This is an optimization exercise on Yosys and OpenROAD, whose aim is small area, a short achievable clock period and few clock cycles per item, not a production implementation. At most, simulation tests tie the RTL to the original design; equivalence was not proved. Some runs may be left out. An edit can pass the tests and still lose a function that they never use. The RTL of runs 8 to 10 was laid out without a check of its function. Power is estimated from default activity; no workload was simulated.

==> flow/design.v <==
module subordinate #(
    localparam DATA_WIDTH = 32,
    localparam ADDRESS_WIDTH = 4
) (
    input  axi_aclk_in,
    input  axi_aresetn_in,
    input  [ADDRESS_WIDTH-1:0] axi_awaddr_in,
    input  [2:0] axi_awprot_in,
    input  axi_awvalid_in,
    input  [DATA_WIDTH-1:0] axi_wdata_in,
    input  [ADDRESS_WIDTH-1:0] axi_wstrb_in,
    input  axi_wvalid_in,
    input  axi_bready_in,
    input  [ADDRESS_WIDTH-1:0] axi_araddr_in,
    input  [2:0] axi_arprot_in,
    input  axi_arvalid_in,
    input  axi_rready_in,
    output axi_awready_out,
    output axi_wready_out,
    output [1:0] axi_bresp_out,
    output axi_bvalid_out,
    output axi_arready_out,
    output [DATA_WIDTH-1:0] axi_rdata_out,
    output [1:0] axi_rresp_out,
    output axi_rvalid_out
);
    reg [DATA_WIDTH-1:0] r0;
    reg [DATA_WIDTH-1:0] r1;
    reg [DATA_WIDTH-1:0] r2;
    reg [DATA_WIDTH-1:0] r3;
    reg axi_wready;
    reg [1:0] axi_bresp;
    reg axi_bvalid;
    reg axi_arready;
    reg [DATA_WIDTH-1:0] axi_rdata;
    reg [1:0] axi_rresp;
    reg axi_rvalid;
    assign axi_wready_out = axi_wready;
    assign axi_awready_out = axi_wready;
    assign axi_bresp_out = axi_bresp;
    assign axi_bvalid_out = axi_bvalid;
    assign axi_arready_out = axi_arready;
    assign axi_rdata_out = axi_rdata;
    assign axi_rresp_out = axi_rresp;
    assign axi_rvalid_out = axi_rvalid;
    always @(*)
    axi_arready <= !axi_rvalid_out;
    wire should_write;
    assign should_write = axi_wready_out && axi_wvalid_in && axi_wready_out && axi_awvalid_in;
    wire should_read;
    assign should_read = axi_arready_out && axi_arvalid_in && (!axi_rvalid_out);
    always @(posedge axi_aclk_in)
    axi_wready <= axi_aresetn_in && !axi_wready && (axi_awvalid_in && axi_wvalid_in) && (!axi_bvalid_out || axi_bready_in);
    always @(posedge axi_aclk_in)
    if (!axi_aresetn_in) begin
        axi_bvalid <= 0;
        axi_bresp  <= 2'b00;
    end else if (should_write)
        axi_bvalid <= 1;
    else if (axi_bready_in)
        axi_bvalid <= 0;
    always @(posedge axi_aclk_in)
    if (!axi_aresetn_in) begin
        axi_rvalid <= 0;
        axi_rresp <= 2'b00;
    end else if (should_read)
        axi_rvalid <= 1;
    else if (axi_rready_in)
        axi_rvalid <= 0;
	function [DATA_WIDTH-1:0] apply_wstrb;
		input [DATA_WIDTH-1:0]   prev;
		input [DATA_WIDTH-1:0]   data;
		input [DATA_WIDTH/8-1:0] wstrb;
		integer	k;
		for(k=0; k<DATA_WIDTH/8; k=k+1)
		begin
			apply_wstrb[k*8+:8] = wstrb[k] ? data[k*8+:8] : prev[k*8+:8];
		end
	endfunction
    always @(posedge axi_aclk_in)
    if (!axi_aresetn_in) begin
        r0 <= 0;
        r1 <= 0;
        r2 <= 0;
        r3 <= 0;
    end else if (should_write) begin
        case(axi_awaddr_in[3:2])
        2'd0: r0 <= apply_wstrb(r0, axi_wdata_in, axi_wstrb_in);
        2'd1: r1 <= apply_wstrb(r1, axi_wdata_in, axi_wstrb_in);
        2'd2: r2 <= apply_wstrb(r2, axi_wdata_in, axi_wstrb_in);
        2'd3: r3 <= apply_wstrb(r3, axi_wdata_in, axi_wstrb_in);
        endcase
    end
    always @(posedge axi_aclk_in)
    if (!axi_rvalid_out || axi_rready_in) begin
        case(axi_araddr_in[3:2])
        2'd0: axi_rdata <= r0;
        2'd1: axi_rdata <= r1;
        2'd2: axi_rdata <= r2;
        2'd3: axi_rdata <= r3;
        endcase
    end 
endmodule
==> flow/run.sh <==
#!/bin/bash
# synth_recipe.tcl (not shown) runs the flow's synth.tcl, then flattens the netlist and writes it again
# the make line also repeats each setting of config.mk as NAME=value (left out here)
make -C /OpenROAD-flow-scripts/flow DESIGN_CONFIG=/design/flow/config.mk WORK_HOME=/design/flow/orfs CLKGATE_MAP_FILE= SYNTH_SCRIPT=/design/flow/synth_recipe.tcl finish
==> flow/config.mk <==
export PLATFORM = sky130hd
export DESIGN_NAME = subordinate
export DESIGN_NICKNAME = subordinate
export VERILOG_FILES = /design/flow/design.v
export SDC_FILE = /design/flow/constraint.sdc
export NUM_CORES = 4
export LEC_CHECK = 0
export CAP_MARGIN = 20
export CORE_MARGIN = 2
export CORE_UTILIZATION = 40
export SLEW_MARGIN = 20
==> flow/constraint.sdc <==
create_clock -name core_clock -period 2.5 [get_ports {axi_aclk_in}]
set_input_delay 0.5000 -clock core_clock [delete_from_list [all_inputs] [get_ports {axi_aclk_in}]]
set_output_delay 0.5000 -clock core_clock [all_outputs]
set_load 0.01 [all_outputs]
Fig. 1: run 1, floorplan with the power grid
Pins as bars on the die edge. Tap cells in gray.
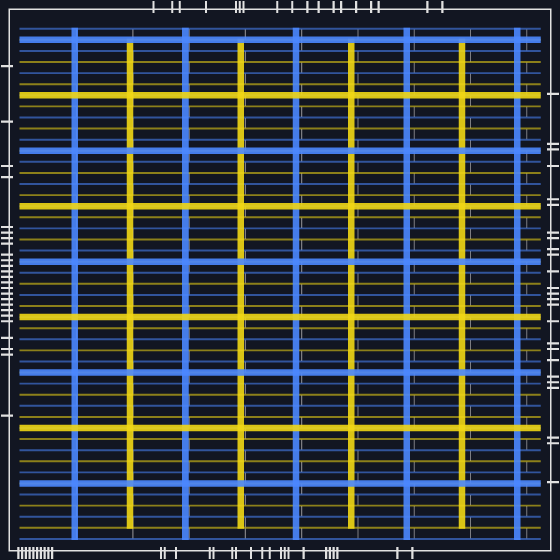
- VDD: yellow
- VSS: blue
- signal pins: 98
- tap cells: 216
- met5 straps: 9
- met1 rails: 47
- met4 straps: 9
die width: 132 um
Die Span Y: 132 um
Core Area: 16000 um2
VDD IR-drop max: 0.443 mV

Fig. 2: run 1, cell classes on the final placement
The bar under the picture is 50 um long.
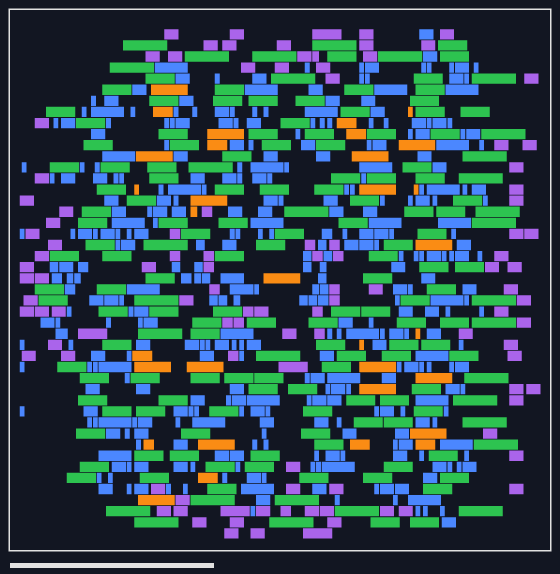
- flip-flops: green (cells 163; share of their area 44%)
- other buffers and delay cells: purple (cells 106; share of their area 13%)
- clock drivers and dummy loads: orange (cells 32; share of their area 7.0%)
- all other logic: blue (cells 359; share of their area 35%)
# rows: 46
final core utilization: 0.521
sequential share of cell area: 0.430

Fig. 3: run 1, clock network drawn from the DEF
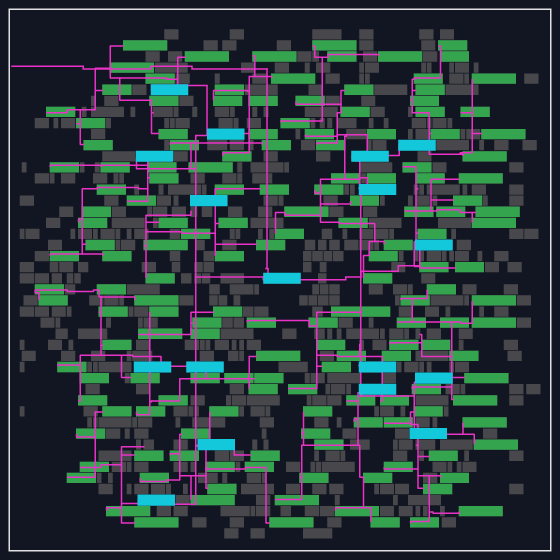
- cells driving clock nets: cyan (count 17)
- flip-flops: green (count 163)
- clock wires: magenta (length 1920 um)
- routed clock nets: 18
P_clk: 2.46 mW
worst-skew pair later-pin latency: 0.42 ns
clock group share of total power: 0.445

## run 1: power by group through the flow
stage                     sequential [mW]  clock [mW]  combinational, mW
after global placement               2.78           0              0.340
after CTS                            2.72        2.51              0.346
after detailed placement             2.78           0              0.345
final                                2.72        2.46              0.341
after floorplan                      2.79           0              0.151
after global routing                 2.72        2.61              0.367
## run 1: sequential cells by signal, indices dropped and copies added (netlist names)
register	cells
axi_rdata	32
axi_bvalid	1
axi_wready	1
r3	32
r1	32
r2	32
r0	32
axi_rvalid	1
## run 1: final timing paths
path                                   endpoint  cells after the start  slack, ns        from
worst max-delay path            axi_awready_out                      1       0.59  axi_wready
worst min-delay path                     r1[13]                      2       0.46      r1[13]
worst max register to register            r1[2]                      4       1.00  axi_wready
worst min register to register           r1[13]                      2       0.46      r1[13]
## run 1: cells by family (layout without fill, tap and decap cells)
logic type      count (synthesis)  count (layout)
compound gates                  2               2
buf+inv                        34             139
flops                         163             163
mux                           160             160
other cells                     1               4
simple gates                  192             192
## run 1: per-layer routing
metal  global-route usage  wire length, um  vias to the layer above
li1                     -                -                     2106
met1                0.209             6060                     2110
met2                0.276             6870                       95
met3               0.0391              709                       19
met4               0.0705              256                        0
met5                    0                0                        -
==> summary.md, run 1 <==
| Metric | Value |
|---|---|
| Synth Area in Simple Gates | `0.124` |
| Pre-CTS WS | `0.375 ns` |
| Via Count | `4330` |
| Worst path buffer plus inverter count | `1` |
| Final hold violations | `0` |
| CTS tree | `built` |
| Initial antenna violation count | `0` |
| Period utilization | `0.765` |
| Hold Crit Class | `reg2reg` |
| Routability cong. | `0.700` |
| Setup TNS | `0 ns` |
| Register area | `3580 um2` |
| Critical Path RT | `2.00 ns` |
| Post-CTS Setup Bufs | `0` |
| Number of library cell types mapped by synthesis | `21` |
| Final setup margin | `0.587 ns` |
| Final setup vio count | `0` |
| Port bufs | `83` |
| Clock transition at path regs | `0.06 ns` |
| # nets final | `704` |
| First-pass GRT wire length | `22900 um` |
| Via-per-instance ratio | `4.94` |
| Post-Synthesis Cells | `552` |
| Most common cell in the netlist | `nand2_1` |
| FF+latch count, synth | `163` |
| P_sw | `1.16 mW` |
| CP max stage delay | `0.57 ns` |
| Synth Area in Compound Gates | `0.00265` |
| CTS buffer count | `17` |
| DRC Markers | `0` |
| Comb pwr share | `0.062` |
| Min cycle time layout | `1.91 ns` |
| Initial Util | `0.412` |
| Synth cell count leaders | `162 x nand2_1, 131 x dfxtp_1, 128 x mux2i_1` |
| Layout Cells excl Fill | `876` |
| YS warnings | `1` |
| Inverters | `1` |
| Sw Ratio | `0.211` |
| Clock buffers | `29` |
| Routed length per instance | `15.9 um` |
| PD cells | `662 nW/um2` |
| Synth Flop Type | `dfxtp_1` |
| Cell family with most CP delay | `buffers and inverters` |
| Largest family of logic cells by synthesized area | `multiplexers` |
| Die ar. | `17500 um2` |
| Sequential cell count | `163` |
| Clk buf depth | `2` |
| Register area share after synthesis | `0.543` |
| Hold Slack | `0.455 ns` |
| Final instance area | `8340 um2` |
| Placed insts | `844` |
| H-Tree Depth | `4` |
| Crit path kind | `reg2out` |
| Post-synthesis xor/xnor area fraction | `0` |
| Internal power | `4.36 mW` |
| Max Slew Vio Count | `0` |
| Post-CTS sizing | `0` |
| Post-Syn Area | `6600 um2` |
| DR pass1 iterations | `4` |
| Max-cap viol count | `0` |
| Commonest cells after routing, fill and taps aside | `162 x nand2_1, 131 x dfxtp_1, 128 x mux2i_1, 81 x clkdlybuf4s50_1` |
| Top cells by area, synth | `dfxtp_1 40%, mux2i_1 19%, edfxtp_1 15%` |
| Overall Global Routing Usage | `0.167` |
| Num tapcells | `216` |
| Asr flop ratio synth | `0` |
| CP cell instances | `clkdlybuf4s50_1` |
| Flop pwr share | `0.493` |
| Proportion of cell area spent on the clock network | `0.0680` |
| RSZ-0062 raised after global routing | `no` |
| Fmax | `0.523 GHz` |
| Clock root buffer | `clkbuf_16` |
| Avg Inst Size Synth | `12.0 um2` |
| Number of multi-input logic gates | `358` |
| Antenna Nets Post-Route | `0` |
| Footprint of the multi-input gates | `2860 um2` |
| DP HPWL | `9030 um` |
| Area share of fa/ha/maj cells after synthesis | `0` |
| Slowest stage cell, crit path | `clkdlybuf4s50_1` |
| Dominant class by area | `registers` |
| Number of global-route vias before repair | `4523` |
| Signal buffers share of area | `0.127` |
| Total power | `5.52 mW` |
| Number of diodes | `0` |
| Share of layout cells above drive strength 1 | `0.155` |
| Commonest non-fill, non-tap cell in the layout | `nand2_1` |
| Clock Skew | `0.00363 ns` |
| Cell Area, Placed | `7770 um2` |
| Clock sink count | `163` |
| # hold bufs at CTS | `0` |
| Fill count | `1443` |
| Iteration-0 DRC Markers | `175` |
| Largest net degree at the start of global routing | `52` |
| Worst setup SP type | `register` |
| CP endpoint kind | `output pin` |
| Yosys top cell area share | `0.397` |
| Area Growth Syn to Fin | `26.4%` |
| Critical path data arrival time | `1.41 ns` |
| Buffers excl. clock | `106` |
| Status | `finished clean` |
| Leakage | `2.85 nW` |
| Total global routing overflow | `0` |
| CP max FO | `6` |
| Number of flops mapped to enable cells by yosys | `32` |
| Multiplexer share of the synthesized area | `0.303` |
| Fraction of area in multi-input gates | `0.342` |
| Cell taking the most area after synthesis | `dfxtp_1` |
| IO Pins | `98` |
| Total routed wirelength | `13900 um` |
Testbench counts for the RTL of run 1, summed over its fixed seeds: cycles 2,568, items 2,560.
Fig. 4: run 1, clock routing
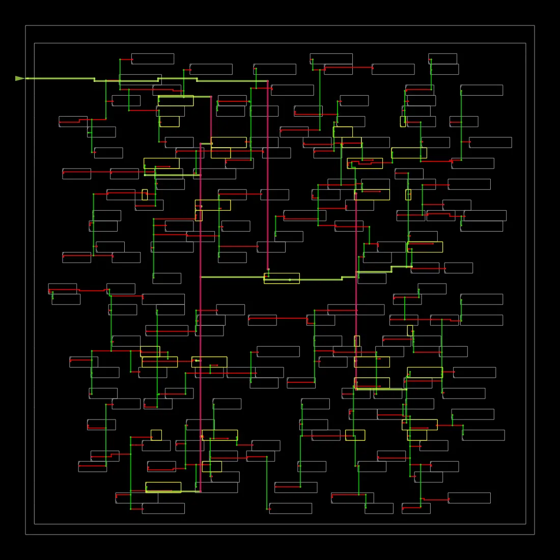

--- run 2 (diff from run 1) ---
==> flow/design.v (replaced) <==
module subordinate #(
    localparam DATA_WIDTH = 32,
    localparam ADDRESS_WIDTH = 4
) (
    input  axi_aclk_in,
    input  axi_aresetn_in,
    input  [ADDRESS_WIDTH-1:0] axi_awaddr_in,
    input  [2:0] axi_awprot_in,
    input  axi_awvalid_in,
    input  [DATA_WIDTH-1:0] axi_wdata_in,
    input  [ADDRESS_WIDTH-1:0] axi_wstrb_in,
    input  axi_wvalid_in,
    input  axi_bready_in,
    input  [ADDRESS_WIDTH-1:0] axi_araddr_in,
    input  [2:0] axi_arprot_in,
    input  axi_arvalid_in,
    input  axi_rready_in,
    output axi_awready_out,
    output axi_wready_out,
    output [1:0] axi_bresp_out,
    output axi_bvalid_out,
    output axi_arready_out,
    output [DATA_WIDTH-1:0] axi_rdata_out,
    output [1:0] axi_rresp_out,
    output axi_rvalid_out
);
    reg [4*DATA_WIDTH-1:0] regs;
    wire write = axi_awvalid_in && axi_wvalid_in;
    assign axi_awready_out = axi_wvalid_in;
    assign axi_wready_out  = axi_awvalid_in;
    wire [DATA_WIDTH-1:0] wd = axi_wdata_in & {DATA_WIDTH{axi_aresetn_in}};
    integer n, k;
    always @(posedge axi_aclk_in)
        for (n = 0; n < 4; n = n + 1)
            for (k = 0; k < DATA_WIDTH/8; k = k + 1)
                if (!axi_aresetn_in || (write && axi_awaddr_in[3:2] == n && axi_wstrb_in[k]))
                    regs[n*DATA_WIDTH+k*8+:8] <= wd[k*8+:8];
    reg       bvalid;
    reg [2:0] bq;
    wire      bslot = !bvalid || axi_bready_in;
    always @(posedge axi_aclk_in)
        if (!axi_aresetn_in) begin
            bvalid <= 1'b0;
            bq     <= 3'd0;
        end else if (bslot) begin
            bvalid <= write || (bq != 3'd0);
            bq     <= (bq != 3'd0) ? bq - 3'd1 + {2'b00, write} : 3'd0;
        end else begin
            bq     <= bq + {2'b00, write};
        end
    assign axi_bvalid_out = bvalid;
    assign axi_bresp_out  = 2'b00;
    reg                  rvalid;
    reg [DATA_WIDTH-1:0] rdata;
    wire rslot = !rvalid || axi_rready_in;
    assign axi_arready_out = rslot;
    always @(posedge axi_aclk_in)
        if (!axi_aresetn_in)
            rvalid <= 1'b0;
        else if (rslot)
            rvalid <= axi_arvalid_in;
    always @(posedge axi_aclk_in)
        if (rslot)
            rdata <= regs[axi_araddr_in[3:2]*DATA_WIDTH+:DATA_WIDTH];
    assign axi_rvalid_out = rvalid;
    assign axi_rdata_out  = rdata;
    assign axi_rresp_out  = 2'b00;
endmodule
==> flow/flow/run.sh (new file) <==
#!/bin/bash
# Standard ORFS layout, with plain buffers (instead of the default delay
# cells) on the ports.
set -euo pipefail
export BUFFER_PORTS_ARGS="-buffer_cell sky130_fd_sc_hd__buf_1"
bash standard.sh > flow_make.log 2>&1
==> flow/standard.sh (new file) <==
#!/bin/bash
# synth_recipe.tcl (not shown) runs the flow's synth.tcl, then flattens the netlist and writes it again
# the make line also repeats each setting of config.mk as NAME=value (left out here)
make -C /OpenROAD-flow-scripts/flow DESIGN_CONFIG=/design/flow/config.mk WORK_HOME=/design/flow/orfs CLKGATE_MAP_FILE= SYNTH_SCRIPT=/design/flow/synth_recipe.tcl "${@:-finish}"
removed: flow/run.sh
Fig. 5: run 2, clock routing
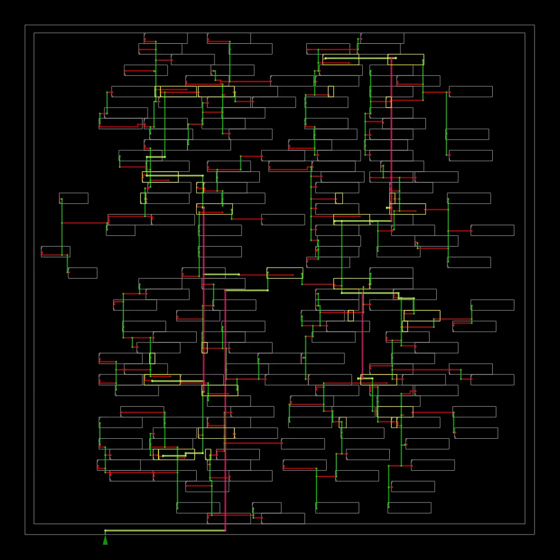
P_clk: 2.18 mW
clock buffers: 23
clock sink count: 165
CTS buffer count: 17
sequential cell count: 165

Fig. 6: run 2, clock network drawn from the DEF
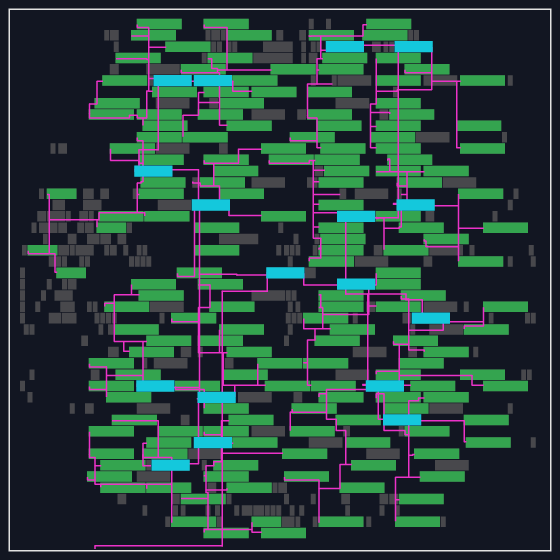
- cells driving clock nets: cyan (count 17)
- clock wires: magenta (length 1750 um)
- flip-flops: green (count 165)
- routed clock nets: 18
Clock Skew: 0.00645 ns
clock group share of total power: 0.352

==> run 2 against run 1 <==
  * First-iteration DRC count rose by 47%
  * Sequential power rose by 27%
  * Via count fell by 32%
  * Critical path depth rose by 1
  * Worst setup slack improved by 0.41 ns
==> summary.md, run 2 <==
| Metric | Value |
|---|---|
| Die ar. | `16900 um2` |
| FF+latch count, synth | `165` |
| CTS tree | `built` |
| Seq pwr | `3.45 mW` |
| Multiplexer share of the synthesized area | `0.115` |
| Share of layout cells above drive strength 1 | `0.146` |
| Final setup vio count | `0` |
| PD cells | `844 nW/um2` |
| Setup TNS | `0 ns` |
| VDD IR-drop max | `0.504 mV` |
| Total global routing overflow | `0` |
| Clock root buffer | `clkbuf_16` |
| Synth Area in Simple Gates | `0.0675` |
| Avg Inst Size Synth | `20.3 um2` |
| Post-Syn Area | `6340 um2` |
| Largest net degree at the start of global routing | `33` |
| Number of flops mapped to enable cells by yosys | `160` |
| Critical path data arrival time | `1.01 ns` |
| # hold bufs at CTS | `0` |
| Cell taking the most area after synthesis | `edfxtp_1` |
| Asr flop ratio synth | `0` |
| Status | `finished clean` |
| Cell family with most CP delay | `flip-flops` |
| Crit path kind | `reg2out` |
| CP max stage delay | `0.31 ns` |
| Total power | `6.18 mW` |
| Total routed wirelength | `10800 um` |
| Max-cap viol count | `0` |
| YS warnings | `1` |
| Fmax | `0.664 GHz` |
| Yosys top cell area share | `0.758` |
| Area Growth Syn to Fin | `15.6%` |
| Register area | `4900 um2` |
| Top power group | `sequential cells` |
| Setup slack, reg-to-reg | `1.02 ns` |
| Iteration-0 DRC Markers | `258` |
| Leakage | `2.48 nW` |
| Pre-CTS WS | `0.637 ns` |
| Synth Flop Type | `edfxtp_1` |
| DP HPWL | `7000 um` |
| Post-synthesis xor/xnor area fraction | `0` |
| R2R cell count | `5` |
| R2r startpoint | `bq[0]` |
| Hold Slack | `0.300 ns` |
| Comb pwr share | `0.089` |
| Post-CTS sizing | `0` |
| Top cells by area, synth | `edfxtp_1 76%, mux4_2 11%, and2_1 3.2%` |
| Worst-skew pair later-pin latency | `0.41 ns` |
| Flop pwr share | `0.559` |
| Routed length per instance | `17.1 um` |
| Max Slew Vio Count | `0` |
| Internal power | `4.85 mW` |
| Final hold violations | `0` |
| Placed insts | `601` |
| Hold Crit Class | `in2reg` |
| Antenna Nets Post-Route | `0` |
| Commonest non-fill, non-tap cell in the layout | `edfxtp_1` |
| Synth cell count leaders | `160 x edfxtp_1, 36 x nand2_1, 32 x and2_1` |
| Sw Ratio | `0.215` |
| Reg with most FFs | `regs` |
| Overall Global Routing Usage | `0.138` |
| Number of library cell types mapped by synthesis | `28` |
| Max reg flops | `128` |
| Footprint of the multi-input gates | `1280 um2` |
| Routability cong. | `0.705` |
| Initial Util | `0.405` |
| Die Span Y | `130 um` |
| DRC Markers | `0` |
| Number of global-route vias before repair | `3094` |
| Largest regs | `regs x128, rdata x32, bq x3` |
| Area share of fa/ha/maj cells after synthesis | `0.00790` |
| Hold path startpoint | `axi_arvalid_in` |
| CP cell instances | `nand2b_2, buf_1` |
| RSZ-0062 raised after global routing | `no` |
| Via-per-instance ratio | `4.69` |
| Initial antenna violation count | `0` |
| Register area share after synthesis | `0.774` |
| Commonest cells after routing, fill and taps aside | `160 x edfxtp_1, 80 x buf_1, 36 x nand2_1, 32 x and2_1, 30 x mux4_2` |
| Number of diodes | `0` |
| Synth Area in Compound Gates | `0.00829` |
| Post-CTS Setup Bufs | `0` |
| R2R Path End | `bq[1]` |
| Comb pwr | `550 uW` |
| Min cycle time layout | `1.51 ns` |
| # rows | `46` |
| Post-Synthesis Cells | `312` |
| Hold Path Stages | `3` |
| First-pass GRT wire length | `16400 um` |
| Port bufs | `83` |
| Slowest stage cell, crit path | `dfxtp_1` |
| Clock transition at path regs | `0.06 ns` |
| Most common cell in the netlist | `edfxtp_1` |
| Cell Area, Placed | `6840 um2` |
| P_sw | `1.33 mW` |
| # nets final | `465` |
| Final setup margin | `0.994 ns` |
| CP max FO | `5` |
| DR pass1 iterations | `4` |
| Via Count | `2966` |
| H-Tree Depth | `4` |
| IO Pins | `98` |
| Critical Path RT | `2.00 ns` |
| Largest family of logic cells by synthesized area | `multiplexers` |
| CP endpoint kind | `output pin` |
| Die width | `130 um` |
| Worst setup SP type | `register` |
| Period utilization | `0.602` |
| Worst path buffer plus inverter count | `1` |
| Clk buf depth | `2` |
| Hold endpoint | `rvalid` |
Testbench counts for the RTL of run 2, summed over its fixed seeds: cycles 1,288, items 2,560.
Fig. 7: run 2, cell classes on the final placement
The bar under the picture is 50 um long.
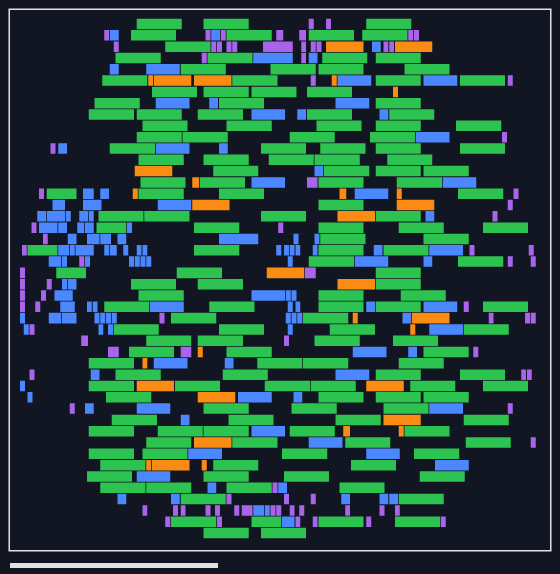
- flip-flops: green (cells 165; share of their area 70%)
- clock drivers and dummy loads: orange (cells 32; share of their area 6.9%)
- all other logic: blue (cells 131; share of their area 18%)
- other buffers and delay cells: purple (cells 89; share of their area 5.3%)
final core utilization: 0.468
Core Area: 15700 um2
sequential share of cell area: 0.670
final instance area: 7320 um2

Fig. 8: run 2, placement view
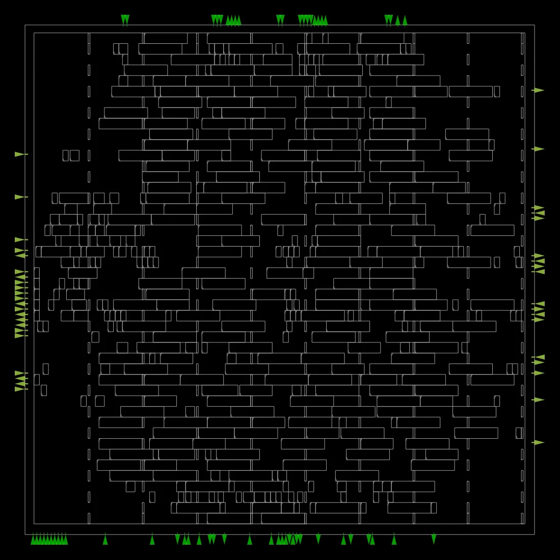
fill count: 1364
Layout Cells excl Fill: 633
num tapcells: 216

-- run 2: cell types whose count changed in the layout (fill, tap and decap cells not counted), sizes merged, moves of 14 or more --
cell	before	now
and2	0	32
buf	25	86
clkdlybuf4s50	81	0
dfxtp	131	5
edfxtp	32	160
mux2i	128	0
nand2	162	36
nor2	14	0
-- run 2: how the worst max path moves through the flow --
stage / start / to / slack [ns] / cells past startpoint
2_1_floorplan: axi_rready_in / axi_arready_out / 0.60 / 1
3_3_place_gp: axi_wvalid_in / bq[1] / 0.69 / 6
3_5_place_dp: axi_wvalid_in / regs[32] / 0.64 / 4
4_1_cts: rvalid / axi_arready_out / 0.97 / 2
5_1_grt: rvalid / axi_arready_out / 0.93 / 2
6_report: rvalid / axi_arready_out / 0.99 / 2
-- run 2: cell type report --
type | count | share of cell area
multi-input cells | 127 | 0.174
well taps | 216 | 0.0369
clock inverters | 9 | 0.00512
inverters | 4 | 0.00205
repair buffers | 89 | 0.0509
flip-flops and latches | 165 | 0.670
clock buffers | 23 | 0.0612
-- run 2: per-layer routing --
layer,part of all wire,vias to the layer above,track usage
li1,-,1409,-
met1,0.41,1467,0.155
met2,0.53,74,0.240
met3,0.039,16,0.0369
met4,0.021,0,0.0734
met5,0,-,0
Fig. 9: run 2, routed metal, one color a layer
Only two layers are drawn.
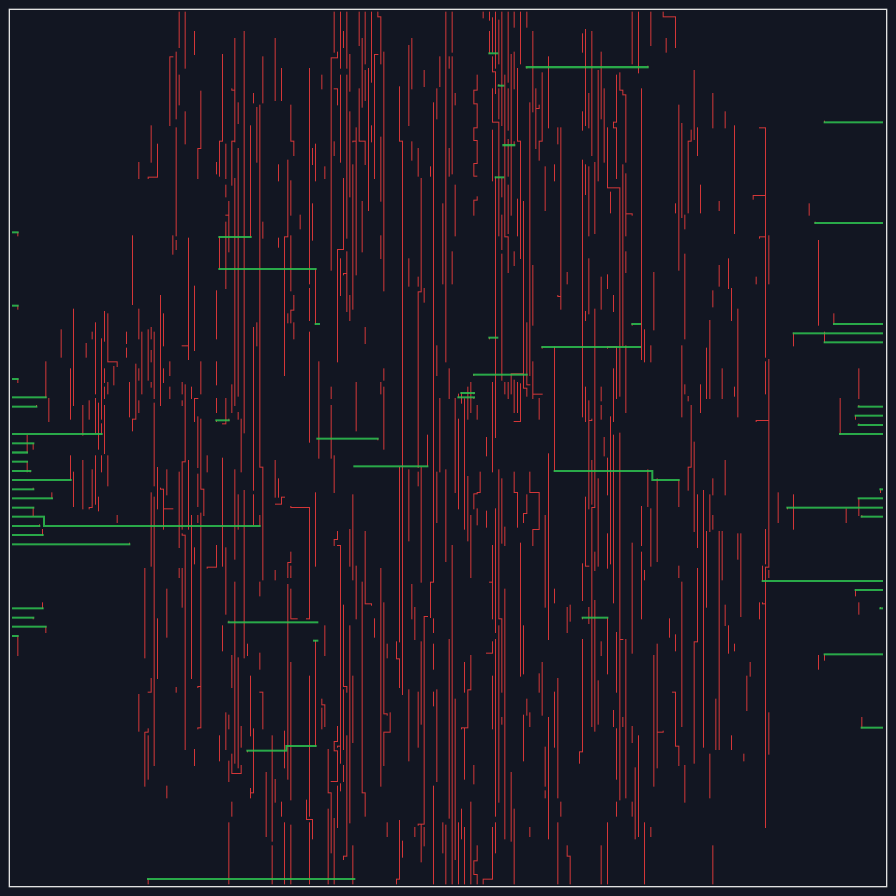

--- run 3 (diff from run 2) ---
--- a/flow/config.mk
+++ b/flow/config.mk
@@ -10,2 +10,3 @@
 export CORE_UTILIZATION = 40
+export CTS_BUF_LIST = sky130_fd_sc_hd__clkbuf_4
 export SLEW_MARGIN = 20
Fig. 10: run 3, routed metal, one color a layer
Only two layers are drawn.
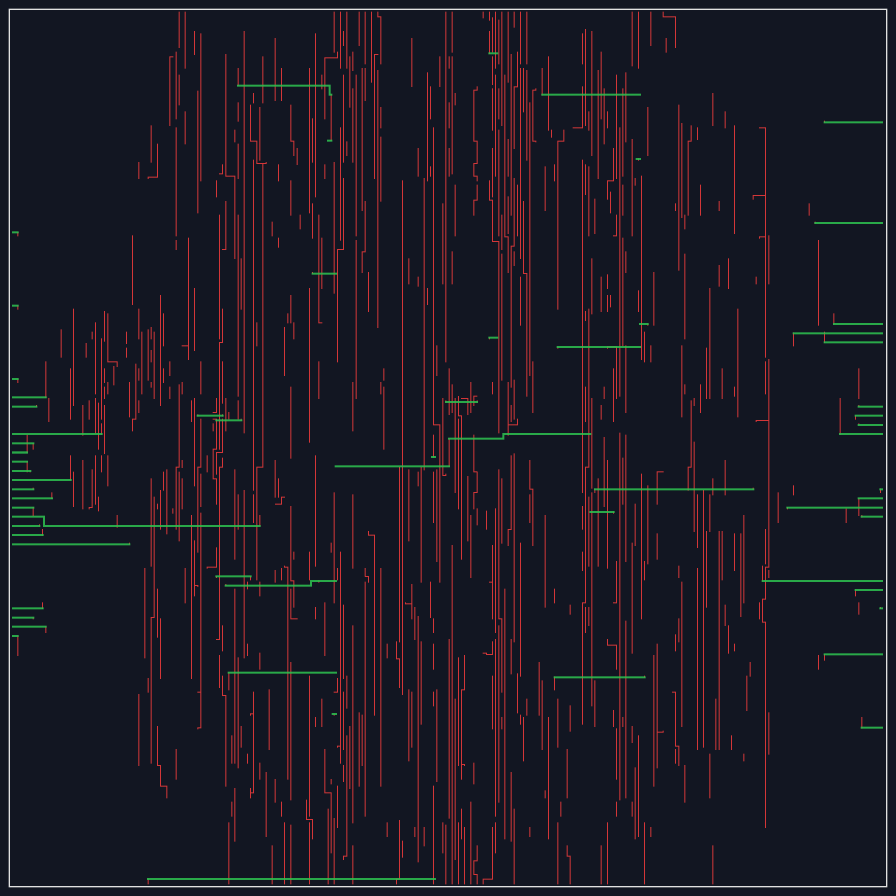
- met3: green (wire length 469 um)
- met2: red (wire length 5690 um)
Overall Global Routing Usage: 0.138
routed length per instance: 17.0 um
total routed wirelength: 10800 um

Fig. 11: run 3, cell classes on the final placement
The bar under the picture is 50 um long.
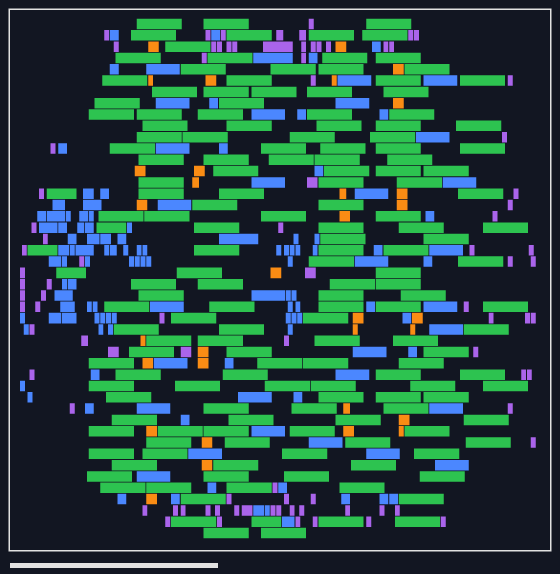
- other buffers and delay cells: purple (cells 89; share of their area 5.5%)
- clock drivers and dummy loads: orange (cells 32; share of their area 3.1%)
- all other logic: blue (cells 131; share of their area 19%)
- flip-flops: green (cells 165; share of their area 72%)
final core utilization: 0.450
final instance area: 7050 um2

==> run 3 against run 2 <==
  * Non-clock buffer count unchanged
  * Clock power decreased by 43%
  * Sequential power about the same
  * Clock skew increased by 0.0084 ns
  * Largest cell class unchanged
==> summary.md, run 3 <==
| Metric | Value |
|---|---|
| Final setup vio count | `0` |
| Synth Flop Type | `edfxtp_1` |
| Hold Crit Class | `in2reg` |
| Max Slew Vio Count | `0` |
| Clock sink count | `165` |
| Clock Skew | `0.0148 ns` |
| Synth cell count leaders | `160 x edfxtp_1, 36 x nand2_1, 32 x and2_1` |
| Post-CTS Setup Bufs | `0` |
| R2R cell count | `5` |
| Number of library cell types mapped by synthesis | `28` |
| IO Pins | `98` |
| Reg with most FFs | `regs` |
| Pre-CTS WS | `0.637 ns` |
| Placed insts | `601` |
| Max reg flops | `128` |
| YS warnings | `1` |
| Die Span Y | `130 um` |
| Global-route met3 utilization | `0.0406` |
| # rows | `46` |
| Area Growth Syn to Fin | `11.3%` |
| Crit path kind | `reg2out` |
| Routability cong. | `0.705` |
| Initial Util | `0.405` |
| Status | `finished clean` |
| Wire length on met2 | `5690 um` |
| Cell Area, Placed | `6840 um2` |
| Commonest non-fill, non-tap cell in the layout | `edfxtp_1` |
| Worst-skew pair later-pin latency | `0.55 ns` |
| Avg Inst Size Synth | `20.3 um2` |
| Die ar. | `16900 um2` |
| Number of flops mapped to enable cells by yosys | `160` |
| Clock root buffer | `clkbuf_4` |
| Uppermost layer routed | `met4` |
| Period utilization | `0.667` |
| Leakage | `2.37 nW` |
| Via Count | `2967` |
| Most common cell in the netlist | `edfxtp_1` |
| Post-Syn Area | `6340 um2` |
| RSZ-0062 raised after global routing | `no` |
| Number of global-route vias before repair | `3072` |
| Via-per-instance ratio | `4.68` |
| Die width | `130 um` |
| PD cells | `744 nW/um2` |
| Antenna Nets Post-Route | `0` |
| Final setup margin | `0.832 ns` |
| Routed wl met3 | `468 um` |
| Hold Path Stages | `3` |
| FF+latch count, synth | `165` |
| DRC Markers | `0` |
| Min cycle time layout | `1.67 ns` |
| Largest net degree at the start of global routing | `33` |
| H-Tree Depth | `4` |
| Hold Slack | `0.147 ns` |
| Metal-1 WL | `4370 um` |
| Yosys top cell area share | `0.758` |
| Initial antenna violation count | `1` |
| Register area share after synthesis | `0.774` |
| Fmax | `0.600 GHz` |
| CP max FO | `5` |
| CTS buffer count | `17` |
| Clock transition at path regs | `0.12 ns` |
| Grt met2 use | `0.241` |
| CTS tree | `built` |
| Commonest cells after routing, fill and taps aside | `160 x edfxtp_1, 80 x buf_1, 36 x nand2_1, 32 x and2_1, 30 x mux4_2` |
| Worst setup SP type | `register` |
| Iteration-0 DRC Markers | `269` |
| Share of layout cells above drive strength 1 | `0.161` |
| Top cells by area, synth | `edfxtp_1 76%, mux4_2 11%, and2_1 3.2%` |
| Total power | `5.25 mW` |
| Port bufs | `83` |
| Met1 usage | `0.153` |
| # nets final | `465` |
| DP HPWL | `7000 um` |
| Slowest stage cell, crit path | `dfxtp_1` |
| CP endpoint kind | `output pin` |
| Critical path data arrival time | `1.17 ns` |
| First-pass GRT wire length | `16300 um` |
| Clk buf depth | `2` |
| Post-Synthesis Cells | `312` |
| Max-cap viol count | `0` |
| Total global routing overflow | `0` |
| Largest regs | `regs x128, rdata x32, bq x3` |
| Cell family with most CP delay | `flip-flops` |
| Post-CTS sizing | `0` |
| Core Area | `15700 um2` |
| Worst path buffer plus inverter count | `1` |
| # hold bufs at CTS | `0` |
| Asr flop ratio synth | `0` |
| Final hold violations | `0` |
| CP max stage delay | `0.34 ns` |
| CP cell instances | `nand2b_2, buf_1` |
| DR pass1 iterations | `4` |
| GRT busiest layer | `met2` |
| Critical Path RT | `2.00 ns` |
| Crit. path cell count | `2` |
| VDD IR-drop max | `0.270 mV` |
| Setup TNS | `0 ns` |
| Cell taking the most area after synthesis | `edfxtp_1` |
Fig. 12: run 3, placement view
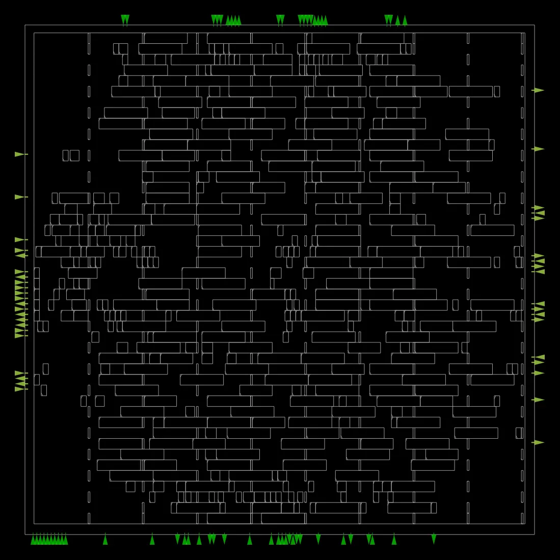
sequential share of cell area: 0.696
Layout Cells excl Fill: 634
fill count: 1399

Fig. 13: run 3, clock network drawn from the DEF
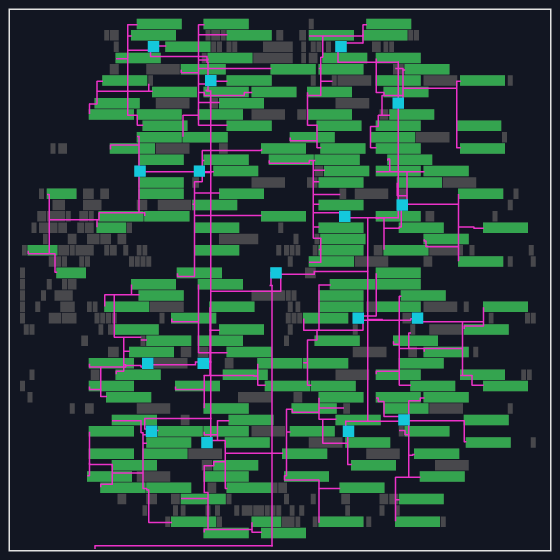
- flip-flops: green (count 165)
- clock wires: magenta (length 1740 um)
- cells driving clock nets: cyan (count 17)
- routed clock nets: 18
P_clk: 1.25 mW
clock group share of total power: 0.238

==> run 3: report_power, final <==
group | switching [mW] | internal, mW | total [mW]
sequential | 0.0895 | 3.36 | 3.45
clock | 0.816 | 0.435 | 1.25
combinational | 0.305 | 0.246 | 0.551
total | 1.21 | 4.04 | 5.25
==> run 3: layout make-up <==
type                            instances  area, um2
Timing Repair Buffer                   89        373
Inverter                                4       15.0
Sequential cell                       165       4900
Antenna cell                            1       2.50
Fill cell                            1399       8600
Multi-Input combinational cell        127       1280
Clock buffer                           23        173
Clock inverter                          9       37.5
Tap cell                              216        270
==> run 3: final timing paths <==
kind	from	slack [ns]	to
setup / recovery	rvalid	0.83	axi_arready_out
hold / removal	axi_arvalid_in	0.15	rvalid
hold reg to reg	bq[2]	0.52	bq[2]
setup reg to reg	bq[0]	1.00	bq[1]
==> run 3: kinds of logic after synthesis <==
group,Yosys count,share of synthesized area
AND/OR/NAND/NOR,80,0.0675
AO/OA/AOI/OAI,7,0.00829
buffers and inverters,23,0.0267
other,1,0.000592
multiplexers,32,0.115
flip-flops,165,0.774
adder cells (fa/ha/maj),4,0.00790
Fig. 14: run 3, clock routing
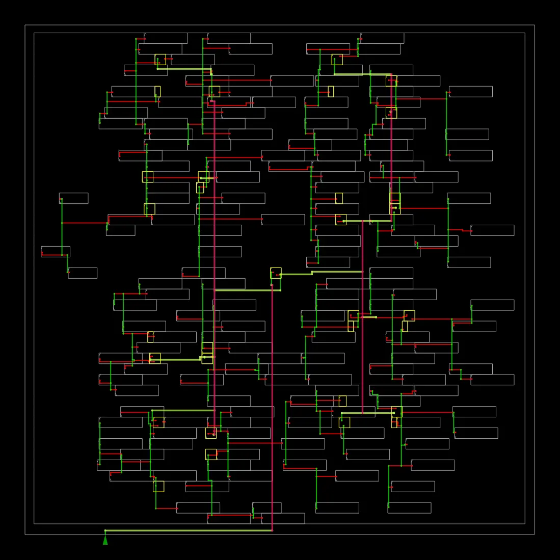

--- run 4 (diff from run 3) ---
--- a/flow/config.mk
+++ b/flow/config.mk
@@ -10,3 +10,4 @@
 export CORE_UTILIZATION = 40
-export CTS_BUF_LIST = sky130_fd_sc_hd__clkbuf_4
+export CTS_BUF_LIST = sky130_fd_sc_hd__clkbuf_8
+export CTS_CLUSTER_SIZE = 30
 export SLEW_MARGIN = 20
Fig. 15: run 4, clock routing
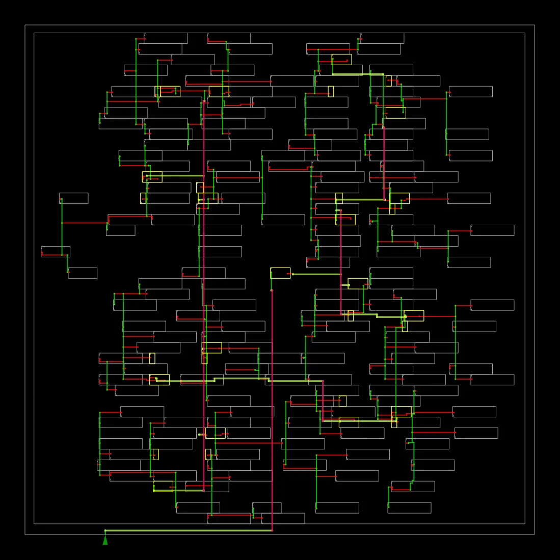
Clock Skew: 0.00945 ns
clock buffers: 17
worst-skew pair later-pin latency: 0.45 ns
P_clk: 1.50 mW

Fig. 16: run 4, clock network drawn from the DEF
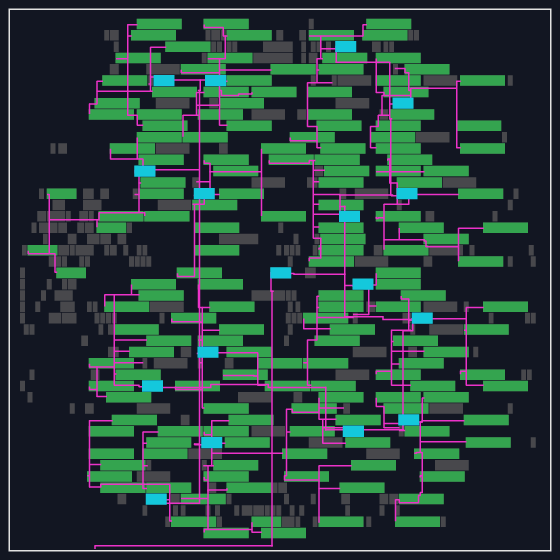
- flip-flops: green (count 165)
- clock wires: magenta (length 1790 um)
- cells driving clock nets: cyan (count 17)
- routed clock nets: 18
clock group share of total power: 0.273

==> run 4 against run 3 <==
  * Still clean on timing, DRC and antenna
  * Global-route usage about the same
  * Clock power increased by about 20%
  * Flip-flop and latch count unchanged
  * Non-clock buffer count unchanged
  * Sequential share of layout area decreased by 0.79 points
  * Via count decreased by 0.64%
  * Synthesized cell count unchanged
  * Clock skew decreased by 0.0054 ns
  * Critical path depth unchanged
  * Fmax increased by 7.4%
  * Power increased by 4.8%
  * Combinational power about the same
  * Largest power group unchanged
  * Highest routed layer unchanged
==> summary.md, run 4 <==
| Metric | Value |
|---|---|
| Number of diodes | `0` |
| Area share of fa/ha/maj cells after synthesis | `0.00790` |
| Top cells by area, synth | `edfxtp_1 76%, mux4_2 11%, and2_1 3.2%` |
| Leakage | `2.42 nW` |
| Hold Slack | `0.255 ns` |
| Hold endpoint | `rvalid` |
| Clock sink count | `165` |
| Cell taking the most area after synthesis | `edfxtp_1` |
| Setup TNS | `0 ns` |
| Critical path endpoint | `axi_arready_out` |
| Hold Path Stages | `3` |
| Share of layout cells above drive strength 1 | `0.146` |
| Post-Synthesis Cells | `312` |
| Crit path launch | `rvalid` |
| Yosys top cell area share | `0.758` |
| Post-CTS sizing | `0` |
| Clock transition at path regs | `0.08 ns` |
| DR pass1 iterations | `4` |
| Clk buf depth | `2` |
| Asr flop ratio synth | `0` |
| Worst setup SP type | `register` |
| Min cycle time layout | `1.55 ns` |
| Reg with most FFs | `regs` |
| Number of library cell types mapped by synthesis | `28` |
| Avg Inst Size Synth | `20.3 um2` |
| CP max FO | `5` |
| R2r startpoint | `bq[0]` |
| Max-cap viol count | `0` |
| R2R cell count | `5` |
| Largest regs | `regs x128, rdata x32, bq x3` |
| Critical path data arrival time | `1.05 ns` |
| # nets final | `465` |
| DRC Markers | `0` |
| Fill count | `1393` |
| GRT busiest layer | `met2` |
| CTS tree | `built` |
| Area Growth Syn to Fin | `12.6%` |
| YS warnings | `1` |
| Most common cell in the netlist | `edfxtp_1` |
| Synth Area in Simple Gates | `0.0675` |
| Iteration-0 DRC Markers | `251` |
| Status | `finished clean` |
| Max reg flops | `128` |
| Synth Flop Type | `edfxtp_1` |
| Max Slew Vio Count | `0` |
| PD cells | `771 nW/um2` |
| Period utilization | `0.621` |
| Post-synthesis xor/xnor area fraction | `0` |
| Multiplexer share of the synthesized area | `0.115` |
| Critical Path RT | `2.00 ns` |
| Setup slack, reg-to-reg | `1.01 ns` |
| IO Pins | `98` |
| Final setup vio count | `0` |
| Hold Crit Class | `in2reg` |
| FF+latch count, synth | `165` |
| Number of flops mapped to enable cells by yosys | `160` |
| Final hold violations | `0` |
| Total power | `5.50 mW` |
| Initial antenna violation count | `0` |
| Via Count | `2948` |
| Number of global-route vias before repair | `3074` |
| # hold bufs at CTS | `0` |
| Fmax | `0.644 GHz` |
| Met1 usage | `0.155` |
| Register area share after synthesis | `0.774` |
| Largest net degree at the start of global routing | `33` |
| Routability cong. | `0.705` |
| Total global routing overflow | `0` |
| Port bufs | `83` |
| Antenna Nets Post-Route | `0` |
| Largest family of logic cells by synthesized area | `multiplexers` |
| H-Tree Depth | `4` |
| Post-CTS Setup Bufs | `0` |
| Routed length per instance | `17.2 um` |
| CTS buffer count | `17` |
| Synth cell count leaders | `160 x edfxtp_1, 36 x nand2_1, 32 x and2_1` |
| Crit path kind | `reg2out` |
| Via-per-instance ratio | `4.66` |
| DP HPWL | `7000 um` |
| Synth Area in Compound Gates | `0.00829` |
| RSZ-0062 raised after global routing | `no` |
| Grt met2 use | `0.238` |
| Global-route met3 utilization | `0.0394` |
| Post-Syn Area | `6340 um2` |
| R2R Path End | `bq[1]` |
| # rows | `46` |
| Core Area | `15700 um2` |
| Commonest non-fill, non-tap cell in the layout | `edfxtp_1` |
| First-pass GRT wire length | `16300 um` |
| Hold path startpoint | `axi_arvalid_in` |
| Clock root buffer | `clkbuf_8` |
| CP endpoint kind | `output pin` |
| Die ar. | `16900 um2` |
Fig. 17: run 4, floorplan with the power grid
Pins as bars on the die edge. Tap cells in gray.
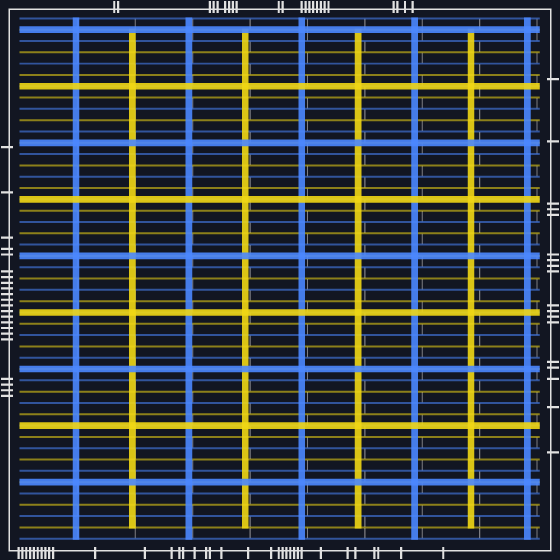
- VDD: yellow
- VSS: blue
- signal pins: 98
- met5 straps: 9
Die Span Y: 130 um
die width: 130 um
VDD IR-drop max: 0.350 mV

Fig. 18: run 4, routed metal, one color a layer
Only two layers are drawn.
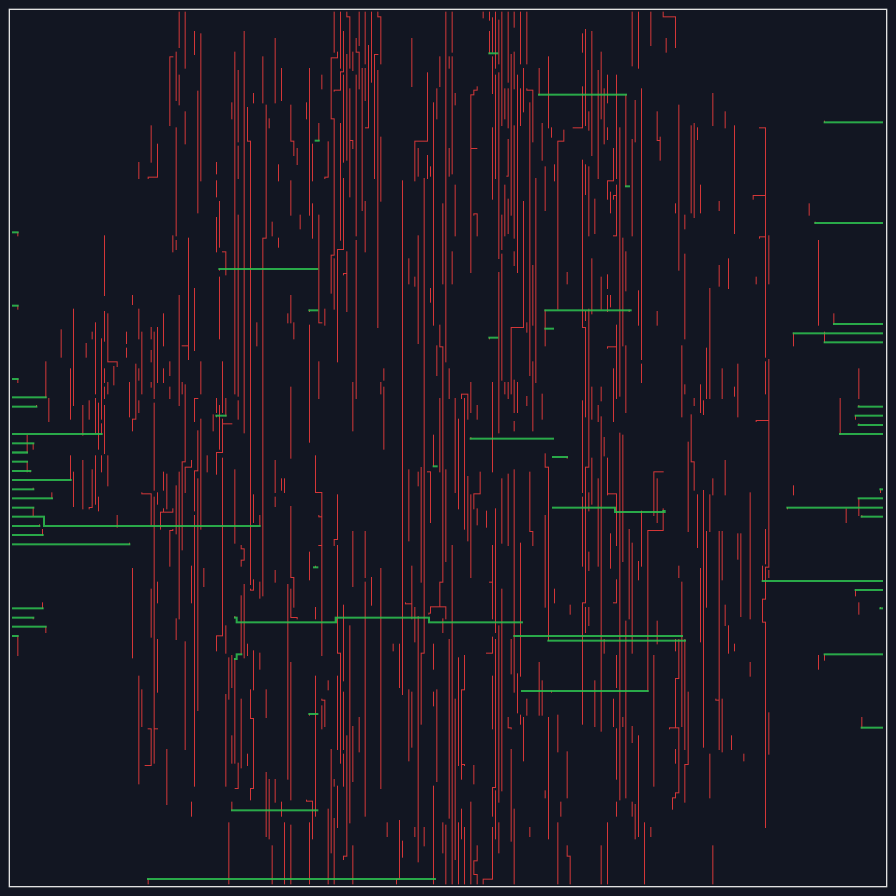
- met2: red (wire length 5730 um)
- met3: green (wire length 493 um)
total routed wirelength: 10900 um
Overall Global Routing Usage: 0.138

==> run 4: routing by layer <==
layer / vias to the layer above / share of wire
li1: 1406 / -
met2: 70 / 0.53
met4: 0 / 0.024
met1: 1453 / 0.41
met5: - / 0
met3: 19 / 0.045
==> run 4: stage by stage <==
stage | instances | cell area (um2) | util | setup WS [ns]
global placement | 601 | 6840 | 0.437 | 0.694
floorplan | 315 | 6350 | - | 0.604
detailed placement | 601 | 6840 | 0.437 | 0.637
CTS | 633 | 7130 | 0.456 | 0.912
finish | 633 | 7130 | 0.456 | 0.947
global route | 633 | 7130 | 0.456 | 0.878
==> run 4: area by class of cell <==
class	count	area (um2)	share of cell area
Clock buffer	17	234	0.0328
Clock inverter	15	60.1	0.00842
Inverter	4	15.0	0.00210
Multi-Input combinational cell	127	1280	0.179
Sequential cell	165	4900	0.688
Tap cell	216	270	0.0379
Timing Repair Buffer	89	373	0.0523
==> run 4: critical path, stage by stage, from the launching register on <==
cell,delay (ns)
dfxtp_1,0.32
nand2b_2,0.12
buf_1,0.16
==> run 4: where the power goes <==
part | total (mW) | internal [mW] | switching [mW]
Combinational | 0.551 | 0.246 | 0.305
Sequential | 3.45 | 3.36 | 0.0900
Clock | 1.50 | 0.635 | 0.866
Fig. 19: run 4, placement view
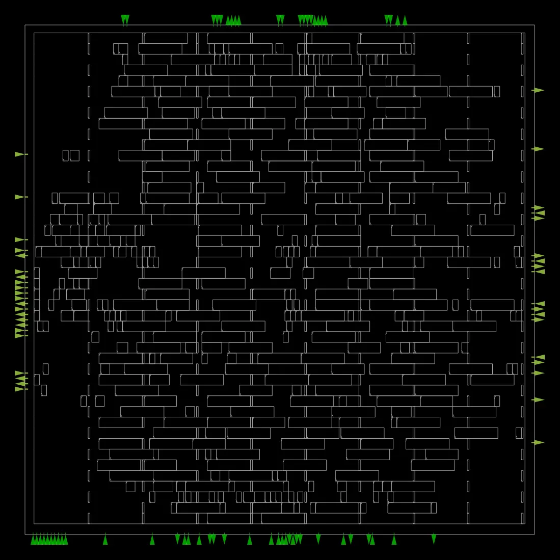

--- run 5 (diff from run 4) ---
==> flow/run.sh (new file) <==
#!/bin/bash
# synth_recipe.tcl (not shown) runs the flow's synth.tcl, then flattens the netlist and writes it again
# the make line also repeats each setting of config.mk as NAME=value (left out here)
make -C /OpenROAD-flow-scripts/flow DESIGN_CONFIG=/design/flow/config.mk WORK_HOME=/design/flow/orfs CLKGATE_MAP_FILE= SYNTH_SCRIPT=/design/flow/synth_recipe.tcl finish
--- a/flow/config.mk
+++ b/flow/config.mk
@@ -10,4 +10,2 @@
 export CORE_UTILIZATION = 40
-export CTS_BUF_LIST = sky130_fd_sc_hd__clkbuf_8
-export CTS_CLUSTER_SIZE = 30
 export SLEW_MARGIN = 20
removed: flow/flow/run.sh
removed: flow/standard.sh
Fig. 20: run 5, placement view
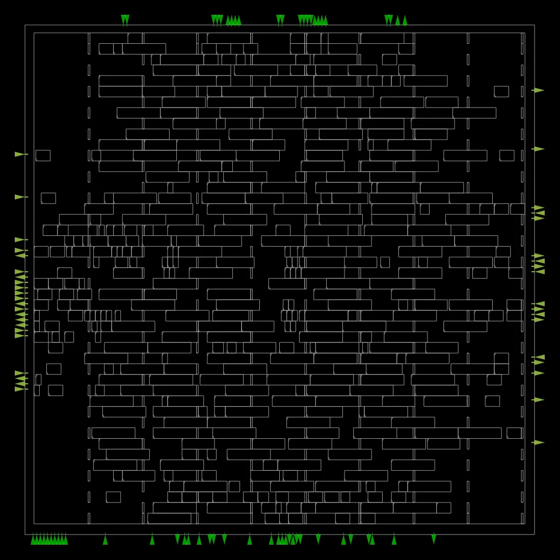
Layout Cells excl Fill: 632
final core utilization: 0.506
fill count: 1280
sequential share of cell area: 0.619

Fig. 21: run 5, cell classes on the final placement
The bar under the picture is 50 um long.
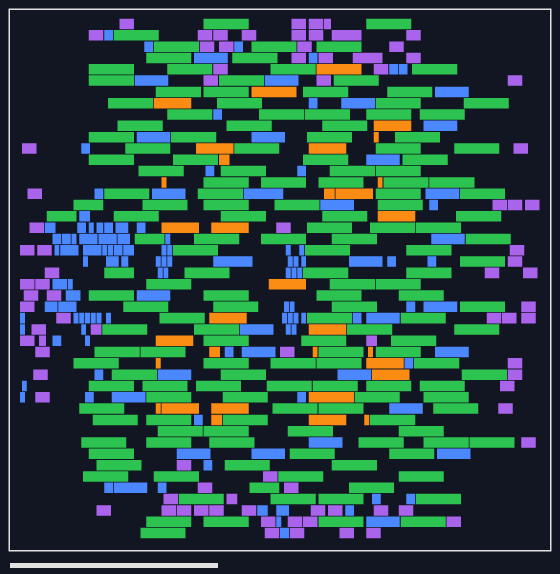
- clock drivers and dummy loads: orange (cells 32; share of their area 7.5%)
- other buffers and delay cells: purple (cells 88; share of their area 12%)
- flip-flops: green (cells 165; share of their area 64%)
- all other logic: blue (cells 131; share of their area 17%)
final instance area: 7930 um2

Fig. 22: run 5, routed metal, one color a layer
Only two layers are drawn.
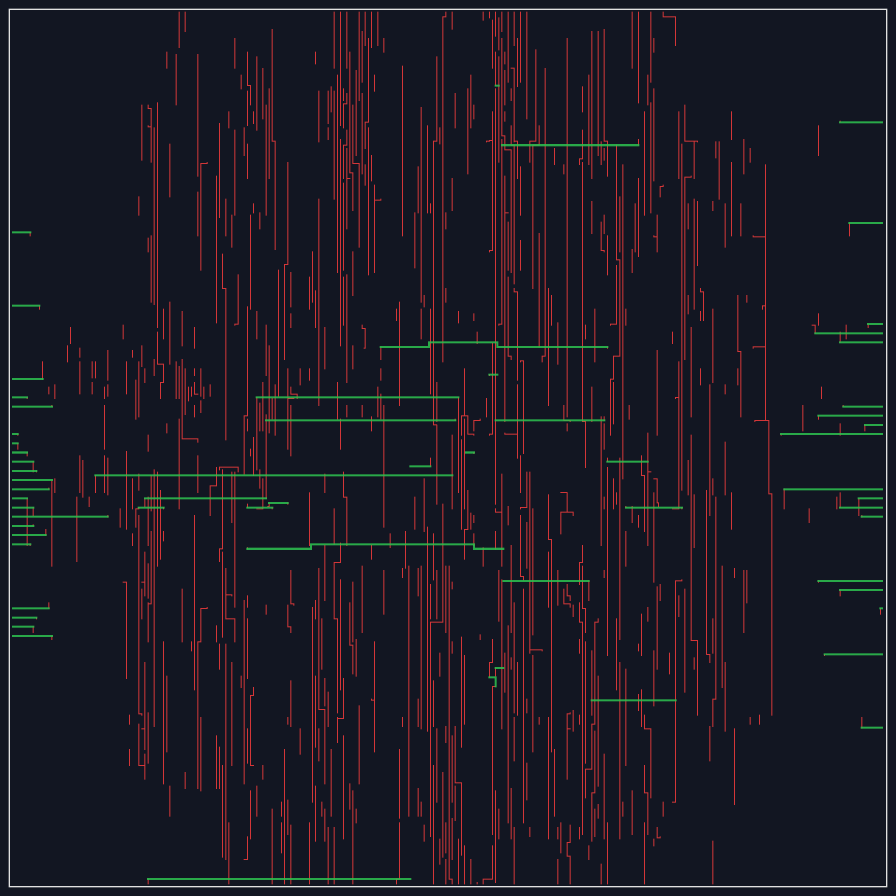
- met3: green (wire length 540 um)
- met2: red (wire length 5730 um)
Via Count: 2981
routed length per instance: 17.4 um

Fig. 23: run 5, clock network drawn from the DEF
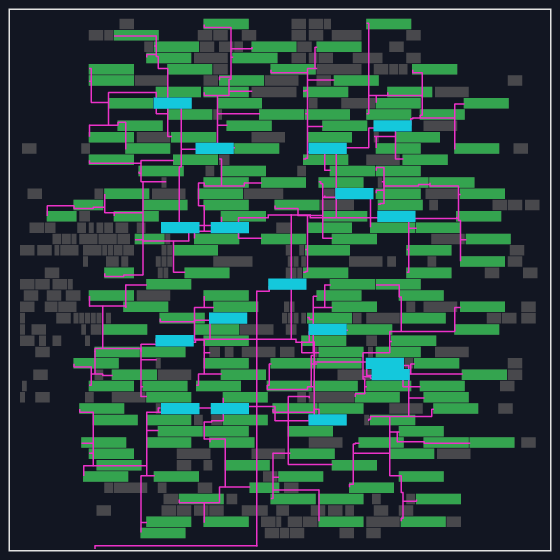
- cells driving clock nets: cyan (count 17)
- flip-flops: green (count 165)
- clock wires: magenta (length 1720 um)
- routed clock nets: 18
worst-skew pair later-pin latency: 0.41 ns
P_clk: 2.52 mW
Clock Skew: 0.00828 ns

==> run 5 against run 4 <==
  * Routed wire length increased by 0.86%
  * Clock skew is 0.0012 ns lower
  * First-iteration DRC count increased by 27%
  * Die area stayed put
  * Sequential power is essentially flat
  * Synthesized cell count unchanged
  * Combinational power increased by 27%
  * Sequential share of layout area shrank 6.9 points
  * Largest power group unchanged
==> summary.md, run 5 <==
| Metric | Value |
|---|---|
| Wire length on met2 | `5730 um` |
| First-pass GRT wire length | `17100 um` |
| Total routed wirelength | `11000 um` |
| CP endpoint kind | `output pin` |
| Global-route met3 utilization | `0.0373` |
| Period utilization | `0.851` |
| CTS buffer count | `17` |
| Top power group | `sequential cells` |
| Post-CTS sizing | `0` |
| VDD IR-drop max | `0.463 mV` |
| R2r startpoint | `bq[0]` |
| Min cycle time layout | `2.13 ns` |
| PD cells | `843 nW/um2` |
| Die ar. | `16900 um2` |
| Cell taking the most area after synthesis | `edfxtp_1` |
| # hold bufs at CTS | `0` |
| Core Area | `15700 um2` |
| Via-per-instance ratio | `4.72` |
| Max reg flops | `128` |
| Number of flops mapped to enable cells by yosys | `160` |
| Clock root buffer | `clkbuf_16` |
| Total global routing overflow | `0` |
| Met1 usage | `0.175` |
| Grt met2 use | `0.239` |
| Status | `finished clean` |
| Iteration-0 DRC Markers | `320` |
| GRT busiest layer | `met2` |
| Register area share after synthesis | `0.774` |
| Avg Inst Size Synth | `20.3 um2` |
| CP cell instances | `clkdlybuf4s50_1, nand2b_2, clkdlybuf4s50_1` |
| CTS tree | `built` |
| Number of library cell types mapped by synthesis | `28` |
| Commonest non-fill, non-tap cell in the layout | `edfxtp_1` |
| Critical path data arrival time | `1.63 ns` |
| R2R cell count | `5` |
| Clock group share of total power | `0.378` |
| Post-Synthesis Cells | `312` |
| Antenna Nets Post-Route | `0` |
| Hold path startpoint | `bq[2]` |
| Routed wl met3 | `539 um` |
| Register area | `4900 um2` |
| Metal-1 WL | `4570 um` |
| Footprint of the multi-input gates | `1280 um2` |
| DRC Markers | `0` |
| CP max FO | `2` |
| Die Span Y | `130 um` |
| Comb pwr | `698 uW` |
| Most used cell, CP | `clkdlybuf4s50_1` |
| # rows | `46` |
| Initial antenna violation count | `0` |
| Clock sink count | `165` |
| Asr flop ratio synth | `0` |
| Fmax | `0.470 GHz` |
| Yosys top cell area share | `0.758` |
| Synth Flop Type | `edfxtp_1` |
| H-Tree Depth | `4` |
| IO Pins | `98` |
| # nets final | `464` |
| Cell family with most CP delay | `buffers and inverters` |
| Clock transition at path regs | `0.06 ns` |
| Final hold violations | `0` |
| Most common cell in the netlist | `edfxtp_1` |
| Synth cell count leaders | `160 x edfxtp_1, 36 x nand2_1, 32 x and2_1` |
| Internal power | `5.32 mW` |
| Clk buf depth | `2` |
| Largest net degree at the start of global routing | `39` |
| YS warnings | `1` |
| P_sw | `1.36 mW` |
| Sw Ratio | `0.203` |
| Seq pwr | `3.46 mW` |
| Crit path launch | `axi_rready_in` |
| Commonest cells after routing, fill and taps aside | `160 x edfxtp_1, 81 x clkdlybuf4s50_1, 36 x nand2_1, 32 x and2_1, 30 x mux4_2` |
| Top cells by area, synth | `edfxtp_1 76%, mux4_2 11%, and2_1 3.2%` |
| Number of diodes | `0` |
| DP HPWL | `6980 um` |
| Setup TNS | `0 ns` |
| RSZ-0062 raised after global routing | `no` |
| CP max stage delay | `0.54 ns` |
| Hold Path Stages | `1` |
| Die width | `130 um` |
| FF+latch count, synth | `165` |
| Routability cong. | `0.685` |
| Post-CTS Setup Bufs | `0` |
| Total power | `6.68 mW` |
| Placed insts | `600` |
| Hold Crit Class | `reg2reg` |
| Largest regs | `regs x128, rdata x32, bq x3` |
| Post-Syn Area | `6340 um2` |
| Comb pwr share | `0.104` |
| Reg with most FFs | `regs` |
| DR pass1 iterations | `4` |
| Flop pwr share | `0.518` |
| Critical Path RT | `2.00 ns` |
| Max-cap viol count | `0` |
| Overall Global Routing Usage | `0.141` |
| Initial Util | `0.405` |
| Max Slew Vio Count | `0` |
| Crit path kind | `in2out` |
| Area Growth Syn to Fin | `25.1%` |
| Leakage | `2.72 nW` |
| Uppermost layer routed | `met4` |
| Worst path buffer plus inverter count | `2` |
| Share of layout cells above drive strength 1 | `0.151` |
| Worst setup SP type | `primary input` |
| Number of global-route vias before repair | `3182` |
| Port bufs | `83` |
-- run 5: cell counts after synthesis --
No cell type changed its count.
-- run 5: cell type report --
type / instances / share of cell area
timing repair buffer: 88 / 0.111
multi-input combinational: 127 / 0.161
clock inverter: 10 / 0.0166
tap: 216 / 0.0341
inverter: 4 / 0.00189
clock buffer: 22 / 0.0560
sequential: 165 / 0.619
-- run 5: path summary, 6_finish.rpt --
path / to / slack, ns
min reg2reg: bq[2] / 0.53
max: axi_arready_out / 0.37
max reg2reg: bq[1] / 1.04
min: bq[2] / 0.53
-- run 5: cells by family (layout without fill, tap and decap cells) --
kind of cell               after synthesis  in the layout  share of synthesized area
other                                    1              4                   0.000592
AOI/OAI and AO/OA                        7              7                    0.00829
DFF                                    165            165                      0.774
adders and majority gates                4              4                    0.00790
and+or+nand+nor                         80             80                     0.0675
buffers and inverters                   23            124                     0.0267
muxes                                   32             32                      0.115
-- run 5: metrics by stage --
stage	area, um2	worst slack, ns	hold WS (ns)
after detailed placement	7350	0.295	0.514
after global placement	7350	0.309	0.508
after CTS	7930	0.368	0.529
after global routing	7930	0.339	0.552
after floorplan	6350	0.604	0.473
final	7930	0.372	0.533
--- run 6 (diff from run 5) ---
==> flow/flow/run.sh (new file) <==
#!/bin/bash
# Standard ORFS layout, with plain buffers (instead of the default delay
# cells) on the ports. ORFS logs stay under orfs/logs; make's own output
# goes to flow_make.log.
set -euo pipefail
export BUFFER_PORTS_ARGS="-buffer_cell sky130_fd_sc_hd__buf_1"
export CTS_ARGS="-sink_clustering_enable -repair_clock_nets -root_buf sky130_fd_sc_hd__clkbuf_8 -buf_list sky130_fd_sc_hd__clkbuf_8 -sink_clustering_size 24 -sink_clustering_max_diameter 100 -sink_clustering_levels 1"
bash standard.sh > flow_make.log 2>&1
==> flow/standard.sh (new file) <==
#!/bin/bash
# synth_recipe.tcl (not shown) runs the flow's synth.tcl, then flattens the netlist and writes it again
# the make line also repeats each setting of config.mk as NAME=value (left out here)
make -C /OpenROAD-flow-scripts/flow DESIGN_CONFIG=/design/flow/config.mk WORK_HOME=/design/flow/orfs CLKGATE_MAP_FILE= SYNTH_SCRIPT=/design/flow/synth_recipe.tcl "${@:-finish}"
removed: flow/run.sh
Fig. 24: run 6, cell classes on the final placement
The bar under the picture is 50 um long.
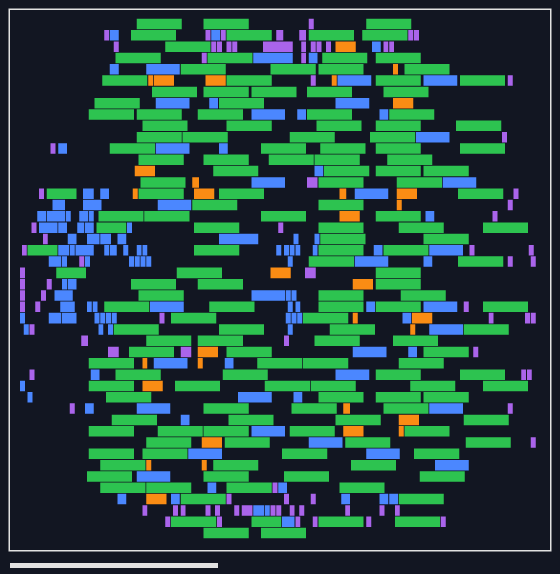
- flip-flops: green (cells 165; share of their area 71%)
- all other logic: blue (cells 131; share of their area 19%)
- clock drivers and dummy loads: orange (cells 32; share of their area 4.3%)
- other buffers and delay cells: purple (cells 89; share of their area 5.4%)
final core utilization: 0.456
final instance area: 7130 um2

==> run 6 against run 5 <==
  * Still clean on timing, DRC and antenna
  * Power shrank 18%
  * Flip-flop and latch count unchanged
  * Non-clock buffer count grew 1
  * Fmax is 37% higher
  * Die area stayed put
  * Critical path type is now reg2out
==> summary.md, run 6 <==
| Metric | Value |
|---|---|
| Top cells by area, synth | `edfxtp_1 76%, mux4_2 11%, and2_1 3.2%` |
| Reg with most FFs | `regs` |
| Total routed wirelength | `10900 um` |
| Via-per-instance ratio | `4.66` |
| Critical Path RT | `2.00 ns` |
| Antenna Nets Post-Route | `0` |
| Period utilization | `0.621` |
| RSZ-0062 raised after global routing | `no` |
| Placed insts | `601` |
| Asr flop ratio synth | `0` |
| Clock transition at path regs | `0.08 ns` |
| Via Count | `2948` |
| Uppermost layer routed | `met4` |
| Min cycle time layout | `1.55 ns` |
| DP HPWL | `7000 um` |
| Overall Global Routing Usage | `0.138` |
| Max Slew Vio Count | `0` |
| DRC Markers | `0` |
| Setup slack, reg-to-reg | `1.01 ns` |
| Largest net degree at the start of global routing | `33` |
| Avg Inst Size Synth | `20.3 um2` |
| Flop pwr share | `0.627` |
| Clock group share of total power | `0.273` |
| Share of layout cells above drive strength 1 | `0.146` |
| Slowest stage cell, crit path | `dfxtp_1` |
| Worst path buffer plus inverter count | `1` |
| CTS tree | `built` |
| Seq pwr | `3.45 mW` |
| Clock sink count | `165` |
| Final setup margin | `0.947 ns` |
| Area Growth Syn to Fin | `12.6%` |
| Commonest non-fill, non-tap cell in the layout | `edfxtp_1` |
| Core Area | `15700 um2` |
| Critical path data arrival time | `1.05 ns` |
| Global-route met3 utilization | `0.0394` |
| Crit path kind | `reg2out` |
| YS warnings | `1` |
| Final hold violations | `0` |
| Total global routing overflow | `0` |
| Clock root buffer | `clkbuf_8` |
| Number of flops mapped to enable cells by yosys | `160` |
| Number of global-route vias before repair | `3074` |
| Commonest cells after routing, fill and taps aside | `160 x edfxtp_1, 80 x buf_1, 36 x nand2_1, 32 x and2_1, 30 x mux4_2` |
| Worst-skew pair later-pin latency | `0.45 ns` |
| R2R Path End | `bq[1]` |
| Status | `finished clean` |
| Initial Util | `0.405` |
| Iteration-0 DRC Markers | `251` |
| Synth cell count leaders | `160 x edfxtp_1, 36 x nand2_1, 32 x and2_1` |
| DR pass1 iterations | `4` |
| FF+latch count, synth | `165` |
| Worst setup SP type | `register` |
| Initial antenna violation count | `0` |
| Post-CTS Setup Bufs | `0` |
| H-Tree Depth | `4` |
| CTS buffer count | `17` |
| Max reg flops | `128` |
| Top power group | `sequential cells` |
| CP max FO | `5` |
| Post-Syn Area | `6340 um2` |
| CP cell instances | `nand2b_2, buf_1` |
| Port bufs | `83` |
| Internal power | `4.24 mW` |
| Number of diodes | `0` |
| Crit path launch | `rvalid` |
| Crit. path cell count | `2` |
| Post-CTS sizing | `0` |
| Total power | `5.50 mW` |
| Wire length on met2 | `5730 um` |
| Setup TNS | `0 ns` |
| Synth Flop Type | `edfxtp_1` |
| Cell Area, Placed | `6840 um2` |
| Routability cong. | `0.705` |
| Grt met2 use | `0.238` |
| Comb pwr share | `0.100` |
| GRT busiest layer | `met2` |
| Routed wl met3 | `492 um` |
| VDD IR-drop max | `0.350 mV` |
| Final setup vio count | `0` |
| First-pass GRT wire length | `16300 um` |
| Leakage | `2.42 nW` |
| Met1 usage | `0.155` |
| Clock Skew | `0.00945 ns` |
| # hold bufs at CTS | `0` |
| Yosys top cell area share | `0.758` |
| Cell taking the most area after synthesis | `edfxtp_1` |
| Clk buf depth | `2` |
| Routed length per instance | `17.2 um` |
| P_clk | `1.50 mW` |
| R2R cell count | `5` |
| Cell family with most CP delay | `flip-flops` |
| Layout Cells excl Fill | `633` |
| Pre-CTS WS | `0.637 ns` |
| CP endpoint kind | `output pin` |
| Post-Synthesis Cells | `312` |
| R2r startpoint | `bq[0]` |
| Die Span Y | `130 um` |
| PD cells | `771 nW/um2` |
| CP max stage delay | `0.32 ns` |
| Hold endpoint | `rvalid` |
| Number of library cell types mapped by synthesis | `28` |
| Die width | `130 um` |
| Hold Slack | `0.255 ns` |
| IO Pins | `98` |
| Fmax | `0.644 GHz` |
| Most common cell in the netlist | `edfxtp_1` |
| Die ar. | `16900 um2` |
| Hold Path Stages | `3` |
| Register area share after synthesis | `0.774` |
-- run 6: cell count changes in the layout (fill, tap and decap cells not counted), moves of 4 or more --
cell             delta
clkdlybuf4s50_1    -81
clkinvlp_4          -4
buf_1              +80
inv_1               +6
clkbuf_1            -5
clkbuf_8           +17
clkbuf_16          -17
-- run 6: worst register-to-register path, cell delays in order, from the launching register on --
cell and delay [ns]:
dfxtp_1 0.38, inv_1 0.06, ha_1 0.19, ha_1 0.26, or3_1 0.36, a21boi_0 0.17
-- run 6: cell type report --
cell class / count / area, um2
Tap cell: 216 / 270
Timing Repair Buffer: 89 / 373
Inverter: 4 / 15.0
Sequential cell: 165 / 4900
Clock inverter: 15 / 60.1
Clock buffer: 17 / 234
Multi-Input combinational cell: 127 / 1280
Fill cell: 1393 / 8520
-- run 6: cell families (layout without fill, tap and decap cells) --
logic type / count (synthesis) / count (layout) / synth area share
flip-flops: 165 / 165 / 0.774
AND/OR/NAND/NOR: 80 / 80 / 0.0675
multiplexers: 32 / 32 / 0.115
buffers and inverters: 23 / 125 / 0.0267
AO/OA/AOI/OAI: 7 / 7 / 0.00829
adder cells (fa/ha/maj): 4 / 4 / 0.00790
other: 1 / 4 / 0.000592
--- run 7 (diff from run 6) ---
==> flow/flow/run.sh (replaced) <==
#!/bin/bash
# Standard ORFS layout, with plain buffers (instead of the default delay
# cells) on the ports. ORFS logs stay under orfs/logs; make's own output
# goes to flow_make.log.
set -euo pipefail
export BUFFER_PORTS_ARGS="-buffer_cell sky130_fd_sc_hd__buf_1"
export CTS_ARGS="-sink_clustering_enable -repair_clock_nets -root_buf sky130_fd_sc_hd__clkbuf_16 -buf_list sky130_fd_sc_hd__clkbuf_16 -sink_clustering_size 50 -sink_clustering_max_diameter 300"
bash standard.sh > flow_make.log 2>&1
Fig. 25: run 7, clock network drawn from the DEF
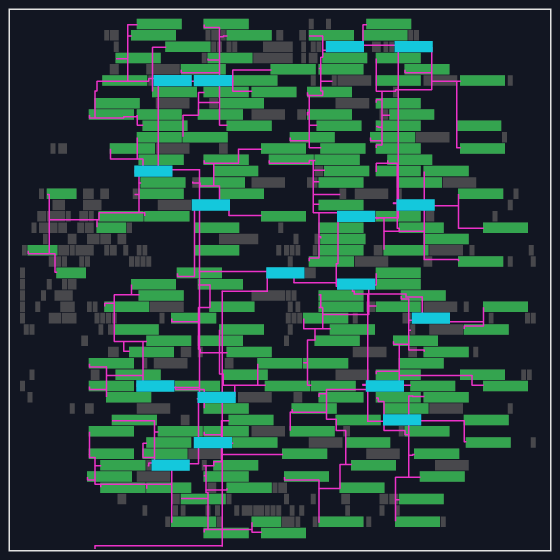
- cells driving clock nets: cyan (count 17)
- clock wires: magenta (length 1740 um)
- flip-flops: green (count 165)
- routed clock nets: 18
Clock Skew: 0.00595 ns
clock group share of total power: 0.350
P_clk: 2.15 mW

Fig. 26: run 7, clock routing
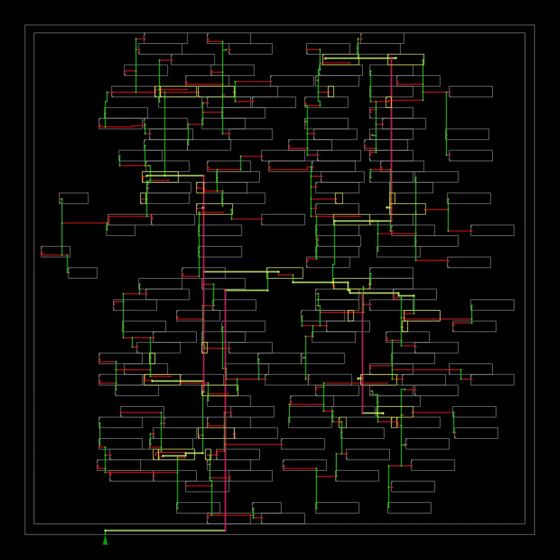

==> run 7 against run 6 <==
  * Synthesized area is the same
  * Power grew 12%
  * Cell count stayed put
  * Critical path type unchanged
  * Via count up 0.20%
  * Sequential power about the same
  * Routed wire length decreased by 0.67%
  * Final area increased by 2.7%
  * Still clean on timing, DRC and antenna
  * Flip-flop and latch count unchanged
  * Clock skew is 0.0035 ns lower
  * First-iteration DRC count is 18% higher
  * Hold slack better by 0.043 ns
  * Fmax grew 3.0%
==> summary.md, run 7 <==
| Metric | Value |
|---|---|
| Synth Area in Simple Gates | `0.0675` |
| Cell family with most CP delay | `flip-flops` |
| Via-per-instance ratio | `4.67` |
| FF+latch count, synth | `165` |
| Total global routing overflow | `0` |
| Post-CTS Setup Bufs | `0` |
| Synth cell count leaders | `160 x edfxtp_1, 36 x nand2_1, 32 x and2_1` |
| CTS tree | `built` |
| VDD IR-drop max | `0.507 mV` |
| Synth Flop Type | `edfxtp_1` |
| Total power | `6.16 mW` |
| Hold path startpoint | `axi_arvalid_in` |
| Clock transition at path regs | `0.06 ns` |
| Hold Path Stages | `3` |
| CP max stage delay | `0.31 ns` |
| Crit path launch | `rvalid` |
| H-Tree Depth | `4` |
| Die width | `130 um` |
| Setup slack, reg-to-reg | `1.02 ns` |
| Post-Syn Area | `6340 um2` |
| Met1 usage | `0.155` |
| Final core utilization | `0.468` |
| Antenna Nets Post-Route | `0` |
| Die ar. | `16900 um2` |
| Iteration-0 DRC Markers | `297` |
| Core Area | `15700 um2` |
| Initial Util | `0.405` |
| Period utilization | `0.603` |
| CTS buffer count | `17` |
| Post-synthesis xor/xnor area fraction | `0` |
| Number of diodes | `0` |
| Hold Crit Class | `in2reg` |
| Hold endpoint | `rvalid` |
| Yosys top cell area share | `0.758` |
| First-pass GRT wire length | `16400 um` |
| Cell taking the most area after synthesis | `edfxtp_1` |
| Number of global-route vias before repair | `3094` |
| Placed insts | `601` |
| Number of library cell types mapped by synthesis | `28` |
| Largest family of logic cells by synthesized area | `multiplexers` |
| Grt met2 use | `0.240` |
| Routability cong. | `0.705` |
| Max-cap viol count | `0` |
| Fmax | `0.663 GHz` |
| Flop pwr share | `0.561` |
| Internal power | `4.83 mW` |
| Area Growth Syn to Fin | `15.6%` |
| Max Slew Vio Count | `0` |
| Die Span Y | `130 um` |
| Number of flops mapped to enable cells by yosys | `160` |
| R2R Path End | `bq[1]` |
| R2R cell count | `5` |
| Crit path kind | `reg2out` |
| Crit. path cell count | `2` |
| Max reg flops | `128` |
| # rows | `46` |
| Layout Cells excl Fill | `633` |
| PD cells | `841 nW/um2` |
| # nets final | `465` |
| Sw Ratio | `0.216` |
| Asr flop ratio synth | `0` |
| Wire length on met2 | `5730 um` |
| # hold bufs at CTS | `0` |
| Leakage | `2.51 nW` |
| Metal-1 WL | `4410 um` |
| Status | `finished clean` |
| YS warnings | `1` |
| Post-CTS sizing | `0` |
| Critical path data arrival time | `1.01 ns` |
| R2r startpoint | `bq[0]` |
| Register area share after synthesis | `0.774` |
| Clock root buffer | `clkbuf_16` |
| Comb pwr share | `0.089` |
| GRT busiest layer | `met2` |
| DP HPWL | `7000 um` |
| Reg with most FFs | `regs` |
| CP cell instances | `nand2b_2, buf_1` |
| Multiplexer share of the synthesized area | `0.115` |
| Clk buf depth | `2` |
| Most common cell in the netlist | `edfxtp_1` |
| Share of layout cells above drive strength 1 | `0.146` |
| Largest regs | `regs x128, rdata x32, bq x3` |
| IO Pins | `98` |
| CP max FO | `5` |
| Slowest stage cell, crit path | `dfxtp_1` |
| Min cycle time layout | `1.51 ns` |
| Initial antenna violation count | `0` |
Fig. 27: run 7, routed metal, one color a layer
Only two layers are drawn.
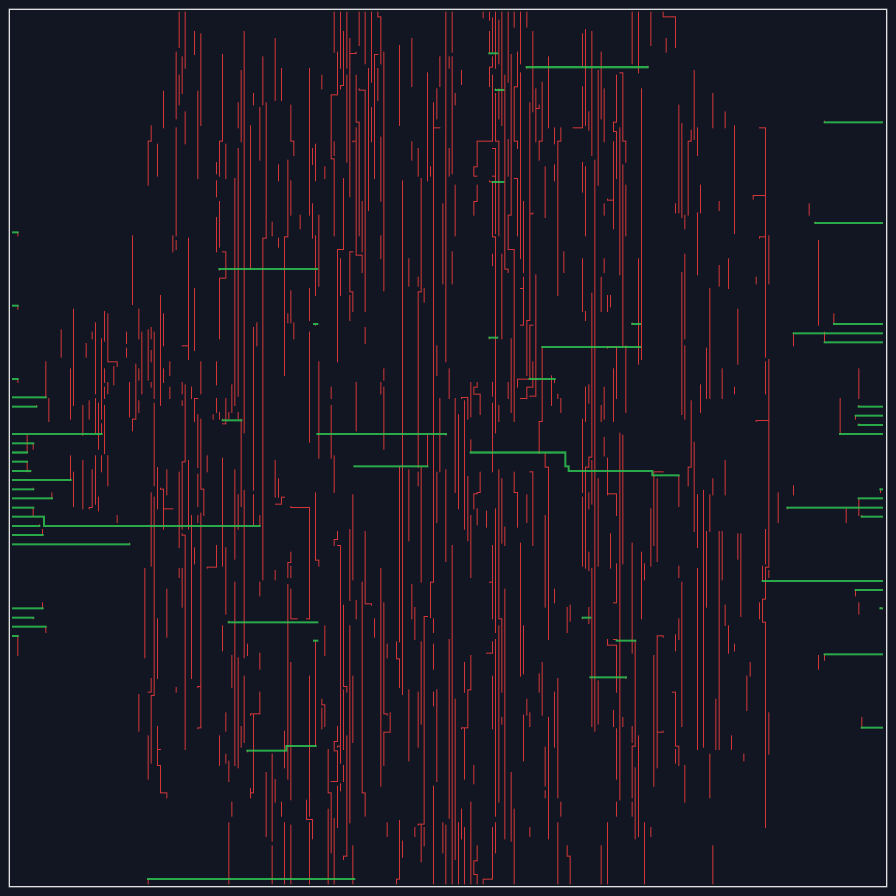
- met2: red (wire length 5730 um)
- met3: green (wire length 436 um)
total routed wirelength: 10800 um
Overall Global Routing Usage: 0.138
routed length per instance: 17.1 um

run 7: changes by cell type in the layout (fill, tap and decap cells not counted):
| cell | previous run | this run |
|---|---|---|
| clkbuf_16 | 0 | 17 |
| clkbuf_8 | 17 | 0 |
run 7: per-stage QoR:
stage          hold WS, ns  setup slack, ns  instance area (um2)
6_report             0.298            0.992                 7320
3_3_place_gp         0.495            0.694                 6840
3_5_place_dp         0.498            0.637                 6840
5_1_grt              0.319            0.929                 7320
2_1_floorplan        0.473            0.604                 6350
4_1_cts              0.278            0.967                 7320
run 7: power groups by stage:
stage | clock, mW | sequential (mW) | combinational, mW
final | 2.15 | 3.45 | 0.550
after global routing | 2.31 | 3.49 | 0.613
after CTS | 2.21 | 3.46 | 0.565
after detailed placement | 0 | 3.52 | 0.561
after global placement | 0 | 3.50 | 0.546
after floorplan | 0 | 3.53 | 0.349
run 7: area by class of cell:
| type | count | area (um2) |
|---|---|---|
| clock buffers | 17 | 425 |
| clock inverters | 15 | 60.1 |
| fillers | 1364 | 8330 |
| inverters | 4 | 15.0 |
| multi-input cells | 127 | 1280 |
| flip-flops and latches | 165 | 4900 |
| well taps | 216 | 270 |
| repair buffers | 89 | 373 |
--- run 8 (diff from run 7) ---
--- a/flow/design.v
+++ b/flow/design.v
@@ -27,5 +27,7 @@
     reg [4*DATA_WIDTH-1:0] regs;
-    wire write = axi_awvalid_in && axi_wvalid_in;
-    assign axi_awready_out = axi_wvalid_in;
-    assign axi_wready_out  = axi_awvalid_in;
+    reg  bvalid;
+    wire bslot = !bvalid || axi_bready_in;
+    wire write = axi_awvalid_in && axi_wvalid_in && bslot;
+    assign axi_awready_out = axi_wvalid_in && bslot;
+    assign axi_wready_out  = axi_awvalid_in && bslot;
     wire [DATA_WIDTH-1:0] wd = axi_wdata_in & {DATA_WIDTH{axi_aresetn_in}};
@@ -37,15 +39,7 @@
                     regs[n*DATA_WIDTH+k*8+:8] <= wd[k*8+:8];
-    reg       bvalid;
-    reg [2:0] bq;
-    wire      bslot = !bvalid || axi_bready_in;
     always @(posedge axi_aclk_in)
-        if (!axi_aresetn_in) begin
+        if (!axi_aresetn_in)
             bvalid <= 1'b0;
-            bq     <= 3'd0;
-        end else if (bslot) begin
-            bvalid <= write || (bq != 3'd0);
-            bq     <= (bq != 3'd0) ? bq - 3'd1 + {2'b00, write} : 3'd0;
-        end else begin
-            bq     <= bq + {2'b00, write};
-        end
+        else if (bslot)
+            bvalid <= write;
     assign axi_bvalid_out = bvalid;
==> flow/flow/run.sh (replaced) <==
#!/bin/bash
# Standard ORFS layout, with plain buffers (instead of the default delay
# cells) on the ports.
set -euo pipefail
export BUFFER_PORTS_ARGS="-buffer_cell sky130_fd_sc_hd__buf_1"
bash standard.sh > flow_make.log 2>&1
--- a/flow/config.mk
+++ b/flow/config.mk
@@ -10,2 +10,4 @@
 export CORE_UTILIZATION = 40
+export CTS_BUF_LIST = sky130_fd_sc_hd__clkbuf_8
+export CTS_CLUSTER_SIZE = 30
 export SLEW_MARGIN = 20
Fig. 28: run 8, clock routing
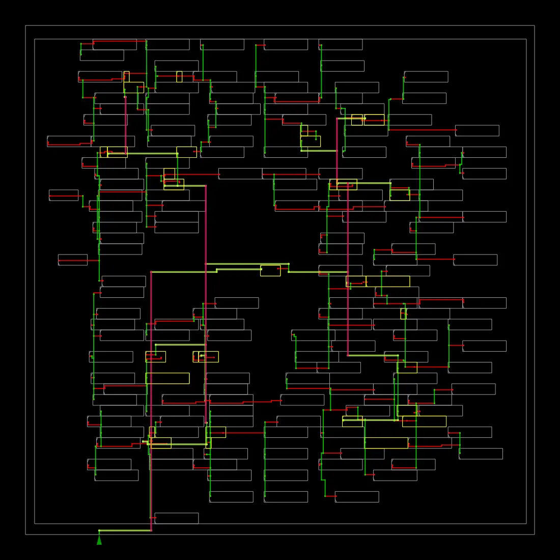
sequential cell count: 162
P_clk: 1.95 mW
worst-skew pair later-pin latency: 0.44 ns
clock sink count: 162
Clock Skew: 0.00712 ns

Fig. 29: run 8, placement view
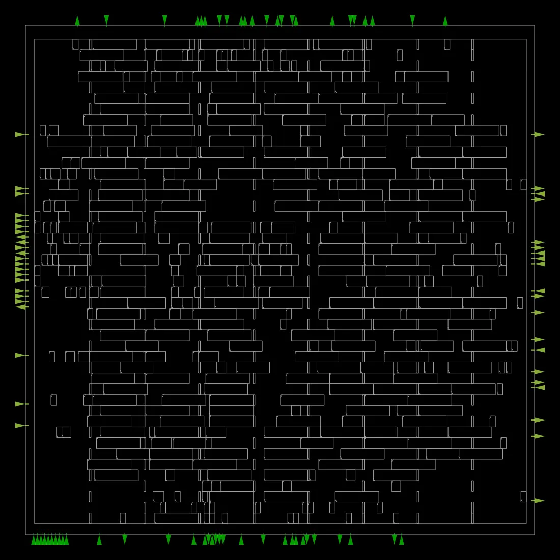
num tapcells: 188
# rows: 45
fill count: 1308
Core Area: 15200 um2
sequential share of cell area: 0.661

==> run 8 against run 7 <==
  * Fmax fell by 20%
  * Global-route usage rose by 0.62 points
  * Worst setup slack got worse by 0.39 ns
  * Clock power fell by 9.3%
==> summary.md, run 8 <==
| Metric | Value |
|---|---|
| Status | `finished clean` |
| Final setup vio count | `0` |
| Hold Crit Class | `in2reg` |
| Period utilization | `0.758` |
| Iteration-0 DRC Markers | `222` |
| VDD IR-drop max | `0.368 mV` |
| FF+latch count, synth | `162` |
| Leakage | `2.42 nW` |
| Final hold violations | `0` |
| Most common cell in the netlist | `edfxtp_1` |
| Hold Slack | `0.272 ns` |
| Crit path kind | `reg2reg` |
| CTS tree | `built` |
| Setup TNS | `0 ns` |
| Post-Syn Area | `6210 um2` |
| Clk buf depth | `2` |
| DR pass1 iterations | `6` |
| Register area share after synthesis | `0.781` |
| Overall Global Routing Usage | `0.144` |
| Max reg flops | `128` |
| Critical path data arrival time | `2.04 ns` |
| H-Tree Depth | `4` |
| Worst path buffer plus inverter count | `2` |
| Number of diodes | `0` |
| Total global routing overflow | `0` |
| PD cells | `788 nW/um2` |
| Total power | `5.78 mW` |
| Number of global-route vias before repair | `3066` |
| Synth Flop Type | `edfxtp_1` |
| Cell taking the most area after synthesis | `edfxtp_1` |
| Post-CTS Setup Bufs | `0` |
| DRC Markers | `0` |
| Worst setup SP type | `register` |
| # nets final | `440` |
| Cell family with most CP delay | `compound AO/OA/AOI/OAI gates` |
| Min cycle time layout | `1.90 ns` |
| IO Pins | `98` |
| RSZ-0062 raised after global routing | `no` |
| First-pass GRT wire length | `16800 um` |
| CP max stage delay | `0.60 ns` |
| Hold Path Stages | `3` |
| Setup slack, reg-to-reg | `0.60 ns` |
| Hold endpoint | `rvalid` |
| Die Span Y | `129 um` |
| YS warnings | `1` |
| Critical Path RT | `2.65 ns` |
| Hold path startpoint | `axi_arvalid_in` |
| Crit. path cell count | `4` |
| Slew @ Worst Pin | `0.904 ns` |
| Largest net degree at the start of global routing | `33` |
| Area Growth Syn to Fin | `18.1%` |
| Synth cell count leaders | `160 x edfxtp_1, 34 x and2_1, 30 x mux4_2` |
| R2R Path End | `regs[10]` |
| CP cell instances | `nor2b_1, buf_4, o41ai_2, buf_2` |
| Initial antenna violation count | `0` |
| Port bufs | `83` |
| R2r startpoint | `bvalid` |
| Cell Area, Placed | `6840 um2` |
| Clock transition at path regs | `0.07 ns` |
| Slew Limit Headroom | `0.397` |
| Yosys top cell area share | `0.774` |
| Number of flops mapped to enable cells by yosys | `160` |
| Routed length per instance | `19.0 um` |
| Routability cong. | `0.658` |
| Post-CTS sizing | `0` |
| # hold bufs at CTS | `0` |
| Crit path launch | `bvalid` |
| Fmax | `0.527 GHz` |
| Asr flop ratio synth | `0` |
| Avg Inst Size Synth | `22.0 um2` |
| Die width | `129 um` |
| Share of layout cells above drive strength 1 | `0.222` |
| Clock root buffer | `clkbuf_8` |
| Slowest stage cell, crit path | `o41ai_2` |
| Number of library cell types mapped by synthesis | `23` |
| Top cells by area, synth | `edfxtp_1 77%, mux4_2 11%, and2_1 3.4%` |
| DP HPWL | `6920 um` |
| R2R cell count | `4` |
| Max-cap viol count | `0` |
| Initial Util | `0.408` |
| Layout Cells excl Fill | `584` |
| Final setup margin | `0.604 ns` |
| Largest regs | `regs x128, rdata x32` |
| Via Count | `2918` |
| Critical path endpoint | `regs[10]` |
| Commonest non-fill, non-tap cell in the layout | `edfxtp_1` |
| Via-per-instance ratio | `5.00` |
| CP endpoint kind | `register` |
| Commonest cells after routing, fill and taps aside | `160 x edfxtp_1, 80 x buf_1, 34 x and2_1, 30 x mux4_2, 17 x clkbuf_8` |
| Post-Synthesis Cells | `282` |
| Pre-CTS WS | `0.108 ns` |
| Die ar. | `16500 um2` |
| Placed insts | `552` |
| Reg with most FFs | `regs` |
| CP max FO | `16` |
| Total routed wirelength | `11100 um` |
| Antenna Nets Post-Route | `0` |
| Max Slew Vio Count | `0` |
| CTS buffer count | `17` |
Fig. 30: run 8, clock network drawn from the DEF
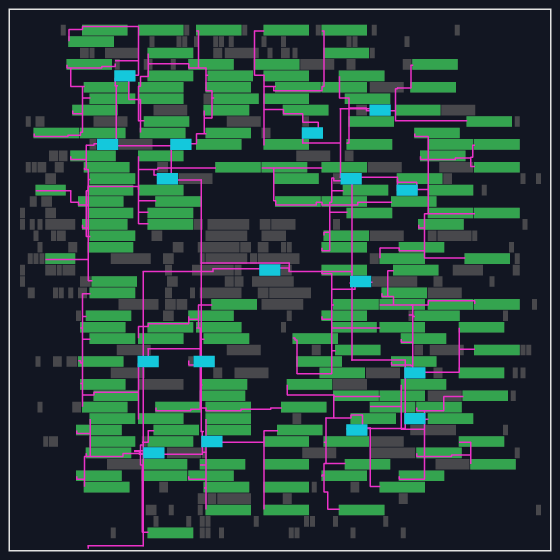
- cells driving clock nets: cyan (count 17)
- clock wires: magenta (length 1730 um)
- flip-flops: green (count 162)
- routed clock nets: 18
clock group share of total power: 0.337

Fig. 31: run 8, cell classes on the final placement
The bar under the picture is 50 um long.
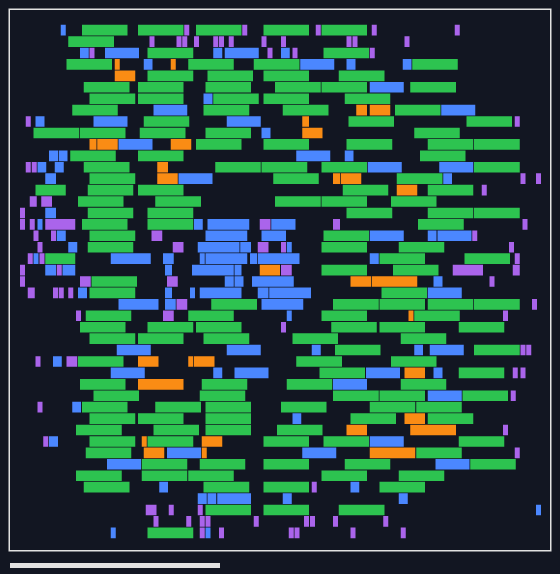
- all other logic: blue (cells 104; share of their area 20%)
- clock drivers and dummy loads: orange (cells 32; share of their area 5.7%)
- other buffers and delay cells: purple (cells 98; share of their area 6.3%)
- flip-flops: green (cells 162; share of their area 68%)
final core utilization: 0.482
final instance area: 7330 um2

## run 8: final cells by class
type | count | area [um2] | area share
clock buffers | 17 | 234 | 0.0319
multi-input cells | 99 | 1370 | 0.187
clock inverters | 15 | 173 | 0.0236
flip-flops and latches | 162 | 4840 | 0.661
inverters | 5 | 18.8 | 0.00256
repair buffers | 98 | 450 | 0.0615
well taps | 188 | 235 | 0.0321
## run 8: kinds of logic (layout without fill, tap and decap cells)
logic type,count (synthesis),after routing,share of synthesized area
AOI/OAI and AO/OA,18,18,0.0278
buffers and inverters,24,135,0.0292
DFF,162,162,0.781
muxes,32,32,0.117
other,1,4,0.000604
and+or+nand+nor,45,45,0.0444
## run 8: metal layers
layer | up-vias | track usage | share of wire
li1 | 1348 | - | -
met1 | 1477 | 0.181 | 0.43
met2 | 77 | 0.241 | 0.51
met3 | 16 | 0.0337 | 0.041
met4 | 0 | 0.0633 | 0.018
met5 | - | 0 | 0
## run 8: power by group
part	total, mW	switching (mW)	internal, mW
sequential	3.34	0.0595	3.28
clock	1.95	0.888	1.06
combinational	0.486	0.278	0.208
## run 8: worst min-delay path: stages
cell and delay [ns]:
buf_1 0.07, inv_1 0.04, a21boi_0 0.06
Fig. 32: run 8, floorplan with the power grid
Pins as bars on the die edge. Tap cells in gray.
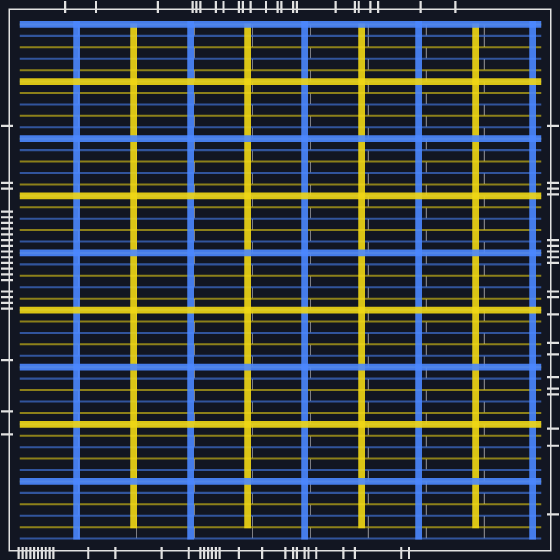

--- run 9 (diff from run 8) ---
--- a/flow/config.mk
+++ b/flow/config.mk
@@ -12,2 +12,3 @@
 export CTS_CLUSTER_SIZE = 30
+export SETUP_SLACK_MARGIN = 1.2
 export SLEW_MARGIN = 20
Fig. 33: run 9, floorplan with the power grid
Pins as bars on the die edge. Tap cells in gray.
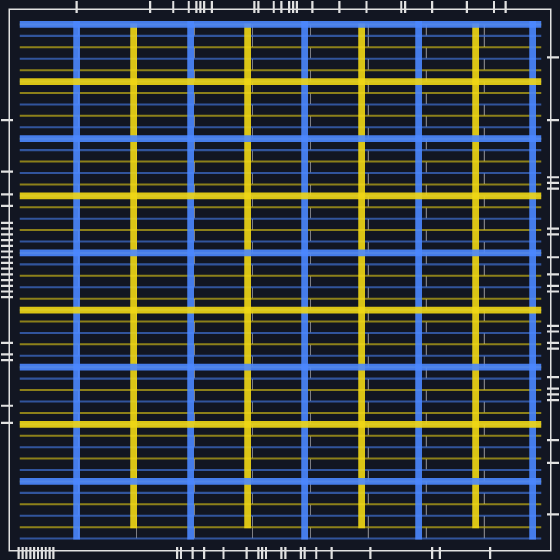
- VSS: blue
- VDD: yellow
- met5 straps: 9
- met4 straps: 9
- signal pins: 98
- met1 rails: 46
- rows: 45
VDD IR-drop max: 0.321 mV
die width: 129 um
Die Span Y: 129 um

Fig. 34: run 9, clock routing
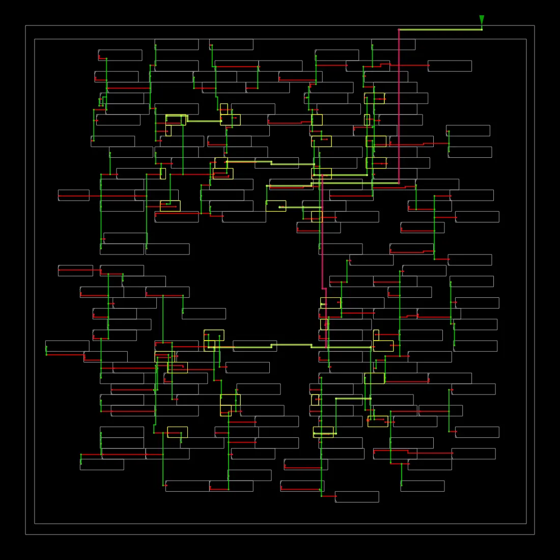
clock buffers: 20
Clock Skew: 0.0101 ns
worst-skew pair later-pin latency: 0.43 ns

==> run 9 against run 8 <==
  * Critical path depth is 1 lower
  * Synthesized cell count stayed put
  * Power is 3.6% lower
  * Synthesized area stayed put
  * Worst setup slack better by 0.12 ns
  * Clock power is 16% lower
  * Highest routed layer unchanged
  * Register-to-register slack better by 0.31 ns
  * Non-clock buffer count is 22 higher
  * Via count is 4.1% higher
==> summary.md, run 9 <==
| Metric | Value |
|---|---|
| DRC Markers | `0` |
| Iteration-0 DRC Markers | `251` |
| Clock sink count | `162` |
| Slowest stage cell, crit path | `dfxtp_2` |
| Number of diodes | `0` |
| Layout Cells excl Fill | `607` |
| Critical Path RT | `2.00 ns` |
| Port bufs | `83` |
| GRT busiest layer | `met2` |
| Uppermost layer routed | `met4` |
| Met1 usage | `0.183` |
| Cell taking the most area after synthesis | `edfxtp_1` |
| Min cycle time layout | `1.77 ns` |
| Cell family with most CP delay | `simple AND/OR/NAND/NOR gates` |
| Commonest non-fill, non-tap cell in the layout | `edfxtp_1` |
| Synth Area in Simple Gates | `0.0444` |
| Yosys top cell area share | `0.774` |
| Max-cap viol count | `0` |
| Die ar. | `16500 um2` |
| Leakage | `2.78 nW` |
| IO Pins | `98` |
| Worst setup SP type | `register` |
| Global-route met3 utilization | `0.0395` |
| Register area share after synthesis | `0.781` |
| Asr flop ratio synth | `0` |
| Max Slew Vio Count | `0` |
| Post-Syn Area | `6210 um2` |
| Area share of fa/ha/maj cells after synthesis | `0` |
| Area Growth Syn to Fin | `25.7%` |
| Initial antenna violation count | `0` |
| Synth Flop Type | `edfxtp_1` |
| Clock transition at path regs | `0.08 ns` |
| Number of flops mapped to enable cells by yosys | `160` |
| Routed length per instance | `19.3 um` |
| Multiplexer share of the synthesized area | `0.117` |
| CP max FO | `3` |
| Wire length on met2 | `6120 um` |
| Commonest cells after routing, fill and taps aside | `160 x edfxtp_1, 45 x buf_1, 32 x mux4_2, 32 x and2_1, 32 x clkbuf_2` |
| Largest family of logic cells by synthesized area | `multiplexers` |
| # nets final | `463` |
| CP endpoint kind | `output pin` |
| # hold bufs at CTS | `0` |
| Clk buf depth | `2` |
| Antenna Nets Post-Route | `0` |
| Number of global-route vias before repair | `3231` |
| Reg with most FFs | `regs` |
| CTS tree | `built` |
| Max reg flops | `128` |
| Largest regs | `regs x128, rdata x32` |
| Avg Inst Size Synth | `22.0 um2` |
| Most common cell in the netlist | `edfxtp_1` |
| Critical path data arrival time | `1.27 ns` |
| Largest net degree at the start of global routing | `33` |
| First-pass GRT wire length | `17500 um` |
| Crit path kind | `reg2out` |
| # rows | `45` |
| CP cell instances | `or2b_1, and2_4, buf_6` |
| Placed insts | `557` |
| Status | `finished clean` |
| Metal-1 WL | `4990 um` |
| Synth cell count leaders | `160 x edfxtp_1, 34 x and2_1, 30 x mux4_2` |
| DR pass1 iterations | `5` |
| Grt met2 use | `0.257` |
| Fmax | `0.564 GHz` |
| Final setup vio count | `0` |
| Post-CTS Setup Bufs | `11` |
| Number of library cell types mapped by synthesis | `23` |
| Total power | `5.57 mW` |
| Post-Synthesis Cells | `282` |
| Share of layout cells above drive strength 1 | `0.387` |
| Total global routing overflow | `0` |
| DP HPWL | `7140 um` |
| Core Area | `15200 um2` |
| Via-per-instance ratio | `5.00` |
| Top cells by area, synth | `edfxtp_1 77%, mux4_2 11%, and2_1 3.4%` |
| CP max stage delay | `0.33 ns` |
| Setup TNS | `0 ns` |
| FF+latch count, synth | `162` |
| Routed wl met3 | `538 um` |
| Period utilization | `0.710` |
| Post-CTS sizing | `26` |
| Initial Util | `0.408` |
| Routability cong. | `0.673` |
| Worst path buffer plus inverter count | `1` |
| PD cells | `714 nW/um2` |
| Clock root buffer | `clkbuf_8` |
| CTS buffer count | `17` |
| Post-synthesis xor/xnor area fraction | `0` |
| Hold Crit Class | `in2reg` |
| Final hold violations | `0` |
| Synth Area in Compound Gates | `0.0278` |
| RSZ-0062 raised after global routing | `yes` |
| H-Tree Depth | `4` |
| YS warnings | `1` |
Fig. 35: run 9, routed metal, one color a layer
Only two layers are drawn.
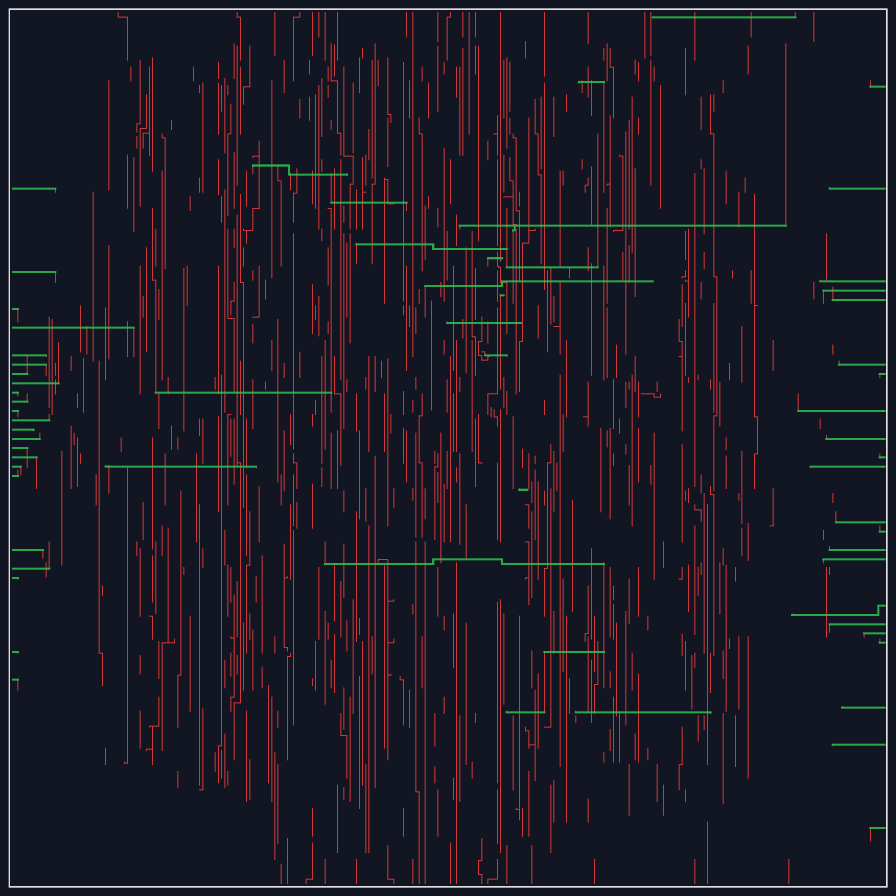
- met3: green (wire length 539 um)
- met2: red (wire length 6120 um)
total routed wirelength: 11700 um
Via Count: 3037
Overall Global Routing Usage: 0.148

Fig. 36: run 9, clock network drawn from the DEF
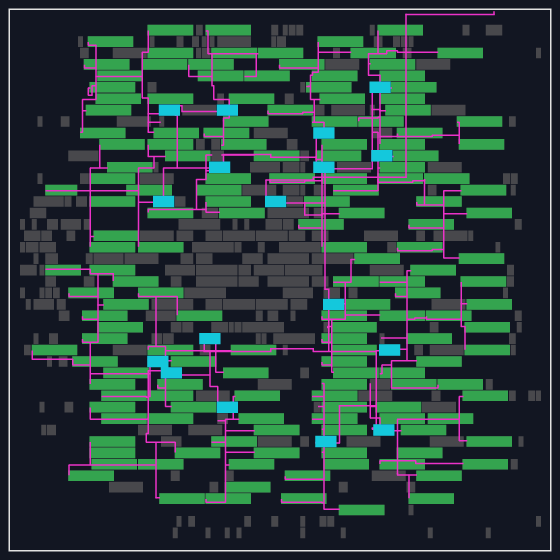
- cells driving clock nets: cyan (count 17)
- clock wires: magenta (length 1670 um)
- flip-flops: green (count 162)
- flops lie: all over the die
clock group share of total power: 0.293
P_clk: 1.63 mW

==> run 9: cell counts after synthesis <==
Identical to the previous run, type by type.
==> run 9: final cells by class <==
type                    instances  area [um2]
clock buffers                  20         275
clock inverters                12        68.8
inverters                       5        18.8
multi-input cells             100        1500
fillers                      1270        7400
well taps                     188         235
repair buffers                120         850
flip-flops and latches        162        4850
==> run 9: path summary, 6_finish.rpt <==
kind             startpoint              to  slack (ns)  cells past startpoint
max                  bvalid  axi_wready_out        0.73                      3
min          axi_arvalid_in          rvalid        0.27                      3
max reg2reg          bvalid        regs[57]        0.91                      6
min reg2reg          bvalid          bvalid        0.63                      2
==> run 9: metrics by stage <==
stage	instance area (um2)	worst slack [ns]	utilization	hold slack [ns]
after CTS	7690	0.698	0.506	0.239
after detailed placement	7100	0.448	0.467	0.616
after global routing	7800	0.656	0.513	0.253
after floorplan	6570	0.783	-	0.609
final	7800	0.726	0.513	0.271
after global placement	7100	0.488	0.467	0.602
==> run 9: power breakdown <==
part	total (mW)	leakage, nW	internal (mW)	switching, mW
Combinational	0.592	1.01	0.289	0.303
Sequential	3.35	1.59	3.28	0.0636
Clock	1.63	0.178	0.749	0.881
Total	5.57	2.78	4.32	1.25
Fig. 37: run 9, cell classes on the final placement
The bar under the picture is 50 um long.
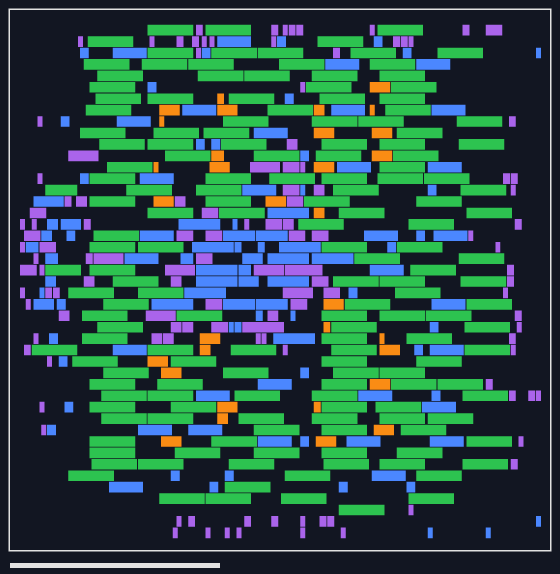

--- run 10 (diff from run 9) ---
--- a/flow/config.mk
+++ b/flow/config.mk
@@ -12,3 +12,3 @@
 export CTS_CLUSTER_SIZE = 30
-export SETUP_SLACK_MARGIN = 1.2
+export SETUP_SLACK_MARGIN = 0.8
 export SLEW_MARGIN = 20
Fig. 38: run 10, cell classes on the final placement
The bar under the picture is 50 um long.
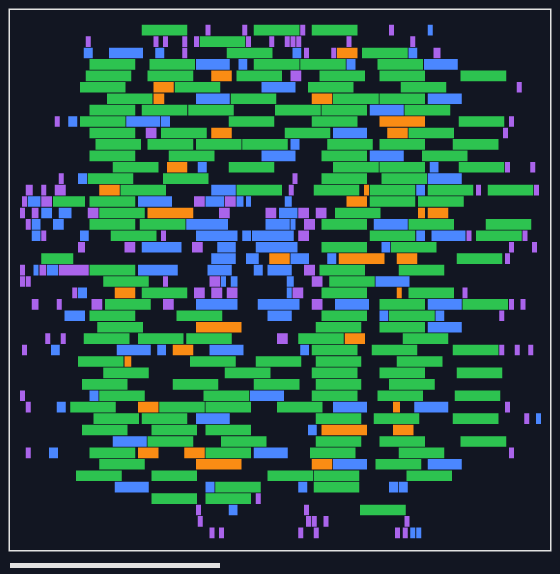
- other buffers and delay cells: purple (cells 110; share of their area 7.4%)
- clock drivers and dummy loads: orange (cells 32; share of their area 6.7%)
- all other logic: blue (cells 104; share of their area 19%)
- flip-flops: green (cells 162; share of their area 67%)
final instance area: 7480 um2
final core utilization: 0.492

Fig. 39: run 10, clock network drawn from the DEF
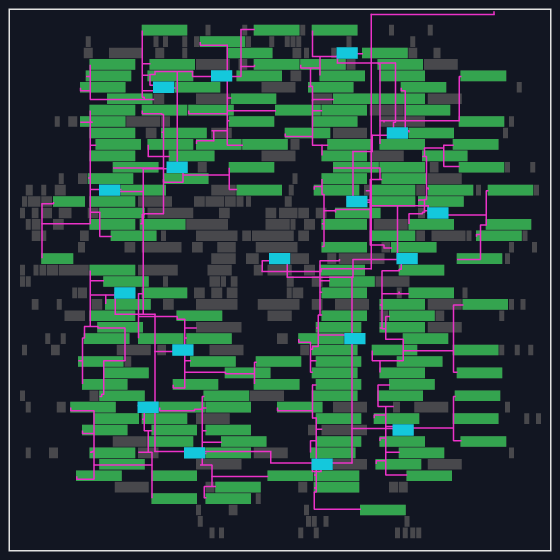
- clock wires: magenta (length 1670 um)
- cells driving clock nets: cyan (count 17)
- flip-flops: green (count 162)
- routed clock nets: 18
Clock Skew: 0.00700 ns
P_clk: 2.22 mW
worst-skew pair later-pin latency: 0.45 ns
clock group share of total power: 0.367

==> run 10 against run 9 <==
  * Final area fell by 4.1%
  * Cell count fell by 1.8%
  * Worst setup slack got worse by 0.036 ns
  * Hold slack got worse by 0.012 ns
  * Critical path type unchanged
  * Largest power group unchanged
==> summary.md, run 10 <==
| Metric | Value |
|---|---|
| DRC Markers | `0` |
| CP max FO | `3` |
| PD cells | `810 nW/um2` |
| Period utilization | `0.724` |
| Number of library cell types mapped by synthesis | `23` |
| Post-CTS Setup Bufs | `1` |
| Number of diodes | `0` |
| Iteration-0 DRC Markers | `198` |
| Total routed wirelength | `11000 um` |
| Post-CTS sizing | `5` |
| Die width | `129 um` |
| DR pass1 iterations | `4` |
| Via Count | `2977` |
| Clock transition at path regs | `0.07 ns` |
| Port bufs | `83` |
| Number of multi-input logic gates | `99` |
| Area Growth Syn to Fin | `20.6%` |
| Routed length per instance | `18.4 um` |
| Routability cong. | `0.688` |
| Final setup vio count | `0` |
| Core Area | `15200 um2` |
| Die Span Y | `129 um` |
| First-pass GRT wire length | `16500 um` |
| Critical path data arrival time | `1.31 ns` |
| R2R cell count | `4` |
| CP endpoint kind | `output pin` |
| Most common cell in the netlist | `edfxtp_1` |
| Share of layout cells above drive strength 1 | `0.284` |
| Synth Flop Type | `edfxtp_1` |
| IO Pins | `98` |
| Setup slack, reg-to-reg | `0.74 ns` |
| Clock buffers | `20` |
| Reg with most FFs | `regs` |
| Cell taking the most area after synthesis | `edfxtp_1` |
| Asr flop ratio synth | `0` |
| Status | `finished clean` |
| Cell Area, Placed | `6970 um2` |
| Commonest cells after routing, fill and taps aside | `160 x edfxtp_1, 77 x buf_1, 33 x and2_1, 30 x mux4_2, 26 x buf_4` |
| Leakage | `2.54 nW` |
| Num tapcells | `188` |
| Grt met2 use | `0.225` |
| Commonest non-fill, non-tap cell in the layout | `edfxtp_1` |
| Top cells by area, synth | `edfxtp_1 77%, mux4_2 11%, and2_1 3.4%` |
| Max Slew Vio Count | `0` |
| Final setup margin | `0.690 ns` |
| Signal buffers share of area | `0.0714` |
| # hold bufs at CTS | `0` |
| CP cell instances | `or2b_1, and2_1, buf_2` |
| # rows | `45` |
| Buffers excl. clock | `110` |
| Pre-CTS WS | `0.442 ns` |
| Hold path startpoint | `axi_arvalid_in` |
| Post-Synthesis Cells | `282` |
| Slew @ Worst Pin | `0.591 ns` |
| Metal-1 WL | `4680 um` |
| Via-per-instance ratio | `4.99` |
| Wire length on met2 | `5450 um` |
| Setup TNS | `0 ns` |
| Number of flops mapped to enable cells by yosys | `160` |
| Hold Path Stages | `3` |
Fig. 40: run 10, clock routing
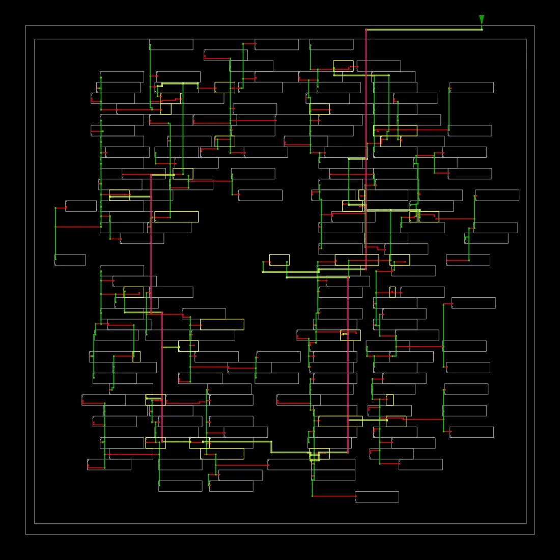

Fig. 41: run 10, floorplan with the power grid
Pins as bars on the die edge. Tap cells in gray.
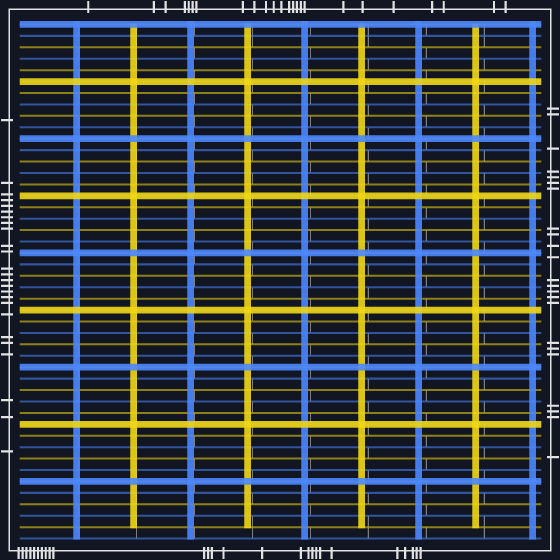
- VDD: yellow
- VSS: blue
- tap cells: 188
- met4 straps: 9
- met5 straps: 9
- rows: 45
VDD IR-drop max: 0.341 mV

-- run 10: how the worst max path moves through the flow --
stage / start / slack, ns / to / cells after the start
2_1_floorplan: axi_awaddr_in[3] / 0.77 / regs[48] / 2
3_3_place_gp: axi_awvalid_in / 0.50 / regs[33] / 5
3_5_place_dp: axi_wvalid_in / 0.44 / regs[7] / 4
4_1_cts: bvalid / 0.66 / axi_awready_out / 3
5_1_grt: bvalid / 0.62 / axi_wready_out / 3
6_report: bvalid / 0.69 / axi_wready_out / 3
-- run 10: kinds of logic after synthesis --
kind of cell	count (synthesis)	synth area share
other	1	0.000604
buffers and inverters	24	0.0292
AOI/OAI and AO/OA	18	0.0278
muxes	32	0.117
DFF	162	0.781
and+or+nand+nor	45	0.0444
-- run 10: power breakdown --
group | switching [mW] | internal, mW
Sequential | 0.0644 | 3.28
Clock | 0.867 | 1.36
Combinational | 0.273 | 0.219
Total | 1.20 | 4.86
-- run 10: stage by stage --
step	power, mW	hold WS, ns
6_report	6.06	0.258
5_1_grt	6.29	0.234
4_1_cts	6.14	0.232
3_5_place_dp	3.91	0.611
3_3_place_gp	3.88	0.588
2_1_floorplan	3.72	0.593

## Gallery

Routed metal, one color a layer.
Only two layers are drawn.
panel A
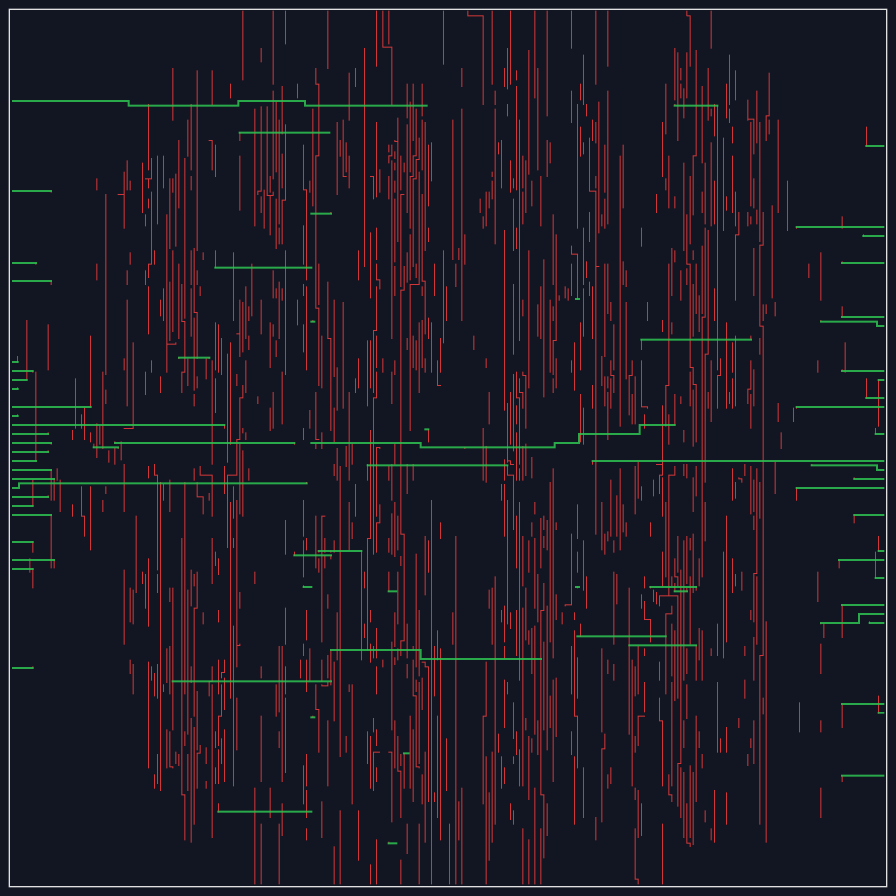
panel B
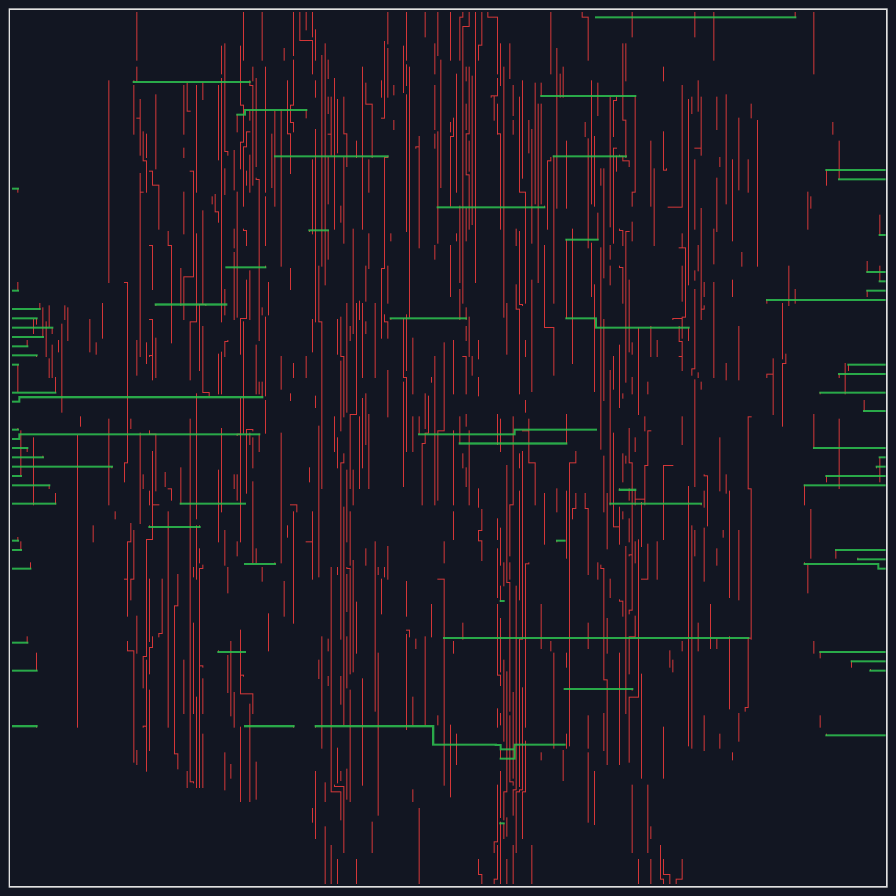
panel C
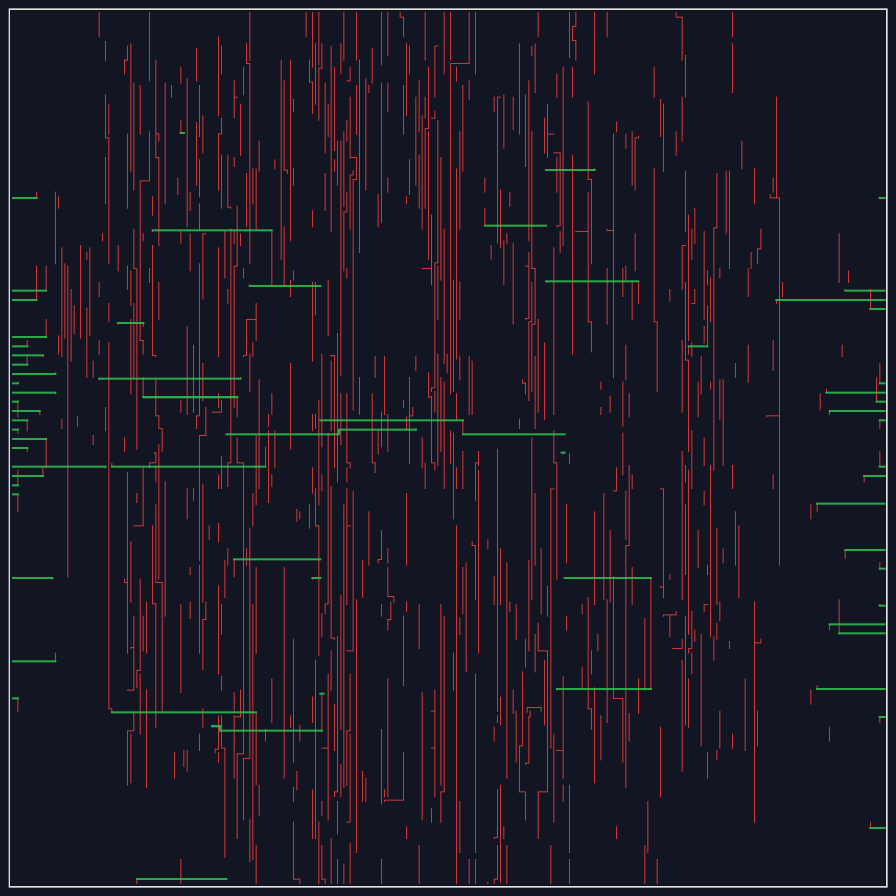
Run 10 is panel B.
Run 1 is panel A.
Run 8 is panel C.
Of these, most wire: panel A

Key to panel A:
- met2: red (wire length 6870 um)
- met3: green (wire length 709 um)


==> layout pictures side by side <==
Placement view.
(a)
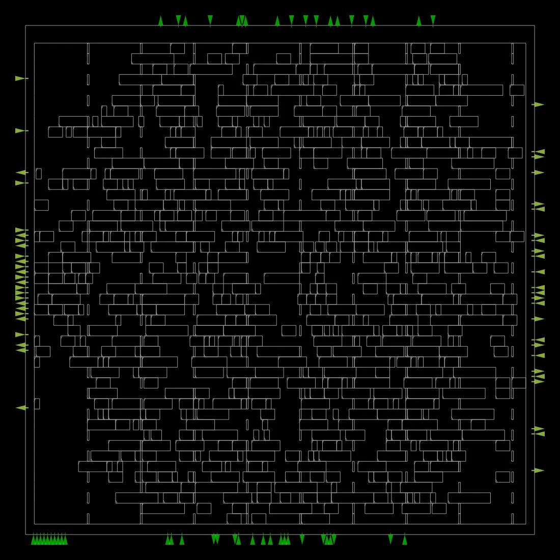
(b)
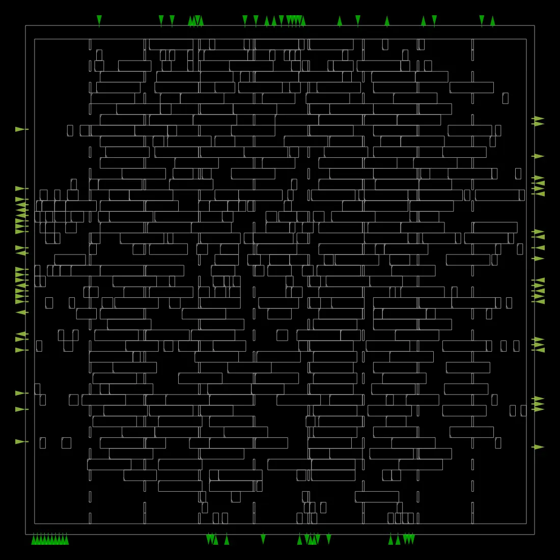
(c)
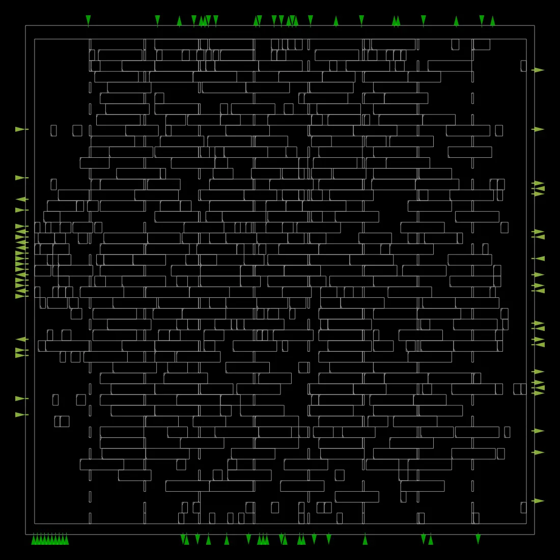
(c) is run 9.
(a) is run 1.
(b) is run 10.
Of these, most cells: (a)

[afterwards: timing with drivers on the ports]
The flow's constraints put no driver on any port. The routed layouts listed below were extracted and timed again, unchanged, in two steps. Step 1: set_driving_cell puts a clkbuf_16 on axi_aclk_in and a buf_2 on each other input, an assumption about the parent block. Step 2 times the ports against the registers' clock, not the clock port: input delays grow and output delays shrink by t, the midpoint of the rising clock arrivals with the driver on. Three values: ideal ports, drivers, drivers and shift; two values: the first two.
run | t (ns) | setup WS [ns] | worst data-port slew with drivers (ns)
run 1 | 0.457 | 0.587 / 0.545 / 0.346 | 0.06
run 2 | 0.449 | 0.994 / 0.956 / 0.643 | 0.06
run 3 | 0.581 | 0.832 / 0.797 / 0.650 | 0.06
run 4 | 0.482 | 0.947 / 0.911 / 0.649 | 0.06
run 5 | 0.442 | 0.372 / 0.350 / 0.326 | 0.05
run 6 | 0.482 | 0.947 / 0.911 / 0.649 | 0.06
run 7 | 0.450 | 0.992 / 0.954 / 0.643 | 0.06
run 8 | 0.478 | 0.604 / 0.580 / 0.297 | 0.06
run 9 | 0.460 | 0.726 / 0.693 / 0.571 | 0.05
run 10 | 0.486 | 0.690 / 0.651 / 0.476 | 0.05
After both steps setup and hold are still met in every run listed. The setup slack of run 2, which loses most, moves by -0.038 ns with the drivers and by -0.351 ns with both steps.
